Context: an optimization exercise on an open-source flow, tuned for small area. The choices shown serve that exercise and are no tape-out recipe.
At most, simulation tests tie the RTL to the original design; equivalence was not proved.
The series may have gaps, and a smaller design here may also do less where the tests do not look.
The RTL of run 3 was laid out without a check of its function.

==> run_1/wires.png <==
The bar under the picture is 100 µm long.
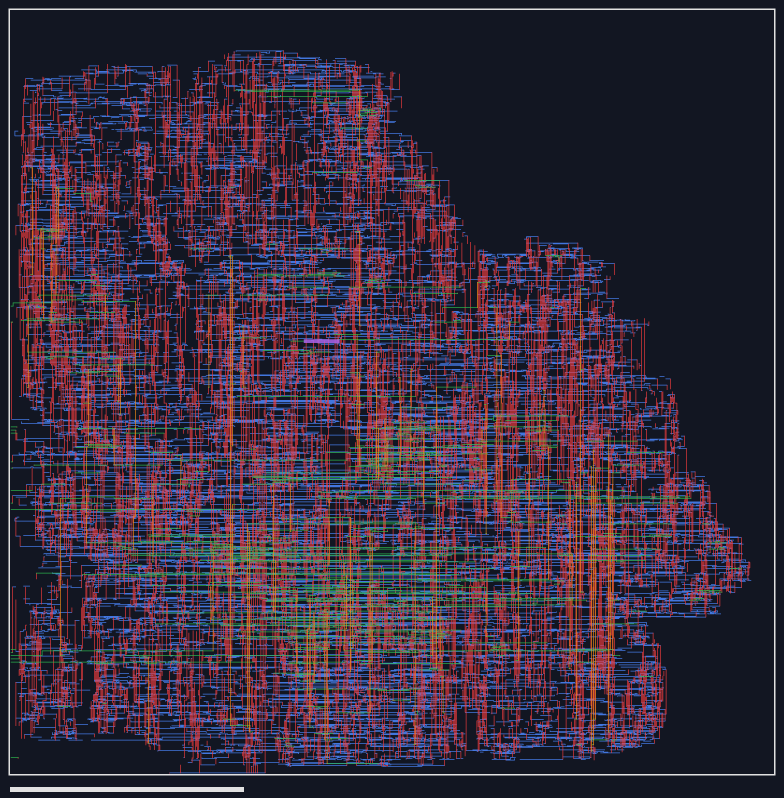
==> run_1/clock_tree.png <==
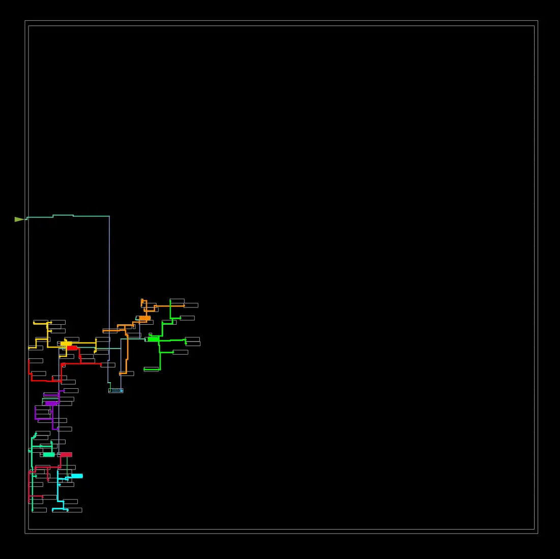
==> run_1/layer_met1.png <==
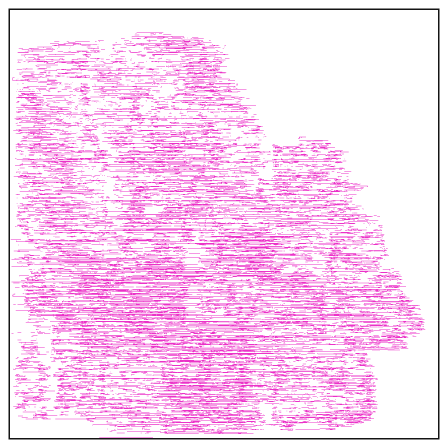
## flow/constraint.sdc

```tcl
create_clock -name core_clock -period 50.0 [get_ports {clk}]
set_input_delay 10.0000 -clock core_clock [delete_from_list [all_inputs] [get_ports {clk}]]
set_output_delay 10.0000 -clock core_clock [all_outputs]
set_load 0.01 [all_outputs]
```

## flow/run.sh

```bash
#!/bin/bash
# synth_recipe.tcl (not shown) runs the flow's synth.tcl, then flattens the netlist and writes it again
# the make line also repeats each setting of config.mk as NAME=value (left out here)
make -C /OpenROAD-flow-scripts/flow DESIGN_CONFIG=/design/flow/config.mk WORK_HOME=/design/flow/orfs CLKGATE_MAP_FILE= SYNTH_SCRIPT=/design/flow/synth_recipe.tcl finish
```

## flow/design.v

```verilog
`timescale 1ns / 1ps
module fpga3(
    input [3:0] SW,
    input rot_A, input rot_B, input rot_dwn,
    input BTN0, input BTN1, input BTN2,
    input reset, input clk,
    output [7:0] LED,
	 output R, output G, output B,
	 output h_sync, output v_sync
    );
reg[10:0] H_scan,V_scan;
wire H_on , V_on;
wire[10:0] X_pix , Y_pix;
reg RR , GG , BB;
reg[2:0] pattn;
reg[3:0] rot_indx;
reg[19:0] debcnt;
reg scal2;
wire scal1,scal_change;
reg[2:0] pattn_scal;
reg dett_A,dett_B,deb_A,deb_B,deb_AA;
wire[10:0] RAD;
reg[10:0] X_cntr;
wire R210,R220,R230,R240,R250,R212,R214,R216 ;
wire G210,G220,G230,G240,G250,G212,G214,G216;
wire B210,B220,B230,B240,B250,B212,B214,B216;
always@(posedge reset or posedge clk)
	if(reset)
		H_scan<= 11'h000;
	else if(H_scan== 11'd1040)
		H_scan<= 11'h001;
	else
		H_scan<= H_scan+11'h001; 
always@(posedge reset or posedge clk)
	if(reset)
		V_scan<= 11'h000;
	else if(V_scan== 11'd666 && H_scan== 11'd1040 )
		V_scan<= 11'h001;
	else if(H_scan== 11'd1040)
		V_scan<= V_scan+11'h001; 
	else
		V_scan<= V_scan;
assign  H_on= (H_scan>= 11'd0105 && H_scan<= 11'd0904);
assign  V_on= (V_scan>= 11'd0023 && V_scan<= 11'd0622);
assign  h_sync= ~(H_scan>= 11'd0921 && H_scan<= 11'd1040);
assign  v_sync= ~(V_scan>= 11'd0659 && V_scan<= 11'd0666);
assign  X_pix= (H_scan>=11'd0105 && H_scan<=11'd0904)? H_scan - 11'd0105 : 11'd0000;
assign  Y_pix= (V_scan>=11'd0023 && V_scan<=11'd0622)? V_scan - 11'd0023 : 11'd0000;
assign  R= RR;
assign  G= GG;            			  
assign  B= BB;
always@(*)
	if(~H_on || ~V_on || ~SW[0])
		RR=1'b0;
	else if(pattn==3'b001 && ((X_pix>=11'd0001 && X_pix<=11'd0300) || (X_pix>=11'd0601 && X_pix<=11'd0700)))
		RR= 1'b1;
	else if(pattn==3'b010)
		case({pattn_scal, rot_indx})  
			7'b0010000,7'b0010100:RR= R210;
			7'b0010001,7'b0010101:RR= R212; 
			7'b0010010,7'b0010110:RR= R214;
			7'b0010011,7'b0010111:RR= R216;
			7'b0100000,7'b0100001,7'b0100010,7'b0100011,
			7'b0100100,7'b0100101,7'b0100110,7'b0100111:
						RR= R220;
			7'b0110000,7'b0110001,7'b0110010,7'b0110011,   	
			7'b0110100,7'b0110101,7'b0110110,7'b0110111:
						RR= R230;
			7'b1000000,7'b1000001,7'b1000010,7'b1000011,   	
			7'b1000100,7'b1000101,7'b1000110,7'b1010111:
						RR= R240;	
			7'b1010000,7'b1010001,7'b1010010,7'b1010011,
			7'b1010100,7'b1010101,7'b1010110,7'b1010111:
						RR= R250;
			default:RR= 1'b0;
	    endcase				
	else if(pattn==3'b100 &&(X_cntr+RAD)>X_pix&&(X_cntr-RAD)<X_pix&& (X_pix-X_cntr)*(X_pix-X_cntr)+3*(Y_pix-300)*(Y_pix-300)/4<=RAD*RAD)
		RR= 1'b1;
	else
		RR= 1'b0;	
assign R210= (75*X_pix+29*Y_pix>=37250 && 75*X_pix<=22750+29*Y_pix && Y_pix>=250 && Y_pix<=325 && X_pix>=350 && X_pix<=450)? 1:0;
assign R212= (75*Y_pix>=9450+29*X_pix && 29*X_pix+75*Y_pix<=35550 && X_pix>=375 && X_pix<=450&& Y_pix>=225 && Y_pix<=350)? 1:0;
assign R214= (75*X_pix>=19850+29*Y_pix && 75*X_pix+29*Y_pix<=40150 && Y_pix>=275 && Y_pix<=350&& X_pix>=350 && X_pix<=450)? 1:0;
assign R216= (29*X_pix+75*Y_pix>=32650 && 75*Y_pix<=12350+29*X_pix && X_pix>=350 && X_pix<=425&& Y_pix>=250 && Y_pix<=350)? 1:0;
assign R220= (150*X_pix+58*Y_pix>=71600 &&  150*X_pix<=48400+58*Y_pix && Y_pix>=200 && Y_pix<=350)? 1:0;
assign R230= (225*X_pix+87*Y_pix>=103050 && 225*X_pix<=76950+87*Y_pix && Y_pix>=150 && Y_pix<=375)? 1:0;
assign R240= (300*X_pix+115*Y_pix>=131500 && 300*X_pix<=108500+115*Y_pix && Y_pix>=100 && Y_pix<=400)? 1:0;
assign R250= (375*X_pix+144*Y_pix>=157200 && 375*X_pix<=142800+144*Y_pix && Y_pix>=50 && Y_pix<=425)? 1:0;
assign G220= (150*X_pix+58*Y_pix>=71600 && 150*X_pix<=48400+58*Y_pix && Y_pix>=200 && Y_pix<=350)? 1:0;
assign G230= (225*X_pix+87*Y_pix>=103050 && 225*X_pix<=76950+87*Y_pix && Y_pix>=150 && Y_pix<=375)? 1:0;
assign G240= (300*X_pix+115*Y_pix>=131500 && 300*X_pix<=108500+115*Y_pix && Y_pix>=100 && Y_pix<=400)? 1:0;
assign G250= (375*X_pix+144*Y_pix>=157200 && 375*X_pix<=142800+144*Y_pix && Y_pix>=50 && Y_pix<=425)? 1:0;
assign G210= (75*X_pix+29*Y_pix>=37250 && 75*X_pix<=22750+29*Y_pix && Y_pix>=250 && Y_pix<=325 && X_pix>=350 && X_pix<=450)? 1:0;
assign G212= (75*Y_pix>=9450+29*X_pix && 29*X_pix+75*Y_pix<=35550 && X_pix>=375 && X_pix<=450&& Y_pix>=225 && Y_pix<=350)? 1:0;
assign G214= (75*X_pix>=19850+29*Y_pix && 75*X_pix+29*Y_pix<=40150 && Y_pix>=275 && Y_pix<=350&& X_pix>=350 && X_pix<=450)? 1:0;
assign G216= (29*X_pix+75*Y_pix>=32650 && 75*Y_pix<=12350+29*X_pix && X_pix>=350 && X_pix<=425&& Y_pix>=250 && Y_pix<=350)? 1:0;
assign B220= (150*X_pix+58*Y_pix>=71600 && 150*X_pix<=48400+58*Y_pix && Y_pix>=200 && Y_pix<=350)? 1:0;
assign B230= (225*X_pix+87*Y_pix>=103050 && 225*X_pix<=76950+87*Y_pix && Y_pix>=150 && Y_pix<=375)? 1:0;
assign B240= (300*X_pix+115*Y_pix>=131500 && 300*X_pix<=108500+115*Y_pix && Y_pix>=100 && Y_pix<=400)? 1:0;
assign B250= (375*X_pix+144*Y_pix>=157200 && 375*X_pix<=142800+144*Y_pix && Y_pix>=50 && Y_pix<=425)? 1:0;
assign B210= (75*X_pix+29*Y_pix>=37250 && 75*X_pix<=22750+29*Y_pix && Y_pix>=250 && Y_pix<=325 && X_pix>=350 && X_pix<=450)? 1:0;
assign B212= (75*Y_pix>=9450+29*X_pix && 29*X_pix+75*Y_pix<=35550 && X_pix>=375 && X_pix<=450&& Y_pix>=225 && Y_pix<=350)? 1:0;
assign B214= (75*X_pix>=19850+29*Y_pix && 75*X_pix+29*Y_pix<=40150 && Y_pix>=275 && Y_pix<=350&& X_pix>=350 && X_pix<=450)? 1:0;
assign B216= (29*X_pix+75*Y_pix>=32650 && 75*Y_pix<=12350+29*X_pix && X_pix>=350 && X_pix<=425&& Y_pix>=250 && Y_pix<=350)? 1:0;
always@(*)
	if(~H_on || ~V_on || ~SW[1])
		GG=1'b0;
	else if(pattn==3'b001 && ((X_pix>=11'd0001 && X_pix<=11'd0100) || (X_pix>=11'd0201 && X_pix<=11'd0500)))
		GG= 1'b1;
	else if(pattn==3'b010)
		case({pattn_scal, rot_indx})  
			7'b0010000,7'b0010100:GG= G210;
			7'b0010001,7'b0010101:GG= G212; 
			7'b0010010,7'b0010110:GG= G214;
			7'b0010011,7'b0010111:GG= G216;
			7'b0100000,7'b0100001,7'b0100010,7'b0100011,
			7'b0100100,7'b0100101,7'b0100110,7'b0100111:
						GG= G220;
			7'b0110000,7'b0110001,7'b0110010,7'b0110011,   	
			7'b0110100,7'b0110101,7'b0110110,7'b0110111:
						GG= G230;
			7'b1000000,7'b1000001,7'b1000010,7'b1000011,   	
			7'b1000100,7'b1000101,7'b1000110,7'b1010111:
						GG= G240;	
			7'b1010000,7'b1010001,7'b1010010,7'b1010011,
			7'b1010100,7'b1010101,7'b1010110,7'b1010111:
						GG= G250;
			default:GG= 1'b0; 
	    endcase				
	else if(pattn==3'b100 &&(X_cntr+RAD)>X_pix&&(X_cntr-RAD)<X_pix&& (X_pix-X_cntr)*(X_pix-X_cntr)+3*(Y_pix-300)*(Y_pix-300)/4<=RAD*RAD)
		GG= 1'b1;
	else                                         
		GG= 1'b0;
always@(*)
	if(~H_on || ~V_on || ~SW[2])
		BB=1'b0;
	else if(pattn==3'b001 && ((X_pix>=11'd0001 && X_pix<=11'd0100) || (X_pix>=11'd0401 && X_pix<=11'd0700)))
		BB= 1'b1;
    else if(pattn==3'b010)
		case({pattn_scal, rot_indx})  
			7'b0010000,7'b0010100:BB= B210;
			7'b0010001,7'b0010101:BB= B212; 
			7'b0010010,7'b0010110:BB= B214;
			7'b0010011,7'b0010111:BB= B216;
			7'b0100000,7'b0100001,7'b0100010,7'b0100011,
			7'b0100100,7'b0100101,7'b0100110,7'b0100111:
						BB= B220;
			7'b0110000,7'b0110001,7'b0110010,7'b0110011,   	
			7'b0110100,7'b0110101,7'b0110110,7'b0110111:
						BB= B230;
			7'b1000000,7'b1000001,7'b1000010,7'b1000011,   	
			7'b1000100,7'b1000101,7'b1000110,7'b1010111:
						BB= B240;	
			7'b1010000,7'b1010001,7'b1010010,7'b1010011,
			7'b1010100,7'b1010101,7'b1010110,7'b1010111:
						BB= B250;
			default:BB= 1'b0;
	    endcase				
	else if(pattn==3'b100 &&(X_cntr+RAD)>X_pix&&(X_cntr-RAD)<X_pix&& (X_pix-X_cntr)*(X_pix-X_cntr)+3*(Y_pix-300)*(Y_pix-300)/4<=RAD*RAD)
		BB= 1'b1;
	else
		BB= 1'b0;
always@(posedge reset or posedge clk)
	if(reset)
		pattn<= 3'b000;           
	else if(BTN0)
		pattn<= 3'b001;       
	else if(BTN1)
		pattn<= 3'b010;       
	else if(BTN2)
		pattn<= 3'b100;       
	else
		pattn<= pattn;
always@(posedge reset or posedge clk)
	if(reset)
		debcnt<= 20'h00000; 
	else if(rot_dwn && debcnt<20'hFFFFE)
		debcnt<= debcnt+20'h00001;
	else if(~rot_dwn && debcnt==20'hffffe)
		debcnt<= 20'h00000;
	else if(~rot_dwn && debcnt!=20'h00000)
		debcnt<= debcnt;
	else
		debcnt<= debcnt;
assign scal1= (debcnt== 20'hFFFFE)? 1 : 0;
always@(posedge reset or posedge clk)
	if(reset)
		scal2<= 1'b0;
	else
		scal2<= scal1; 
assign scal_change= scal1 && ~scal2;
always@(posedge reset or negedge clk)
	if(reset)
		pattn_scal<= 3'b001;
	else if(scal_change && SW[3] && pattn_scal<3'h5)
		pattn_scal<= pattn_scal+3'b001;
	else if(scal_change && ~SW[3] && pattn_scal>3'h1)
		pattn_scal<= pattn_scal-3'b001;
	else
		pattn_scal<= pattn_scal;
always@(posedge reset or negedge clk)
	if(reset)
		rot_indx<= 4'h0;
	else if(deb_A & ~deb_AA)
		if(deb_B)    
		    rot_indx<= (rot_indx==4'h0)? 4'h7 : rot_indx- 4'h1;
		else
			rot_indx<= (rot_indx==4'h7)? 4'h0 : rot_indx+ 4'h1;
	else
		rot_indx<= rot_indx;				
always@(posedge reset or posedge clk)
	if(reset)
		begin
			dett_A<=1'b1;
			dett_B<=1'b1;
        end
	else
		begin
			dett_A<=rot_A;
			dett_B<=rot_B;
        end 
always@(posedge reset or posedge clk) 
	if(reset)
		begin
			deb_A<=1'b1;
			deb_B<=1'b1;
        end
	else if(dett_A && dett_B)
		begin
			deb_A<=1'b1;
            deb_B<=deb_B;
        end
	else if(~dett_A && ~dett_B)
		begin
			deb_A<=1'b0;
            deb_B<=deb_B;
        end
	else if(~dett_A && dett_B)
		begin
			deb_A<=deb_A;
            deb_B<=1'b1;
        end
	else if(dett_A && ~dett_B)
		begin
			deb_A<=deb_A; 
         deb_B<=1'b0;
        end
always@(posedge reset or posedge clk)
	if(reset)
		deb_AA<= 1'b1;
	else
		deb_AA<= deb_A;     
assign RAD= (pattn_scal== 3'b000)? 11'd000 :
            (pattn_scal== 3'b001)? 11'd050 :
				(pattn_scal== 3'b010)? 11'd100 :
				(pattn_scal== 3'b011)? 11'd150 :
				(pattn_scal== 3'b100)? 11'd200 :
				(pattn_scal== 3'b101)? 11'd250 : 
								   11'd000;
always@(*)
	case({SW[3], rot_indx})
		5'h11:  X_cntr= 11'd430;
		5'h12:  X_cntr= 11'd450;
		5'h13:  X_cntr= 11'd470;
		5'h14:  X_cntr= 11'd500;
		5'h15:  X_cntr= 11'd530;
		5'h16:  X_cntr= 11'd550;
		5'h17:  X_cntr= 11'd570;
		5'h01:  X_cntr= 11'd370;
		5'h02:  X_cntr= 11'd350;
		5'h03:  X_cntr= 11'd330;
		5'h04:  X_cntr= 11'd300;
		5'h05:  X_cntr= 11'd270;
		5'h06:  X_cntr= 11'd250;
		5'h07:  X_cntr= 11'd230;
		default:X_cntr= 11'd400;
	endcase		
assign LED[7:0]= {rot_indx, 1'b0, pattn_scal};
endmodule
```

## flow/config.mk

```make
export PLATFORM = sky130hd
export DESIGN_NAME = fpga3
export DESIGN_NICKNAME = fpga3
export VERILOG_FILES = /design/flow/design.v
export SDC_FILE = /design/flow/constraint.sdc
export NUM_CORES = 4
export LEC_CHECK = 0
export CAP_MARGIN = 20
export CORE_MARGIN = 2
export CORE_UTILIZATION = 40
export SLEW_MARGIN = 20
```

==> impl_metrics.ini, run 1 <==
[outcome]
status = timing/DRC/antenna clean

[setup_path]
worstSetupEndpointType = output pin
max_stage_delay_ps = 860
timing.critical_path.buf_inv = 9
path_class = reg -> out
cp.arrival_ps = 38480
path_delay_family = adder cells
crit_slowest_cell = nor4_2
start_kind = flip-flop
path_max_fanout = 12

[timing]
rsz0062_at_grt = no
fin_ws_ps = 1520
finalHoldViolCount = 0
hold_slack_ps = 424
setup_viol = 0
timing.max_slew.rel_slack_pct = 23.6
finClkSkew_ps = 57.0
tightest_slew_ps = 1140
final-max-slew-violation-count = 0

[cells_and_area]
final_nets = 6382
clkCellAreaFrac_pct = 0.710
n_all_buffers = 85
multi_input_area_share_pct = 82.9
design_area_mm2 = 0.0442
nClkBuffers = 10
comb.multi_input.count = 3978
drive_above_1_share_pct = 3.26
seq_cells = 58
dominant-cell-class = multi-input combinational cells
top_register = debcnt
nNonClkInverters = 894
reg.largest.list = debcnt x20, H_scan x11, V_scan x11
insertedDiodeCount = 2
bufAreaShareNonClock_pct = 1.57
multiInputGateArea_mm2 = 0.0367
mostFrequentLayoutCell = inv_1
final_util_pct = 42.7
fin_cells = 6414
fill_cells = 10400
syn_to_final_growth_pct = 5.93
seqCellArea_mm2 = 0.00146
seq_share_pct = 3.30
largest_reg_flops = 20
layout_common_cells = inv_1 (881), ha_1 (847), fa_1 (496)

[die]
rows = 118
die_w_um = 327
n_tap_cell = 1380
core_area_mm2 = 0.103
io_pins = 25
initial_core_util_pct = 40.3
die_y_um = 327

[global_routing]
globalRouteMet2Util_pct = 38.1
antenna_found_initial = 3
first_global_vias = 35300
top_usage_layer = met2
grt_max_degree = 50
grt_pass1_wl_mm = 197
grtUsageMet3_pct = 3.39
grt-ovfl-total = 0

[synthesis]
synth_top_area_share_pct = 25.4
synth_compound_area_share_pct = 16.4
synth-edff-count = 0
synth-seq-cells = 58
synthCells = 5010
yosysTopAreaCell = ha_1
synth_warnings = 1
yosysSeqAreaShare_pct = 3.50
synth_most_common_cell = inv_1
netlist_top_cells_area = ha_1 (25%), fa_1 (24%), inv_1 (7.9%)
muxShareOfSynthArea_pct = 0.579
yosysUniqueCellTypes = 95
async_flop_share_pct = 100
synth_top_family_by_area = adder cells
synth.avg_cell_area_um2 = 8.33
synth_common_cells = inv_1 (882), ha_1 (847), fa_1 (496)
ys.flop_type = dfrtp_1
synth-simple-area-share_pct = 13.8

[placed_design]
dp.cells = 6396
gp_congestion = 0.968
hpwl_mm = 106
dp_slack_ps = 1950
postPlaceCellArea_mm2 = 0.0439
portBuffers = 23

[clock_tree]
cts.repair.resized = 0
ctsHoldBuffers = 0
cts_tree = yes
cts_setup_buffers = 0
clk_pin_slew_ps = 60
clock_latency_ps = 390

[routing]
drt_iter0_drc = 2214
wl_met3_mm = 8.27
first_pass_iters = 6
wl_met1_mm = 56.3
route.detailed.drc = 0
postRouteAntennaNets = 0
vias_per_cell = 5.46
routed.top_layer = met5

[min_path]
hold_path_class = reg -> reg

[run]
drv_cap = 0
-- wires.png (at the start) --
legend:
  metal 3:
    colour: green
    wire_length: 8270 µm
  metal 1:
    colour: blue
    wire_length: 56.3 mm
  metal 5:
    colour: purple
    wire_length: 13.8 µm
  metal 2:
    colour: red
    wire_length: 55.9 mm
  metal 4:
    colour: orange
    wire_length: 4040 µm
GRT Util Overall: 23.3%
drt wl/cell: 19.4 µm
via count: 35100
WL final: 125 mm

-- clock_tree.png (at the start) --
H-tree Lvls: 3
clock sinks: 58
Inserted Clock Buffers: 9

-- layer_met1.png (at the start) --
longest straight run: 99.8 µm
main direction: horizontal
met1 Track Usage GR: 31.9%

[run 1: worst paths after layout]
path | from | end | slack [ps] | cells past startpoint
max | rot_indx[0]$_DFFE_NP0P_ | R | 1520 | 46
min | deb_A$_DFFE_PP1P_ | deb_AA$_DFF_PP1_ | 420 | 0
max reg2reg | debcnt[8]$_DFFE_PP0P_ | pattn_scal[2]$_DFFE_NP0P_ | 22660 | 8
min reg2reg | deb_A$_DFFE_PP1P_ | deb_AA$_DFF_PP1_ | 420 | 0
max in group asynchronous | reset | pattn_scal[0]$_DFFE_NP1P_ | 14830 | 2
min in group asynchronous | reset | scal2$_DFF_PP0_ | 9930 | 2
[run 1: logic make-up after synthesis]
logic type | count (synthesis)
compound gates | 1045
simple gates | 1198
fa+ha+maj | 1343
other cells | 1
buf+inv | 975
flops | 58
mux | 23
xor+xnor | 367
==> run 2: a larger rewrite; changed files in full <==
==> flow/design.v <==
`timescale 1ns / 1ps
module fpga3(
    input [3:0] SW,
    input rot_A, input rot_B, input rot_dwn,
    input BTN0, input BTN1, input BTN2,
    input reset, input clk,
    output [7:0] LED,
    output R, output G, output B,
    output h_sync, output v_sync
    );
function [31:0] addc;            
	input [31:0] a, b;
	input ci;
	integer i;
	reg c;
	begin
		c = ci;
		for (i = 0; i < 32; i = i + 1) begin
			addc[i] = a[i] ^ b[i] ^ c;
			c = (a[i] & b[i]) | (c & (a[i] ^ b[i]));
		end
	end
endfunction
function geu;                    
	input [31:0] a, b;
	integer i;
	reg c;
	begin
		c = 1'b1;
		for (i = 0; i < 32; i = i + 1)
			c = (a[i] & ~b[i]) | (c & ~(a[i] ^ b[i]));
		geu = c;
	end
endfunction
reg       hs;
reg [9:0] ha;
reg [9:0] V;
wire line_end  = ha[9] & ha[4] & ha[2] & ha[1] & ha[0];    
wire frame_end = V[9] & V[7] & V[4] & V[3] & V[1];        
reg [9:0] ha_step;
integer k;
reg t;
always @(*) begin
	t = 1'b1;
	for (k = 0; k < 10; k = k + 1) begin
		ha_step[k] = ha[k] ^ t;
		t = t & (ha[k] ^ hs);
	end
end
always @(posedge reset or posedge clk)
	if (reset) begin
		hs <= 1'b1;
		ha <= 10'd505;
	end else if (line_end) begin
		hs <= 1'b1;
		ha <= 10'd504;
	end else begin
		ha <= ha_step;
		if (ha[9:1] == 9'd0) hs <= 1'b0;
	end
wire [9:0] V_inc = addc(V, 0, 1'b1);
always @(posedge reset or posedge clk)
	if (reset)
		V <= 10'd0;
	else if (line_end)
		V <= frame_end ? 10'd1 : V_inc;
wire H_on = geu(10'd399, ha) | (hs & ha == 10'd400);
wire V_on = geu(V, 10'd23) & ~geu(V, 10'd623);
wire on   = H_on & V_on;
assign h_sync = ~(~hs & ~geu(10'd415, ha));
assign v_sync = ~geu(V, 10'd659);
wire [10:0] vy = addc(V, ~32'd323, 1'b1);
wire [9:0] b = addc(vy[9:0] ^ {10{vy[10]}}, 0, vy[10]);
reg [1:0] pattn;             
always @(posedge reset or posedge clk)
	if (reset)
		pattn <= 2'd0;
	else if (BTN0)
		pattn <= 2'd1;
	else if (BTN1)
		pattn <= 2'd2;
	else if (BTN2)
		pattn <= 2'd3;
reg [19:0] debcnt;
wire deb_end = &debcnt[19:1];
always @(posedge reset or posedge clk)
	if (reset)
		debcnt <= 20'h00000;
	else if (rot_dwn)
		debcnt <= addc(debcnt, 0, ~&debcnt);
	else if (deb_end)
		debcnt <= 20'h00000;
wire scal_change = deb_end & ~debcnt[0];
reg [2:0] ps;
always @(posedge reset or negedge clk)
	if (reset)
		ps <= 3'd1;
	else if (scal_change && SW[3] && !(ps[2] & ps[0]))
		ps <= addc(ps, 0, 1'b1);
	else if (scal_change && ~SW[3] && ps != 3'd1)
		ps <= addc(ps, 32'hffffffff, 1'b0);
reg dett_A, dett_B, deb_A, deb_B, deb_AA;
always @(posedge reset or posedge clk)
	if (reset) begin
		dett_A <= 1'b1; dett_B <= 1'b1;
		deb_A <= 1'b1; deb_B <= 1'b1; deb_AA <= 1'b1;
	end else begin
		dett_A <= rot_A; dett_B <= rot_B;
		if (dett_A == dett_B) deb_A <= dett_A;
		else deb_B <= dett_B;
		deb_AA <= deb_A;
	end
reg [2:0] rot;
always @(posedge reset or negedge clk)
	if (reset)
		rot <= 3'd0;
	else if (deb_A & ~deb_AA)
		rot <= addc(rot, {32{deb_B}}, ~deb_B);
assign LED = {1'b0, rot, 1'b0, ps};
reg [8:0] w3;                  
reg [6:0] e3;
wire vinit = line_end & (frame_end | (V == 10'd0));
wire [7:0] e3p = addc(e3, 29, 1'b0);
wire c3 = geu(e3p, 75);
wire [6:0] e3n = c3 ? addc(e3p, ~32'd74, 1'b0) : e3p;    
always @(posedge clk)
	if (vinit) begin
		w3 <= 9'h1bd;               
		e3 <= 7'd37;
	end else if (line_end) begin
		w3 <= addc(w3, 0, c3);
		e3 <= e3n;
	end
wire e3ge25 = geu(e3, 25);
wire e3ge50 = geu(e3, 50);
wire e3gt25 = geu(e3, 26);
wire [6:0] ep  = e3ge50 ? addc(e3, ~32'd49, 1'b0) : addc(e3, 25, 1'b0);
wire [6:0] epp = e3ge25 ? addc(e3, ~32'd24, 1'b0) : addc(e3, 50, 1'b0);
wire c4 = ~geu(addc({ep, 2'b0}, 123, 1'b0), V);                          
wire c5 = ~geu(addc(addc({epp, 2'b0}, epp, 1'b0), 73, 1'b0), V);       
wire s1 = (ps == 3'd1);
wire s4sh = (ps == 3'd4 && rot != 3'd7) || (ps == 3'd5 && rot == 3'd7);
wire s5sh = (ps == 3'd5 && rot != 3'd7);
wire r0 = s1 & (rot[1:0] == 2'd0);
wire r2 = s1 & (rot[1:0] == 2'd2);
reg [9:0] K;
reg cb;
reg tok;
always @(*) begin
	K = 10'd0; cb = 1'b0; tok = 1'b0;
	if (r0) begin
		K = -10'd38; cb = ~e3ge50; tok = ~geu(V, 10'd349);
	end else if (r2) begin
		K = 10'd78; cb = e3gt25; tok = geu(V, 10'd298);
	end else if (ps == 3'd2) begin
		K = -10'd19; cb = ~e3ge25; tok = ~geu(V, 10'd374);
	end else if (ps == 3'd3) begin
		K = 10'd0; cb = 1'b0; tok = ~geu(V, 10'd399);
	end else if (s4sh) begin
		K = e3ge50 ? 10'd20 : 10'd19; cb = c4; tok = ~geu(V, 10'd424);
	end else if (s5sh) begin
		K = e3ge25 ? 10'd39 : 10'd38; cb = c5; tok = ~geu(V, 10'd449);
	end
end
wire [9:0] w3s = {w3[8], w3} ^ {10{r2}};
wire [9:0] thr = addc(w3s, K, 1'b0) - cb;
wire tri_main = tok & ~thr[9] & geu(thr[8:0], ha);
reg [7:0] Rt;
always @(*)
	case (b[4:0])
		5'd0: Rt = 50;   5'd1: Rt = 47;   5'd2: Rt = 44;   5'd3: Rt = 42;
		5'd4: Rt = 39;   5'd5: Rt = 37;   5'd6: Rt = 34;   5'd7: Rt = 31;
		5'd8: Rt = 29;   5'd9: Rt = 26;   5'd10: Rt = 24;  5'd11: Rt = 21;
		5'd12: Rt = 18;  5'd13: Rt = 16;  5'd14: Rt = 13;  5'd15: Rt = 11;
		5'd16: Rt = 8;   5'd17: Rt = 6;   5'd18: Rt = 3;   5'd19: Rt = 0;
		5'd20: Rt = 2;   5'd21: Rt = 5;   5'd22: Rt = 7;   5'd23: Rt = 10;
		5'd24: Rt = 13;  5'd25: Rt = 15;  5'd26: Rt = 18;  5'd27: Rt = 20;
		5'd28: Rt = 23;  5'd29: Rt = 25;  default: Rt = 0;
	endcase
wire Rneg = geu(b[4:0], 20);
wire up_neg = hs ^ rot[1];
wire tri_odd = ~geu(b, 30) &
	(up_neg ? (geu(10'd25, ha) & (~Rneg | geu(ha, Rt))) : (~Rneg & geu(Rt, ha)));
wire tri_px = (s1 & rot[0]) ? tri_odd : tri_main;
reg [7:0] m;                   
always @(*)
	case (rot)
		3'd0: m = 0;   3'd1: m = 30;  3'd2: m = 50;  3'd3: m = 70;
		3'd4: m = 100; 3'd5: m = 130; 3'd6: m = 150; 3'd7: m = 170;
	endcase
wire sub = hs ^ SW[3];
wire [10:0] x = addc(ha, {{3{sub}}, m ^ {8{sub}}}, sub);
wire neg = sub & x[10];
wire [10:0] dab = addc(x ^ {11{neg}}, 0, neg);
wire [7:0] d = dab[7:0];
reg [7:0] RADm1;
reg [15:0] RAD2;
always @(*)
	case (ps)
		3'd1: begin RADm1 = 49;  RAD2 = 2500;  end
		3'd2: begin RADm1 = 99;  RAD2 = 10000; end
		3'd3: begin RADm1 = 149; RAD2 = 22500; end
		3'd4: begin RADm1 = 199; RAD2 = 40000; end
		3'd5: begin RADm1 = 249; RAD2 = 62500; end
		default: begin RADm1 = 0; RAD2 = 0; end
	endcase
function [31:0] sq;
	input [15:0] x;
	integer i, j;
	reg [31:0] acc, row;
	begin
		acc = 0;
		for (i = 0; i < 16; i = i + 1)
			acc[2*i] = x[i];
		for (j = 1; j < 16; j = j + 1) begin
			row = 0;
			for (i = 0; i < j; i = i + 1)
				row[i+j+1] = x[i] & x[j];
			acc = addc(acc, row, 1'b0);
		end
		sq = acc;
	end
endfunction
wire [15:0] d2 = sq(d);
wire [17:0] b2 = sq(b[8:0]);
wire [15:0] q = b2[17:2];
wire [17:0] lhs = addc(addc(d2, q, 1'b0), {q, 1'b0}, 1'b0);
wire circ = ~(ps[2] & ps[0] & ~SW[3] & (&rot)) & (dab[10:8] == 3'd0) &
            geu(RADm1, d) & geu(RAD2, lhs);
wire barR = (hs & ~geu(10'd99, ha) & geu(10'd399, ha)) | (~hs & ~geu(10'd200, ha) & geu(10'd300, ha));
wire barG = (hs & ~geu(10'd299, ha) & geu(10'd399, ha)) | (hs & geu(10'd199, ha)) | (~hs & geu(10'd100, ha));
wire barB = (hs & ~geu(10'd299, ha) & geu(10'd399, ha)) | (~hs & ~geu(10'd0, ha) & geu(10'd300, ha));
wire shape = pattn[0] ? circ : tri_px;
wire [2:0] pix = (pattn == 2'd1) ? {barB, barG, barR} : {3{pattn[1] & shape}};
assign R = on & SW[0] & pix[0];
assign G = on & SW[1] & pix[1];
assign B = on & SW[2] & pix[2];
endmodule
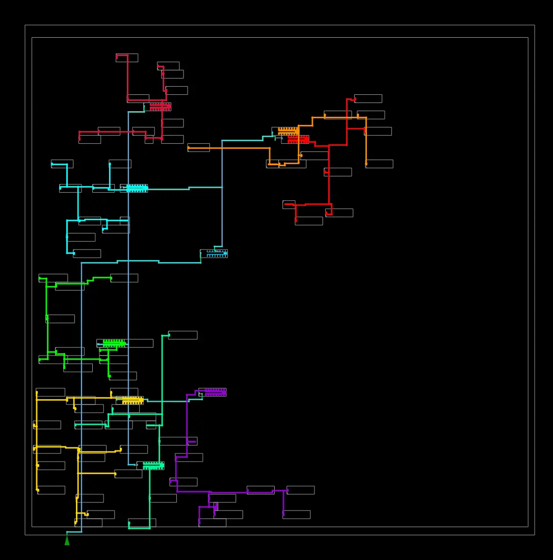
(run_2/clock_tree.png)
number of sequential cells: 70
Clock Tree Root: clkbuf_16
clock sinks: 70

==> run 2 against run 1 <==
Compared with the run above: still clean; synthesized cell count decreased by 74%; flip-flop and latch count increased by 12; wire length down 79%; area after synthesis is 74% lower; final area down 73%; worst hold slack worse by 46 ps; sequential share of layout area is 11 points higher; critical endpoint is now G; highest routed layer is now met4.
==> impl_metrics.ini, run 2 <==
[outcome]
status = timing/DRC/antenna clean

[clock_tree]
ctsHoldBuffers = 0
cts_tree = yes
cts.repair.resized = 8
clock_latency_ps = 400
cts_htree_levels = 3
clk_pin_slew_ps = 70
cts-buffers-inserted = 9
cts_setup_buffers = 1

[timing]
setup_viol = 0
fin_ws_ps = 666
timing.max_slew.rel_slack_pct = 40.9
tightest_slew_ps = 886
finClkSkew_ps = 51.8
finalHoldViolCount = 0
final-max-slew-violation-count = 0

[setup_path]
max_stage_delay_ps = 550
path_max_fanout = 4
path_delay_family = adder cells
timing.critical_path.buf_inv = 15
crit_slowest_cell = fa_2
cp.arrival_ps = 39330
start_kind = flip-flop
worstSetupEndpointType = output pin
path_class = reg -> out

[synthesis]
ys.flop_type = dfrtp_1
synth_most_common_cell = ha_1
synth.avg_cell_area_um2 = 8.59
synth_warnings = 1
synth_compound_area_share_pct = 13.4
yosysSeqAreaShare_pct = 15.3
synth-simple-area-share_pct = 15.8
synthCells = 1285
synth-edff-count = 0
synth_common_cells = ha_1 (207), inv_1 (173), nand2_1 (148)
yosysUniqueCellTypes = 82
async_flop_share_pct = 77.1
synth_top_area_share_pct = 23.5
synth_top_family_by_area = adder cells
netlist_top_cells_area = ha_1 (23%), fa_1 (16%), dfrtp_1 (7.9%)
yosysTopAreaCell = ha_1
muxShareOfSynthArea_pct = 1.29
synth-seq-cells = 70

[routing]
vias = 8532
postRouteAntennaNets = 0
routed.top_layer = met4
routed-wl-met2_mm = 11.5
drt_iter0_drc = 591
first_pass_iters = 5
wl_met3_um = 856
wl_met1_mm = 12.8
route.detailed.drc = 0

[cells_and_area]
layout_common_cells = ha_1 (205), inv_1 (169), nand2_1 (148)
fill_cells = 2724
top_register = debcnt
n_all_buffers = 39
mostFrequentLayoutCell = ha_1
seqCellArea_mm2 = 0.00169
multiInputGateArea_mm2 = 0.00851
comb.multi_input.count = 983
nClkBuffers = 9
largest_reg_flops = 20
seq_share_pct = 14.2
insertedDiodeCount = 0
nNonClkInverters = 177
reg.largest.list = debcnt x20, V x10, ha x10
final_nets = 1589
bufAreaShareNonClock_pct = 2.91
drive_above_1_share_pct = 7.93
dominant-cell-class = multi-input combinational cells
syn_to_final_growth_pct = 8.16

[die]
die_w_um = 170
io_pins = 25
rows = 60
initial_core_util_pct = 40.8
die_y_um = 170
n_tap_cell = 341
core_area_mm2 = 0.0270

[global_routing]
antenna_found_initial = 0
grt-ovfl-total = 0
grt_pass1_wl_mm = 43.4
gr-usage-met1_pct = 26.9
globalRouteMet2Util_pct = 29.3
grtUsageMet3_pct = 2.26
first_global_vias = 8412
top_usage_layer = met2
grt_max_degree = 55

[placed_design]
dp_slack_ps = -90.8
gp_congestion = 0.913
portBuffers = 22

[min_path]
hold_path_class = reg -> reg

[run]
drv_cap = 0
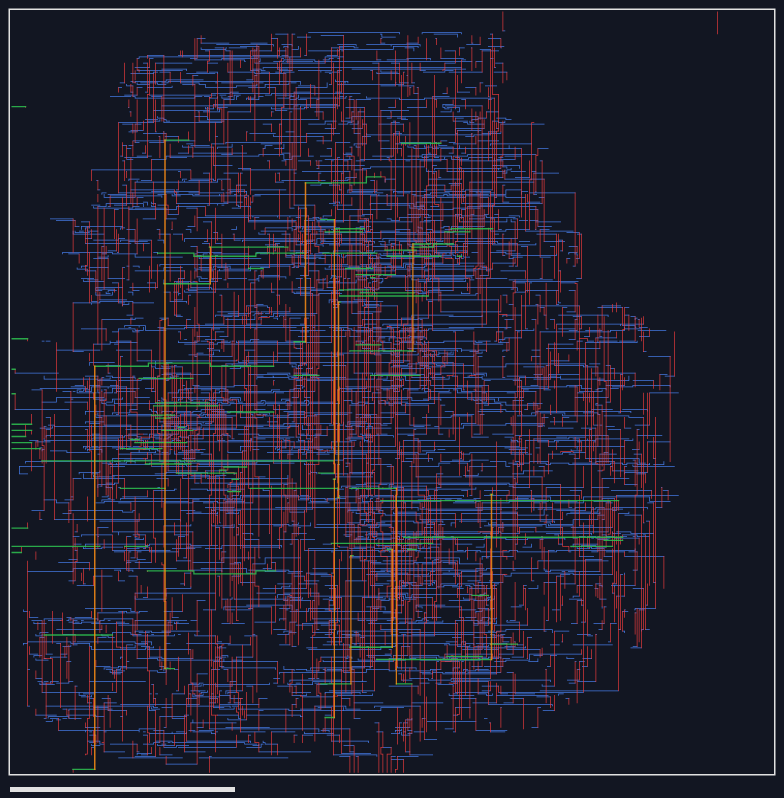
(run_2/wires.png)
The bar under the picture is 50 µm long.
legend:
  metal 4:
    colour: orange
    wire_length: 558 µm
  metal 3:
    colour: green
    wire_length: 857 µm
  metal 2:
    colour: red
    wire_length: 11500 µm
  metal 1:
    colour: blue
    wire_length: 12800 µm
WL final: 25.7 mm
drt wl/cell: 15.8 µm
GRT Util Overall: 18.8%

run 2: metrics by stage:
step / std cells / TNS [ps] / hold slack, ps / instance area [µm²] / utilization, %
2_1_floorplan: 1286 / 0 / 363 / 11000 / -
3_3_place_gp: 1608 / 0 / 369 / 11500 / 42.7
3_5_place_dp: 1609 / -257 / 370 / 11600 / 42.8
4_1_cts: 1626 / 0 / 380 / 11900 / 44.0
5_1_grt: 1627 / -14.6 / 384 / 11900 / 44.2
6_report: 1627 / 0 / 378 / 11900 / 44.2
run 2: final timing paths:
kind / from / end / slack (ps) / cells past startpoint
worst max-delay path: rot[1]$_DFFE_NP0P_ / G / 670 / 58
worst min register to register: deb_A$_DFFE_PP1N_ / deb_AA$_DFF_PP1_ / 380 / 0
min in group asynchronous: reset / ha[2]$_DFF_PP0_ / 10170 / 3
max in group asynchronous: reset / ps[0]$_DFFE_NP1P_ / 14440 / 3
worst min-delay path: deb_A$_DFFE_PP1N_ / deb_AA$_DFF_PP1_ / 380 / 0
worst max register to register: debcnt[15]$_DFFE_PP0P_ / ps[1]$_DFFE_NP0P_ / 22560 / 7
--- run 3 (changed files replaced; the others as in run 2) ---
==> flow/design.v <==
`timescale 1ns / 1ps
module fpga3(
    input [3:0] SW,
    input rot_A, input rot_B, input rot_dwn,
    input BTN0, input BTN1, input BTN2,
    input reset, input clk,
    output [7:0] LED,
    output R, output G, output B,
    output h_sync, output v_sync
    );
function [31:0] addc;            
	input [31:0] a, b;
	input ci;
	integer i;
	reg c;
	begin
		c = ci;
		for (i = 0; i < 32; i = i + 1) begin
			addc[i] = a[i] ^ b[i] ^ c;
			c = (a[i] & b[i]) | (c & (a[i] ^ b[i]));
		end
	end
endfunction
function geu;                    
	input [31:0] a, b;
	integer i;
	reg c;
	begin
		c = 1'b1;
		for (i = 0; i < 32; i = i + 1)
			c = (a[i] & ~b[i]) | (c & ~(a[i] ^ b[i]));
		geu = c;
	end
endfunction
reg       hs;
reg [9:0] ha;
reg [9:0] V;
wire line_end  = ha[9] & ha[4] & ha[2] & ha[1] & ha[0];    
wire frame_end = V[9] & V[7] & V[4] & V[3] & V[1];        
reg [9:0] ha_step;
integer k;
reg t;
always @(*) begin
	t = 1'b1;
	for (k = 0; k < 10; k = k + 1) begin
		ha_step[k] = ha[k] ^ t;
		t = t & (ha[k] ^ hs);
	end
end
always @(posedge reset or posedge clk)
	if (reset) begin
		hs <= 1'b1;
		ha <= 10'd505;
	end else if (line_end) begin
		hs <= 1'b1;
		ha <= 10'd504;
	end else begin
		ha <= ha_step;
		if (ha[9:1] == 9'd0) hs <= 1'b0;
	end
wire [9:0] V_inc = addc(V, 0, 1'b1);
always @(posedge reset or posedge clk)
	if (reset)
		V <= 10'd0;
	else if (line_end)
		V <= frame_end ? 10'd1 : V_inc;
wire H_on = geu(10'd399, ha) | (hs & ha == 10'd400);
wire V_on = geu(V, 10'd23) & ~geu(V, 10'd623);
wire on   = H_on & V_on;
assign h_sync = ~(~hs & ~geu(10'd415, ha));
assign v_sync = ~geu(V, 10'd659);
reg [1:0] pattn;             
always @(posedge reset or posedge clk)
	if (reset)
		pattn <= 2'd0;
	else if (BTN0)
		pattn <= 2'd1;
	else if (BTN1)
		pattn <= 2'd2;
	else if (BTN2)
		pattn <= 2'd3;
reg [19:0] debcnt;
wire deb_end  = (debcnt == 20'h80000);
wire deb_ones = &debcnt;
always @(posedge reset or posedge clk)
	if (reset)
		debcnt <= 20'h00000;
	else if (rot_dwn)
		debcnt <= deb_end ? 20'hFFFFF : {debcnt[18:0], ~(debcnt[19] ^ debcnt[16])};
	else if (deb_end | deb_ones)
		debcnt <= 20'h00000;
wire scal_change = deb_end;
reg [2:0] ps;
always @(posedge reset or negedge clk)
	if (reset)
		ps <= 3'd1;
	else if (scal_change && SW[3] && !(ps[2] & ps[0]))
		ps <= addc(ps, 0, 1'b1);
	else if (scal_change && ~SW[3] && ps != 3'd1)
		ps <= addc(ps, 32'hffffffff, 1'b0);
reg dett_A, dett_B, deb_A, deb_B, deb_AA;
always @(posedge reset or posedge clk)
	if (reset) begin
		dett_A <= 1'b1; dett_B <= 1'b1;
		deb_A <= 1'b1; deb_B <= 1'b1; deb_AA <= 1'b1;
	end else begin
		dett_A <= rot_A; dett_B <= rot_B;
		if (dett_A == dett_B) deb_A <= dett_A;
		else deb_B <= dett_B;
		deb_AA <= deb_A;
	end
reg [2:0] rot;
always @(posedge reset or negedge clk)
	if (reset)
		rot <= 3'd0;
	else if (deb_A & ~deb_AA)
		rot <= addc(rot, {32{deb_B}}, ~deb_B);
assign LED = {1'b0, rot, 1'b0, ps};
reg [8:0] w3;                  
reg [6:0] e3;
wire vinit = line_end & (frame_end | (V == 10'd0));
wire c3 = geu(e3, 46);
always @(posedge clk)
	if (vinit) begin
		w3 <= 9'h1bd;               
		e3 <= 7'd37;
	end else if (line_end) begin
		w3 <= addc(w3, 0, c3);
		e3 <= addc(e3, c3 ? 7'd82 : 7'd29, 1'b0);           
	end
wire e3ge25 = geu(e3, 25);
wire e3ge50 = geu(e3, 50);
wire e3gt25 = geu(e3, 26);
wire [10:0] P4 = {addc({1'b0, V[9:2]}, ~{2'b0, e3}, 1'b1), V[1:0]};
wire [10:0] P5 = addc(P4, ~{4'b0, e3}, 1'b1);
wire c4 = e3ge50 ? ~geu(11'd1024 - 11'd77, P4 ^ 11'h400) : ~geu(11'd1024 + 11'd223, P4 ^ 11'h400);
wire c5 = e3ge25 ? ~geu(11'd1024 - 11'd52, P5 ^ 11'h400) : ~geu(11'd1024 + 11'd323, P5 ^ 11'h400);
wire s1 = (ps == 3'd1);
wire s4sh = (ps == 3'd4 && rot != 3'd7) || (ps == 3'd5 && rot == 3'd7);
wire s5sh = (ps == 3'd5 && rot != 3'd7);
wire r0 = s1 & (rot[1:0] == 2'd0);
wire r2 = s1 & (rot[1:0] == 2'd2);
reg [9:0] K;
reg cb;
reg tok;
always @(*) begin
	K = -10'd1; cb = 1'b0; tok = 1'b0;
	if (r0) begin
		K = -10'd39; cb = ~e3ge50; tok = ~geu(V, 10'd349);
	end else if (r2) begin
		K = 10'd77; cb = e3gt25; tok = geu(V, 10'd298);
	end else if (ps == 3'd2) begin
		K = -10'd20; cb = ~e3ge25; tok = ~geu(V, 10'd374);
	end else if (ps == 3'd3) begin
		K = -10'd1; cb = 1'b0; tok = ~geu(V, 10'd399);
	end else if (s4sh) begin
		K = e3ge50 ? 10'd19 : 10'd18; cb = c4; tok = ~geu(V, 10'd424);
	end else if (s5sh) begin
		K = e3ge25 ? 10'd38 : 10'd37; cb = c5; tok = ~geu(V, 10'd449);
	end
end
wire [9:0] w3s = {w3[8], w3} ^ {10{r2}};
wire [9:0] thr = addc(w3s, K, ~cb);
wire tri_main = tok & ~thr[9] & geu(thr[8:0], ha);
reg [5:0] Rt;                  
reg Rneg;
always @(*)
	case (V[5:0])
		6'd38: begin Rt = 6'd25; Rneg = 1'b1; end
		6'd39: begin Rt = 6'd23; Rneg = 1'b1; end
		6'd40: begin Rt = 6'd20; Rneg = 1'b1; end
		6'd41: begin Rt = 6'd18; Rneg = 1'b1; end
		6'd42: begin Rt = 6'd15; Rneg = 1'b1; end
		6'd43: begin Rt = 6'd13; Rneg = 1'b1; end
		6'd44: begin Rt = 6'd10; Rneg = 1'b1; end
		6'd45: begin Rt = 6'd7; Rneg = 1'b1; end
		6'd46: begin Rt = 6'd5; Rneg = 1'b1; end
		6'd47: begin Rt = 6'd2; Rneg = 1'b1; end
		6'd48: begin Rt = 6'd0; Rneg = 1'b0; end
		6'd49: begin Rt = 6'd3; Rneg = 1'b0; end
		6'd50: begin Rt = 6'd6; Rneg = 1'b0; end
		6'd51: begin Rt = 6'd8; Rneg = 1'b0; end
		6'd52: begin Rt = 6'd11; Rneg = 1'b0; end
		6'd53: begin Rt = 6'd13; Rneg = 1'b0; end
		6'd54: begin Rt = 6'd16; Rneg = 1'b0; end
		6'd55: begin Rt = 6'd18; Rneg = 1'b0; end
		6'd56: begin Rt = 6'd21; Rneg = 1'b0; end
		6'd57: begin Rt = 6'd24; Rneg = 1'b0; end
		6'd58: begin Rt = 6'd26; Rneg = 1'b0; end
		6'd59: begin Rt = 6'd29; Rneg = 1'b0; end
		6'd60: begin Rt = 6'd31; Rneg = 1'b0; end
		6'd61: begin Rt = 6'd34; Rneg = 1'b0; end
		6'd62: begin Rt = 6'd37; Rneg = 1'b0; end
		6'd63: begin Rt = 6'd39; Rneg = 1'b0; end
		6'd0: begin Rt = 6'd42; Rneg = 1'b0; end
		6'd1: begin Rt = 6'd44; Rneg = 1'b0; end
		6'd2: begin Rt = 6'd47; Rneg = 1'b0; end
		6'd3: begin Rt = 6'd50; Rneg = 1'b0; end
		6'd4: begin Rt = 6'd47; Rneg = 1'b0; end
		6'd5: begin Rt = 6'd44; Rneg = 1'b0; end
		6'd6: begin Rt = 6'd42; Rneg = 1'b0; end
		6'd7: begin Rt = 6'd39; Rneg = 1'b0; end
		6'd8: begin Rt = 6'd37; Rneg = 1'b0; end
		6'd9: begin Rt = 6'd34; Rneg = 1'b0; end
		6'd10: begin Rt = 6'd31; Rneg = 1'b0; end
		6'd11: begin Rt = 6'd29; Rneg = 1'b0; end
		6'd12: begin Rt = 6'd26; Rneg = 1'b0; end
		6'd13: begin Rt = 6'd24; Rneg = 1'b0; end
		6'd14: begin Rt = 6'd21; Rneg = 1'b0; end
		6'd15: begin Rt = 6'd18; Rneg = 1'b0; end
		6'd16: begin Rt = 6'd16; Rneg = 1'b0; end
		6'd17: begin Rt = 6'd13; Rneg = 1'b0; end
		6'd18: begin Rt = 6'd11; Rneg = 1'b0; end
		6'd19: begin Rt = 6'd8; Rneg = 1'b0; end
		6'd20: begin Rt = 6'd6; Rneg = 1'b0; end
		6'd21: begin Rt = 6'd3; Rneg = 1'b0; end
		6'd22: begin Rt = 6'd0; Rneg = 1'b0; end
		6'd23: begin Rt = 6'd2; Rneg = 1'b1; end
		6'd24: begin Rt = 6'd5; Rneg = 1'b1; end
		6'd25: begin Rt = 6'd7; Rneg = 1'b1; end
		6'd26: begin Rt = 6'd10; Rneg = 1'b1; end
		6'd27: begin Rt = 6'd13; Rneg = 1'b1; end
		6'd28: begin Rt = 6'd15; Rneg = 1'b1; end
		6'd29: begin Rt = 6'd18; Rneg = 1'b1; end
		6'd30: begin Rt = 6'd20; Rneg = 1'b1; end
		6'd31: begin Rt = 6'd23; Rneg = 1'b1; end
		6'd32: begin Rt = 6'd25; Rneg = 1'b1; end
		default: begin Rt = 6'd0; Rneg = 1'b1; end
	endcase
wire up_neg = hs ^ rot[1];
wire tri_odd = geu(V, 10'd294) & ~geu(V, 10'd353) &
	(up_neg ? (geu(10'd25, ha) & (~Rneg | geu(ha, Rt))) : (~Rneg & geu(Rt, ha)));
wire tri_px = (s1 & rot[0]) ? tri_odd : tri_main;
reg [7:0] m;                   
always @(*)
	case (rot)
		3'd0: m = 0;   3'd1: m = 30;  3'd2: m = 50;  3'd3: m = 70;
		3'd4: m = 100; 3'd5: m = 130; 3'd6: m = 150; 3'd7: m = 170;
	endcase
wire sub = hs ^ SW[3];
wire [10:0] x = addc(ha, {{3{sub}}, m ^ {8{sub}}}, sub);
wire neg = sub & x[10];
wire [10:0] dab = addc(x ^ {11{neg}}, 0, neg);
wire [7:0] d = dab[7:0];
wire Dz = geu(V, 10'd322) & ~geu(V, 10'd325);
reg [17:0] Kc;                 
always @(*)
	case (ps)
		3'd1: Kc = Dz ? 18'd259644 : 18'd259643;
		3'd2: Kc = Dz ? 18'd252144 : 18'd252143;
		3'd3: Kc = Dz ? 18'd239644 : 18'd239643;
		3'd4: Kc = Dz ? 18'd222144 : 18'd222143;
		default: Kc = Dz ? 18'd199644 : 18'd199643;
	endcase
reg [16:0] D;
wire cq0 = d[0] & d[1];
wire cq1 = d[0] & d[2];
wire cq2 = d[0] & d[3];
wire cq3 = d[0] & d[4];
wire cq4 = d[0] & d[5];
wire cq5 = d[0] & d[6];
wire cq6 = d[0] & d[7];
wire cq7 = d[1] & d[2];
wire cq8 = d[1] & d[3];
wire cq9 = d[1] & d[4];
wire cq10 = d[1] & d[5];
wire cq11 = d[1] & d[6];
wire cq12 = d[1] & d[7];
wire cq13 = d[2] & d[3];
wire cq14 = d[2] & d[4];
wire cq15 = d[2] & d[5];
wire cq16 = d[2] & d[6];
wire cq17 = d[2] & d[7];
wire cq18 = d[3] & d[4];
wire cq19 = d[3] & d[5];
wire cq20 = d[3] & d[6];
wire cq21 = d[3] & d[7];
wire cq22 = d[4] & d[5];
wire cq23 = d[4] & d[6];
wire cq24 = d[4] & d[7];
wire cq25 = d[5] & d[6];
wire cq26 = d[5] & d[7];
wire cq27 = d[6] & d[7];
wire cq28 = d[0] ^ D[0] ^ Kc[0];
wire cq29 = (d[0] & D[0]) | (d[0] & Kc[0]) | (D[0] & Kc[0]);
wire cq30 = D[1] ^ Kc[1] ^ cq29;
wire cq31 = (D[1] & Kc[1]) | (D[1] & cq29) | (Kc[1] & cq29);
wire cq32 = d[1] ^ cq0 ^ D[2];
wire cq33 = (d[1] & cq0) | (d[1] & D[2]) | (cq0 & D[2]);
wire cq34 = Kc[2] ^ cq31 ^ cq32;
wire cq35 = (Kc[2] & cq31) | (Kc[2] & cq32) | (cq31 & cq32);
wire cq36 = cq1 ^ D[3] ^ Kc[3];
wire cq37 = (cq1 & D[3]) | (cq1 & Kc[3]) | (D[3] & Kc[3]);
wire cq38 = cq33 ^ cq35 ^ cq36;
wire cq39 = (cq33 & cq35) | (cq33 & cq36) | (cq35 & cq36);
wire cq40 = d[2] ^ cq2 ^ cq7;
wire cq41 = (d[2] & cq2) | (d[2] & cq7) | (cq2 & cq7);
wire cq42 = D[4] ^ Kc[4] ^ cq37;
wire cq43 = (D[4] & Kc[4]) | (D[4] & cq37) | (Kc[4] & cq37);
wire cq44 = cq39 ^ cq40 ^ cq42;
wire cq45 = (cq39 & cq40) | (cq39 & cq42) | (cq40 & cq42);
wire cq46 = cq3 ^ cq8 ^ D[5];
wire cq47 = (cq3 & cq8) | (cq3 & D[5]) | (cq8 & D[5]);
wire cq48 = Kc[5] ^ cq41 ^ cq43;
wire cq49 = (Kc[5] & cq41) | (Kc[5] & cq43) | (cq41 & cq43);
wire cq50 = cq45 ^ cq46 ^ cq48;
wire cq51 = (cq45 & cq46) | (cq45 & cq48) | (cq46 & cq48);
wire cq52 = d[3] ^ cq4 ^ cq9;
wire cq53 = (d[3] & cq4) | (d[3] & cq9) | (cq4 & cq9);
wire cq54 = cq13 ^ D[6] ^ Kc[6];
wire cq55 = (cq13 & D[6]) | (cq13 & Kc[6]) | (D[6] & Kc[6]);
wire cq56 = cq47 ^ cq49 ^ cq51;
wire cq57 = (cq47 & cq49) | (cq47 & cq51) | (cq49 & cq51);
wire cq58 = cq52 ^ cq54 ^ cq56;
wire cq59 = (cq52 & cq54) | (cq52 & cq56) | (cq54 & cq56);
wire cq60 = cq5 ^ cq10 ^ cq14;
wire cq61 = (cq5 & cq10) | (cq5 & cq14) | (cq10 & cq14);
wire cq62 = D[7] ^ Kc[7] ^ cq53;
wire cq63 = (D[7] & Kc[7]) | (D[7] & cq53) | (Kc[7] & cq53);
wire cq64 = cq55 ^ cq57 ^ cq59;
wire cq65 = (cq55 & cq57) | (cq55 & cq59) | (cq57 & cq59);
wire cq66 = cq60 ^ cq62 ^ cq64;
wire cq67 = (cq60 & cq62) | (cq60 & cq64) | (cq62 & cq64);
wire cq68 = d[4] ^ cq6 ^ cq11;
wire cq69 = (d[4] & cq6) | (d[4] & cq11) | (cq6 & cq11);
wire cq70 = cq15 ^ cq18 ^ D[8];
wire cq71 = (cq15 & cq18) | (cq15 & D[8]) | (cq18 & D[8]);
wire cq72 = Kc[8] ^ cq61 ^ cq63;
wire cq73 = (Kc[8] & cq61) | (Kc[8] & cq63) | (cq61 & cq63);
wire cq74 = cq65 ^ cq67 ^ cq68;
wire cq75 = (cq65 & cq67) | (cq65 & cq68) | (cq67 & cq68);
wire cq76 = cq70 ^ cq72 ^ cq74;
wire cq77 = (cq70 & cq72) | (cq70 & cq74) | (cq72 & cq74);
wire cq78 = cq12 ^ cq16 ^ cq19;
wire cq79 = (cq12 & cq16) | (cq12 & cq19) | (cq16 & cq19);
wire cq80 = D[9] ^ Kc[9] ^ cq69;
wire cq81 = (D[9] & Kc[9]) | (D[9] & cq69) | (Kc[9] & cq69);
wire cq82 = cq71 ^ cq73 ^ cq75;
wire cq83 = (cq71 & cq73) | (cq71 & cq75) | (cq73 & cq75);
wire cq84 = cq77 ^ cq78 ^ cq80;
wire cq85 = (cq77 & cq78) | (cq77 & cq80) | (cq78 & cq80);
wire cq86 = d[5] ^ cq17 ^ cq20;
wire cq87 = (d[5] & cq17) | (d[5] & cq20) | (cq17 & cq20);
wire cq88 = cq22 ^ D[10] ^ Kc[10];
wire cq89 = (cq22 & D[10]) | (cq22 & Kc[10]) | (D[10] & Kc[10]);
wire cq90 = cq79 ^ cq81 ^ cq83;
wire cq91 = (cq79 & cq81) | (cq79 & cq83) | (cq81 & cq83);
wire cq92 = cq85 ^ cq86 ^ cq88;
wire cq93 = (cq85 & cq86) | (cq85 & cq88) | (cq86 & cq88);
wire cq94 = cq21 ^ cq23 ^ D[11];
wire cq95 = (cq21 & cq23) | (cq21 & D[11]) | (cq23 & D[11]);
wire cq96 = Kc[11] ^ cq87 ^ cq89;
wire cq97 = (Kc[11] & cq87) | (Kc[11] & cq89) | (cq87 & cq89);
wire cq98 = cq91 ^ cq93 ^ cq94;
wire cq99 = (cq91 & cq93) | (cq91 & cq94) | (cq93 & cq94);
wire cq100 = d[6] ^ cq24 ^ cq25;
wire cq101 = (d[6] & cq24) | (d[6] & cq25) | (cq24 & cq25);
wire cq102 = D[12] ^ Kc[12] ^ cq95;
wire cq103 = (D[12] & Kc[12]) | (D[12] & cq95) | (Kc[12] & cq95);
wire cq104 = cq97 ^ cq99 ^ cq100;
wire cq105 = (cq97 & cq99) | (cq97 & cq100) | (cq99 & cq100);
wire cq106 = cq26 ^ D[13] ^ Kc[13];
wire cq107 = (cq26 & D[13]) | (cq26 & Kc[13]) | (D[13] & Kc[13]);
wire cq108 = cq101 ^ cq103 ^ cq105;
wire cq109 = (cq101 & cq103) | (cq101 & cq105) | (cq103 & cq105);
wire cq110 = d[7] ^ cq27 ^ D[14];
wire cq111 = (d[7] & cq27) | (d[7] & D[14]) | (cq27 & D[14]);
wire cq112 = Kc[14] ^ cq107 ^ cq109;
wire cq113 = (Kc[14] & cq107) | (Kc[14] & cq109) | (cq107 & cq109);
wire cq114 = D[15] ^ Kc[15] ^ cq111;
wire cq115 = (D[15] & Kc[15]) | (D[15] & cq111) | (Kc[15] & cq111);
wire cq116 = D[16] ^ 1'b1 ^ cq115;
wire cq117 = (D[16] & 1'b1) | (D[16] & cq115) | (1'b1 & cq115);
wire cq118 = cq82 & cq84;
wire cq119 = (cq90 & cq92) | (cq90 & cq118) | (cq92 & cq118);
wire cq120 = (cq96 & cq98) | (cq96 & cq119) | (cq98 & cq119);
wire cq121 = (cq102 & cq104) | (cq102 & cq120) | (cq104 & cq120);
wire cq122 = (cq106 & cq108) | (cq106 & cq121) | (cq108 & cq121);
wire cq123 = (cq110 & cq112) | (cq110 & cq122) | (cq112 & cq122);
wire cq124 = (cq113 & cq114) | (cq113 & cq123) | (cq114 & cq123);
wire cq125 = cq116 & cq124;
wire cq126 = (1'b1 & cq117) | (1'b1 & cq125) | (cq117 & cq125);
wire circ_far = cq126;
wire cu0 = D[0] ^ V[1] ^ 1'b1;
wire cu1 = (D[0] & V[1]) | (D[0] & 1'b1) | (V[1] & 1'b1);
wire cu2 = D[1] ^ V[1] ^ V[2];
wire cu3 = (D[1] & V[1]) | (D[1] & V[2]) | (V[1] & V[2]);
wire cu4 = D[2] ^ V[2] ^ V[3];
wire cu5 = (D[2] & V[2]) | (D[2] & V[3]) | (V[2] & V[3]);
wire cu6 = 1'b1 ^ cu3 ^ cu4;
wire cu7 = (1'b1 & cu3) | (1'b1 & cu4) | (cu3 & cu4);
wire cu8 = D[3] ^ V[3] ^ V[4];
wire cu9 = (D[3] & V[3]) | (D[3] & V[4]) | (V[3] & V[4]);
wire cu10 = 1'b1 ^ cu5 ^ cu7;
wire cu11 = (1'b1 & cu5) | (1'b1 & cu7) | (cu5 & cu7);
wire cu12 = D[4] ^ V[4] ^ V[5];
wire cu13 = (D[4] & V[4]) | (D[4] & V[5]) | (V[4] & V[5]);
wire cu14 = 1'b1 ^ cu9 ^ cu11;
wire cu15 = (1'b1 & cu9) | (1'b1 & cu11) | (cu9 & cu11);
wire cu16 = D[5] ^ V[5] ^ V[6];
wire cu17 = (D[5] & V[5]) | (D[5] & V[6]) | (V[5] & V[6]);
wire cu18 = cu13 ^ cu15 ^ cu16;
wire cu19 = (cu13 & cu15) | (cu13 & cu16) | (cu15 & cu16);
wire cu20 = D[6] ^ V[6] ^ V[7];
wire cu21 = (D[6] & V[6]) | (D[6] & V[7]) | (V[6] & V[7]);
wire cu22 = cu17 ^ cu19 ^ cu20;
wire cu23 = (cu17 & cu19) | (cu17 & cu20) | (cu19 & cu20);
wire cu24 = D[7] ^ V[7] ^ V[8];
wire cu25 = (D[7] & V[7]) | (D[7] & V[8]) | (V[7] & V[8]);
wire cu26 = cu21 ^ cu23 ^ cu24;
wire cu27 = (cu21 & cu23) | (cu21 & cu24) | (cu23 & cu24);
wire cu28 = D[8] ^ V[8] ^ V[9];
wire cu29 = (D[8] & V[8]) | (D[8] & V[9]) | (V[8] & V[9]);
wire cu30 = cu25 ^ cu27 ^ cu28;
wire cu31 = (cu25 & cu27) | (cu25 & cu28) | (cu27 & cu28);
wire cu32 = D[9] ^ V[9] ^ 1'b1;
wire cu33 = (D[9] & V[9]) | (D[9] & 1'b1) | (V[9] & 1'b1);
wire cu34 = cu29 ^ cu31 ^ cu32;
wire cu35 = (cu29 & cu31) | (cu29 & cu32) | (cu31 & cu32);
wire cu36 = D[10] ^ 1'b1 ^ cu33;
wire cu37 = (D[10] & 1'b1) | (D[10] & cu33) | (1'b1 & cu33);
wire cu38 = D[11] ^ 1'b1 ^ cu37;
wire cu39 = (D[11] & 1'b1) | (D[11] & cu37) | (1'b1 & cu37);
wire cu40 = D[12] ^ 1'b1 ^ cu39;
wire cu41 = (D[12] & 1'b1) | (D[12] & cu39) | (1'b1 & cu39);
wire cu42 = D[13] ^ 1'b1 ^ cu41;
wire cu43 = (D[13] & 1'b1) | (D[13] & cu41) | (1'b1 & cu41);
wire cu44 = D[14] ^ 1'b1 ^ cu43;
wire cu45 = (D[14] & 1'b1) | (D[14] & cu43) | (1'b1 & cu43);
wire cu46 = D[15] ^ 1'b1 ^ cu45;
wire cu47 = (D[15] & 1'b1) | (D[15] & cu45) | (1'b1 & cu45);
wire cu48 = D[16] ^ 1'b1 ^ cu47;
wire cu49 = (D[16] & 1'b1) | (D[16] & cu47) | (1'b1 & cu47);
wire cu50 = cu1 ^ cu2;
wire cu51 = cu1 & cu2;
wire cu52 = cu6 ^ cu51;
wire cu53 = cu6 & cu51;
wire cu54 = cu8 ^ cu10 ^ cu53;
wire cu55 = (cu8 & cu10) | (cu8 & cu53) | (cu10 & cu53);
wire cu56 = cu12 ^ cu14 ^ cu55;
wire cu57 = (cu12 & cu14) | (cu12 & cu55) | (cu14 & cu55);
wire cu58 = cu18 ^ cu57;
wire cu59 = cu18 & cu57;
wire cu60 = cu22 ^ cu59;
wire cu61 = cu22 & cu59;
wire cu62 = cu26 ^ cu61;
wire cu63 = cu26 & cu61;
wire cu64 = cu30 ^ cu63;
wire cu65 = cu30 & cu63;
wire cu66 = cu34 ^ cu65;
wire cu67 = cu34 & cu65;
wire cu68 = cu35 ^ cu36 ^ cu67;
wire cu69 = (cu35 & cu36) | (cu35 & cu67) | (cu36 & cu67);
wire cu70 = cu38 ^ cu69;
wire cu71 = cu38 & cu69;
wire cu72 = cu40 ^ cu71;
wire cu73 = cu40 & cu71;
wire cu74 = cu42 ^ cu73;
wire cu75 = cu42 & cu73;
wire cu76 = cu44 ^ cu75;
wire cu77 = cu44 & cu75;
wire cu78 = cu46 ^ cu77;
wire cu79 = cu46 & cu77;
wire cu80 = cu48 ^ cu79;
wire cu81 = cu48 & cu79;
wire [16:0] D_upd = {cu80, cu78, cu76, cu74, cu72, cu70, cu68, cu66, cu64, cu62, cu60, cu58, cu56, cu54, cu52, cu50, cu0};
always @(posedge clk)
	if (vinit)
		D <= 17'd77763;
	else if (line_end)
		D <= D_upd;
wire circ = ~(ps[2] & ps[0] & ~SW[3] & (&rot)) & (dab[10:8] == 3'd0) & ~circ_far;
wire barR = (hs & ~geu(10'd99, ha) & geu(10'd399, ha)) | (~hs & ~geu(10'd200, ha) & geu(10'd300, ha));
wire barG = (hs & ~geu(10'd299, ha) & geu(10'd399, ha)) | (hs & geu(10'd199, ha)) | (~hs & geu(10'd100, ha));
wire barB = (hs & ~geu(10'd299, ha) & geu(10'd399, ha)) | (~hs & ~geu(10'd0, ha) & geu(10'd300, ha));
wire shape = pattn[0] ? circ : tri_px;
wire [2:0] pix = (pattn == 2'd1) ? {barB, barG, barR} : {3{pattn[1] & shape}};
assign R = on & SW[0] & pix[0];
assign G = on & SW[1] & pix[1];
assign B = on & SW[2] & pix[2];
endmodule
==> flow/config.mk <==
export PLATFORM = sky130hd
export DESIGN_NAME = fpga3
export DESIGN_NICKNAME = fpga3
export VERILOG_FILES = /design/flow/design.v
export SDC_FILE = /design/flow/constraint.sdc
export NUM_CORES = 4
export LEC_CHECK = 0
export CAP_MARGIN = 20
export CORE_MARGIN = 2
export CORE_UTILIZATION = 40
export CTS_BUF_LIST = sky130_fd_sc_hd__clkbuf_8
export CTS_CLUSTER_DIAMETER = 150
export CTS_CLUSTER_SIZE = 24
export SLEW_MARGIN = 20
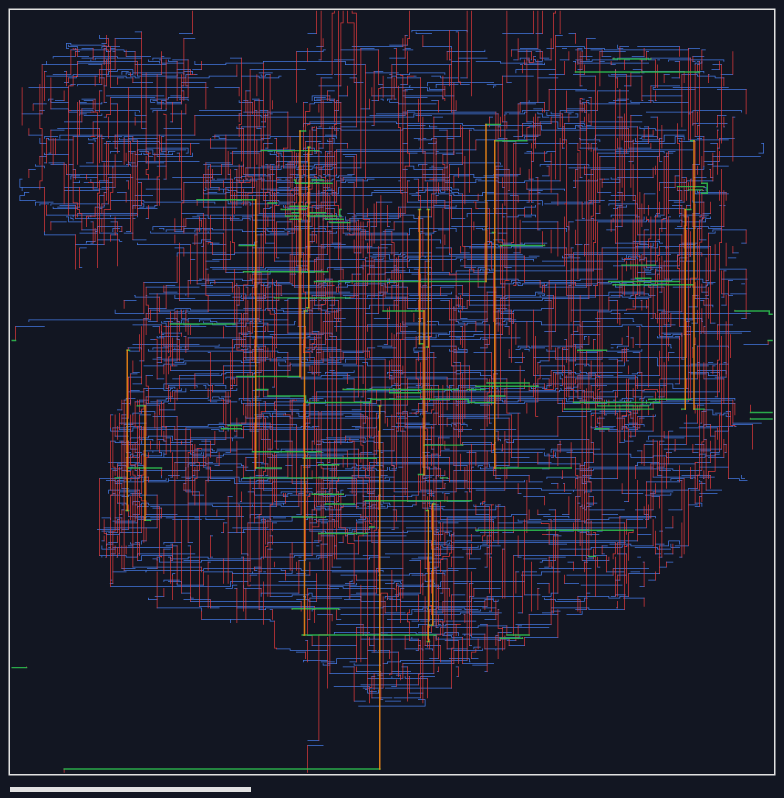
(run_3/wires.png)
The bar under the picture is 50 µm long.
legend:
  metal 2:
    colour: red
    wire_length: 11300 µm
  metal 3:
    colour: green
    wire_length: 796 µm
  metal 1:
    colour: blue
    wire_length: 11900 µm
  metal 4:
    colour: orange
    wire_length: 681 µm
WL final: 24.6 mm
GRT Util Overall: 20.1%
via count: 7864
drt wl/cell: 17.2 µm

==> run 3 against run 2 <==
Compared with the run above: worst hold slack improved by 9.0 ps; flip-flop and latch count grew 17; area after synthesis is 13% lower; final cell count down 12%; critical path depth fell by 12; clock skew increased by 2.7 ps; final area is 15% lower; worst setup slack improved by 190 ps; via count is 7.8% lower; global-route usage grew 1.3 points; critical path type unchanged; largest cell class unchanged.
==> impl_metrics.ini, run 3 <==
[outcome]
status = timing/DRC/antenna clean

[clock_tree]
clock_latency_ps = 420
cts_tree = yes
root_buffer = clkbuf_8
clk_pin_slew_ps = 100

[synthesis]
yosysUniqueCellTypes = 84
synth_warnings = 1
yosysSeqAreaShare_pct = 21.2
synth-simple-area-share_pct = 17.9
synth_top_family_by_area = adder cells
synth_compound_area_share_pct = 16.8

[cells_and_area]
mostFrequentLayoutCell = inv_1
largest_reg_flops = 20
fin_cells = 1432
final_nets = 1296

[setup_path]
timing.critical_path.buf_inv = 7
path_max_fanout = 9
cp.arrival_ps = 39140
crit_slowest_cell = clkdlybuf4s50_1

[routing]
wl_met3_um = 796
first_pass_iters = 7
routed.top_layer = met4
routed-wl-met2_mm = 11.3
vias_per_cell = 5.49

[timing]
tightest_slew_ps = 776
setup_viol = 0
final-max-slew-violation-count = 0
fin_ws_ps = 857
hold_slack_ps = 387

[global_routing]
grtUsageMet3_pct = 2.04
first_global_vias = 7908
globalRouteMet2Util_pct = 32.4
top_usage_layer = met2

[placed_design]
portBuffers = 22
hpwl_mm = 18.2
dp_slack_ps = 1270

[die]
core_area_mm2 = 0.0235

[min_path]
hold_path_class = reg -> reg
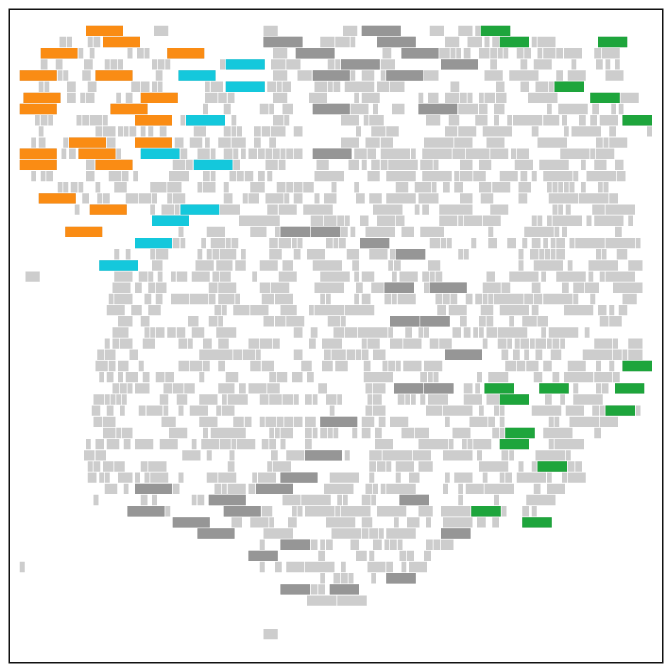
(run_3/flops_by_reg.png)
Other sequential cells in the stronger grey, the rest of the logic in the fainter grey.
legend:
  debcnt:
    colour: orange
    placed_flops: 20
    where: north-west
  D:
    colour: green
    placed_flops: 17
  ha:
    colour: cyan
    placed_flops: 10
not coloured: 40
Seq/total area: 19.9%

run 3: cell type report:
| type | count | area (µm²) |
|---|---|---|
| clock buffers | 9 | 124 |
| flip-flops and latches | 87 | 2030 |
| clock inverters | 8 | 80.1 |
| fillers | 2313 | 13300 |
| well taps | 319 | 399 |
| multi-input cells | 841 | 6770 |
| repair buffers | 28 | 265 |
| inverters | 140 | 526 |
run 3: worst reg2reg max path, delay by kind of cell, from the launching register on:
kind	cells	cell delay, ps
AOI/OAI and AO/OA	1	450
and+or+nand+nor	3	890
DFF	1	420
muxes	1	120
run 3: path summary, 6_finish.rpt:
kind	startpoint	endpoint	slack [ps]	depth (start not counted)
max	rot[0]$_DFFE_NP0P_	B	860	46
min	deb_A$_DFFE_PP1N_	deb_AA$_DFF_PP1_	390	0
max reg2reg	debcnt[7]$_DFFE_PP0P_	ps[0]$_DFFE_NP1P_	23040	5
min reg2reg	deb_A$_DFFE_PP1N_	deb_AA$_DFF_PP1_	390	0
max in group asynchronous	reset	ps[2]$_DFFE_NP0P_	14470	3
min in group asynchronous	reset	pattn[0]$_DFFE_PP0P_	10120	3
--- run 4 (diff from run 3) ---
--- a/flow/design.v
+++ b/flow/design.v
@@ -243,13 +243,13 @@
 wire [10:0] dab = addc(x ^ {11{neg}}, 0, neg);
 wire [7:0] d = dab[7:0];
-wire Dz = geu(V, 10'd322) & ~geu(V, 10'd325);
+reg [7:0] RADm1;
 reg [17:0] Kc;                 
 always @(*)
 	case (ps)
-		3'd1: Kc = Dz ? 18'd259644 : 18'd259643;
-		3'd2: Kc = Dz ? 18'd252144 : 18'd252143;
-		3'd3: Kc = Dz ? 18'd239644 : 18'd239643;
-		3'd4: Kc = Dz ? 18'd222144 : 18'd222143;
-		default: Kc = Dz ? 18'd199644 : 18'd199643;
+		3'd1: begin RADm1 = 49;  Kc = 18'd259643; end
+		3'd2: begin RADm1 = 99;  Kc = 18'd252143; end
+		3'd3: begin RADm1 = 149; Kc = 18'd239643; end
+		3'd4: begin RADm1 = 199; Kc = 18'd222143; end
+		default: begin RADm1 = 249; Kc = 18'd199643; end
 	endcase
 reg [16:0] D;
@@ -282,14 +282,14 @@
 wire cq26 = d[5] & d[7];
 wire cq27 = d[6] & d[7];
-wire cq28 = d[0] ^ D[0] ^ Kc[0];
-wire cq29 = (d[0] & D[0]) | (d[0] & Kc[0]) | (D[0] & Kc[0]);
-wire cq30 = D[1] ^ Kc[1] ^ cq29;
-wire cq31 = (D[1] & Kc[1]) | (D[1] & cq29) | (Kc[1] & cq29);
+wire cq28 = d[0] ^ D[0] ^ 1'b1;
+wire cq29 = (d[0] & D[0]) | (d[0] & 1'b1) | (D[0] & 1'b1);
+wire cq30 = D[1] ^ 1'b1 ^ cq29;
+wire cq31 = (D[1] & 1'b1) | (D[1] & cq29) | (1'b1 & cq29);
 wire cq32 = d[1] ^ cq0 ^ D[2];
 wire cq33 = (d[1] & cq0) | (d[1] & D[2]) | (cq0 & D[2]);
 wire cq34 = Kc[2] ^ cq31 ^ cq32;
 wire cq35 = (Kc[2] & cq31) | (Kc[2] & cq32) | (cq31 & cq32);
-wire cq36 = cq1 ^ D[3] ^ Kc[3];
-wire cq37 = (cq1 & D[3]) | (cq1 & Kc[3]) | (D[3] & Kc[3]);
+wire cq36 = cq1 ^ D[3] ^ 1'b1;
+wire cq37 = (cq1 & D[3]) | (cq1 & 1'b1) | (D[3] & 1'b1);
 wire cq38 = cq33 ^ cq35 ^ cq36;
 wire cq39 = (cq33 & cq35) | (cq33 & cq36) | (cq35 & cq36);
@@ -470,5 +470,6 @@
 	else if (line_end)
 		D <= D_upd;
-wire circ = ~(ps[2] & ps[0] & ~SW[3] & (&rot)) & (dab[10:8] == 3'd0) & ~circ_far;
+wire circ = ~(ps[2] & ps[0] & ~SW[3] & (&rot)) & (dab[10:8] == 3'd0) &
+            geu(RADm1, d) & ~circ_far;
 wire barR = (hs & ~geu(10'd99, ha) & geu(10'd399, ha)) | (~hs & ~geu(10'd200, ha) & geu(10'd300, ha));
 wire barG = (hs & ~geu(10'd299, ha) & geu(10'd399, ha)) | (hs & geu(10'd199, ha)) | (~hs & geu(10'd100, ha));
--- a/flow/config.mk
+++ b/flow/config.mk
@@ -9,6 +9,3 @@
 export CORE_MARGIN = 2
 export CORE_UTILIZATION = 40
-export CTS_BUF_LIST = sky130_fd_sc_hd__clkbuf_8
-export CTS_CLUSTER_DIAMETER = 150
-export CTS_CLUSTER_SIZE = 24
 export SLEW_MARGIN = 20
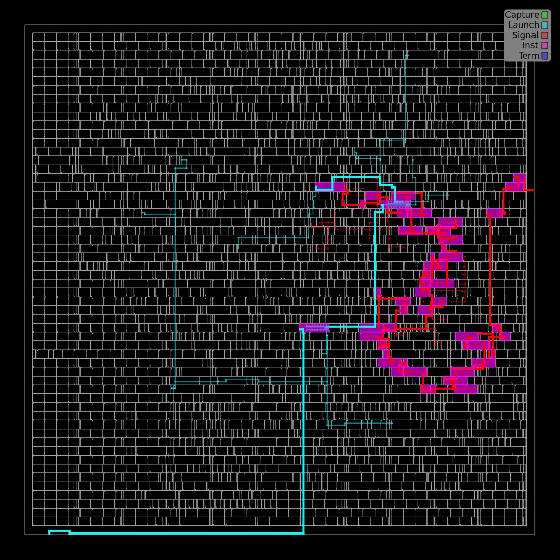
(run_4/worst_path.png)
Final TNS setup: 0 ps
fin worst setup slack: 782 ps
Post-Layout Cell Count: 1433
final core utilization: 43.7%

==> run 4 against run 3 <==
Compared with the run above: first-iteration DRC count grew 21%; register-to-register slack worse by 90 ps; clock skew up 1.7 ps; wire length fell by 2.6%; core utilization rose by 0.28 points; worst setup slack got worse by 75 ps; highest routed layer unchanged.
==> impl_metrics.ini, run 4 <==
[synthesis]
synth-simple-area-share_pct = 16.7
synth_common_cells = inv_1 (138), nand2_1 (105), ha_1 (102)
muxShareOfSynthArea_pct = 0.531
yosysTopAreaCell = fa_1
netlist_top_cells_area = fa_1 (17%), ha_1 (14%), dfrtp_1 (9.3%)
synth_compound_area_share_pct = 16.6
synthCells = 1127
synth-seq-cells = 87
synth_most_common_cell = inv_1
yosysSeqAreaShare_pct = 21.6
synth-edff-count = 0
synth_warnings = 1
synth_top_area_share_pct = 17.2

[routing]
vias = 7675
wl_met3_mm = 1.34
routed.top_layer = met4
wl_met1_mm = 11.3
drt_iter0_drc = 613
postRouteAntennaNets = 0

[global_routing]
grtUsageMet3_pct = 3.30
gr-usage-met1_pct = 28.7
top_usage_layer = met2
globalRouteMet2Util_pct = 32.5
grt-ovfl-total = 0
grt_pass1_wl_mm = 39.6
gr-usage-all-layers_pct = 20.4

[cells_and_area]
drive_above_1_share_pct = 4.85
largest_reg_flops = 20
syn_to_final_growth_pct = 8.03
seqCellArea_mm2 = 0.00203
insertedDiodeCount = 0
layout_common_cells = inv_1 (137), nand2_1 (105), ha_1 (102)
multiInputGateArea_mm2 = 0.00663

[clock_tree]
cts_htree_levels = 3
clock_sinks = 87
clk_pin_slew_ps = 70
ctsHoldBuffers = 0
cts.repair.resized = 0
cts-buffers-inserted = 9

[timing]
setup_viol = 0
final-max-slew-violation-count = 0
tightest_slew_ps = 1020
rsz0062_at_grt = no
finClkSkew_ps = 56.2

[setup_path]
timing.critical_path.buf_inv = 6
worstSetupEndpointType = output pin
start_kind = flip-flop
path_max_fanout = 9
path_class = reg -> out

[placed_design]
dp_slack_ps = 997
gp_congestion = 0.894

[run]
drv_cap = 0

[outcome]
status = timing/DRC/antenna clean

[die]
rows = 56
io_pins = 25
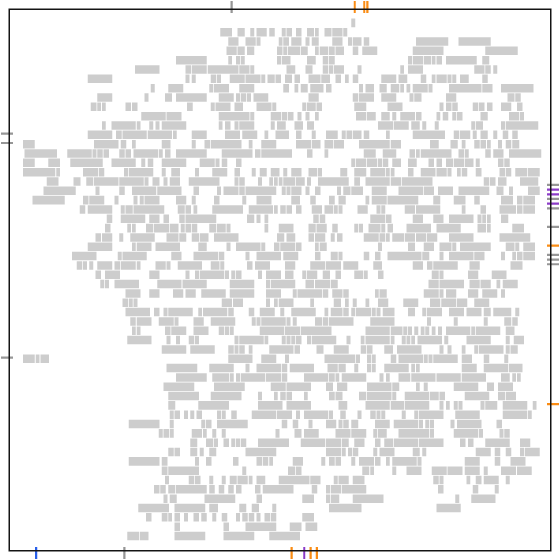
(run_4/io_placement.png)
Pins as bars across the die edge, other pins in grey.
legend:
    colour: purple
    pins: 4
    direction: input
    edge: 3 east, 1 south
  LED:
    colour: orange
    pins: 8
    direction: output
    edge: 3 south, 3 north, 2 east
  clk:
    colour: blue
    pins: 1
    direction: input
    edge: south
Die Span Y: 157 µm
number of buffers added on ports: 22
die width: 157 µm

run 4: metrics by stage:
stage	utilization, %	area [µm²]	cells	hold WS (ps)
floorplan	-	9420	1128	363
global placement	42.4	9860	1417	369
detailed placement	42.4	9860	1417	372
CTS	43.7	10200	1433	382
global route	43.7	10200	1433	387
finish	43.7	10200	1433	380
run 4: worst paths after layout:
path / end / from / slack (ps) / depth (start not counted)
worst max-delay path: B / rot[0]$_DFFE_NP0P_ / 780 / 46
min in group asynchronous: debcnt[5]$_DFFE_PP0P_ / reset / 10180 / 3
worst min-delay path: deb_AA$_DFF_PP1_ / deb_A$_DFFE_PP1N_ / 380 / 0
worst max register to register: ps[1]$_DFFE_NP0P_ / debcnt[10]$_DFFE_PP0P_ / 22950 / 6
max in group asynchronous: rot[2]$_DFFE_NP0P_ / reset / 14400 / 3
worst min register to register: deb_AA$_DFF_PP1_ / deb_A$_DFFE_PP1N_ / 380 / 0
run 4: final cells by class:
class,count,area share (%)
inverters,143,5.30
repair buffers,28,2.61
flip-flops and latches,87,20.0
clock inverters,6,0.480
clock buffers,11,2.60
multi-input cells,839,65.1
well taps,319,3.92

==> notes/layouts.md <==
Pictures saved along the way, in no particular order.

Worst path highlighted.
picture 1
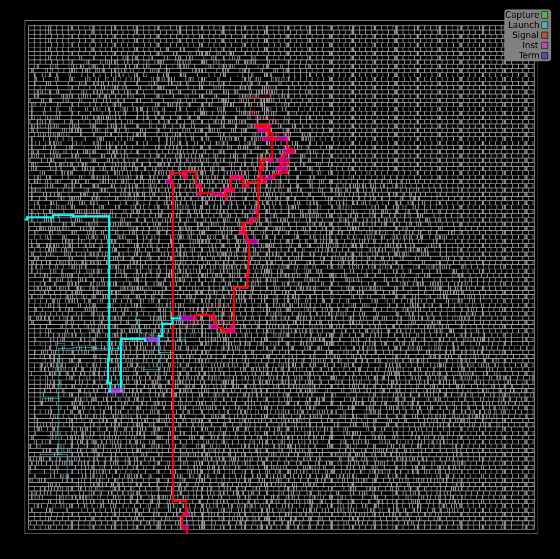
picture 2
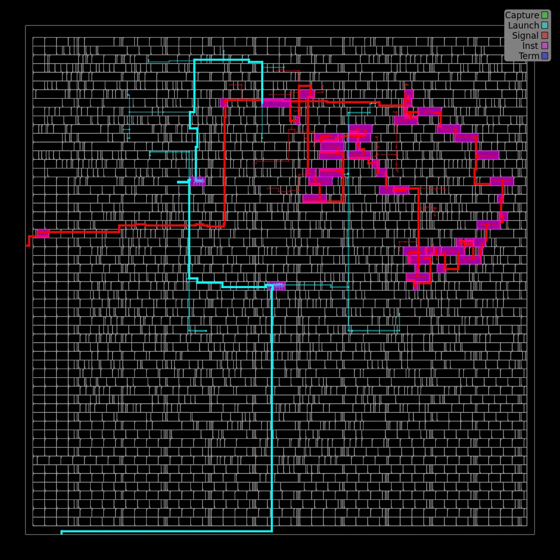
picture 3
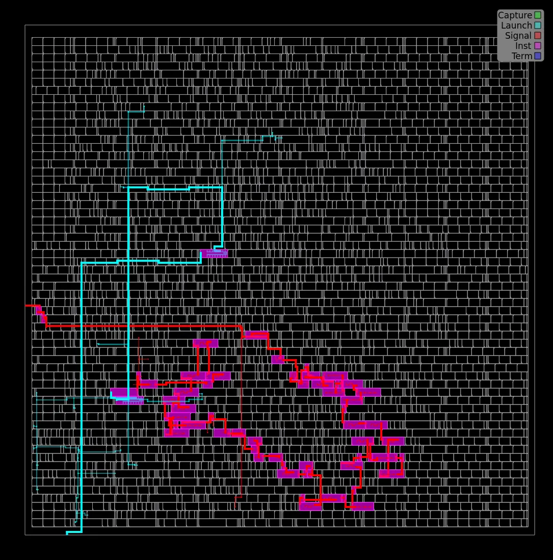
Run 3 is picture 2.
Run 1 is picture 1.
Run 2 is picture 3.
Of these, most cells: picture 1


==> gallery <==
Ports around the boundary.
Pins as bars across the die edge, other pins in grey.
shot_01.png
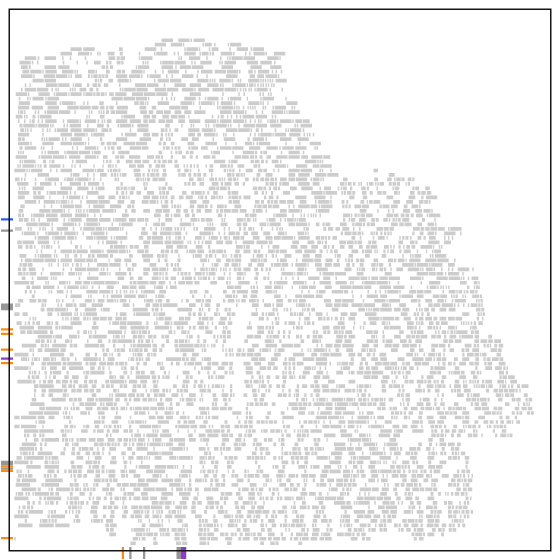
shot_02.png
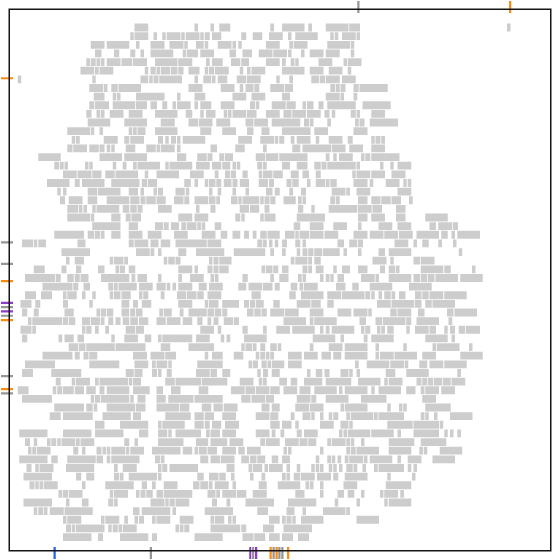
shot_03.png
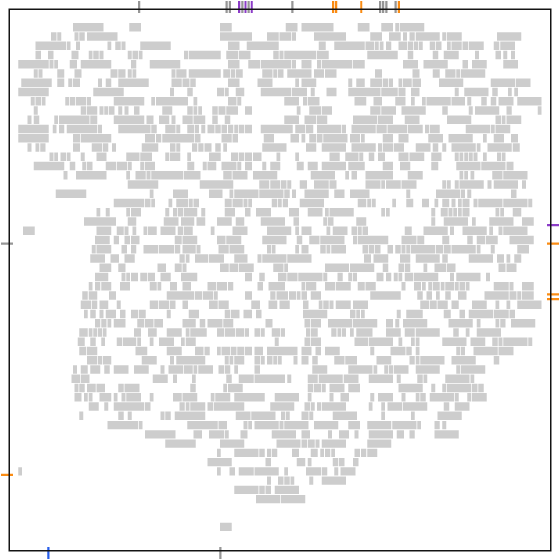
shot_01.png -> run 1
shot_02.png -> run 2
shot_03.png -> run 3

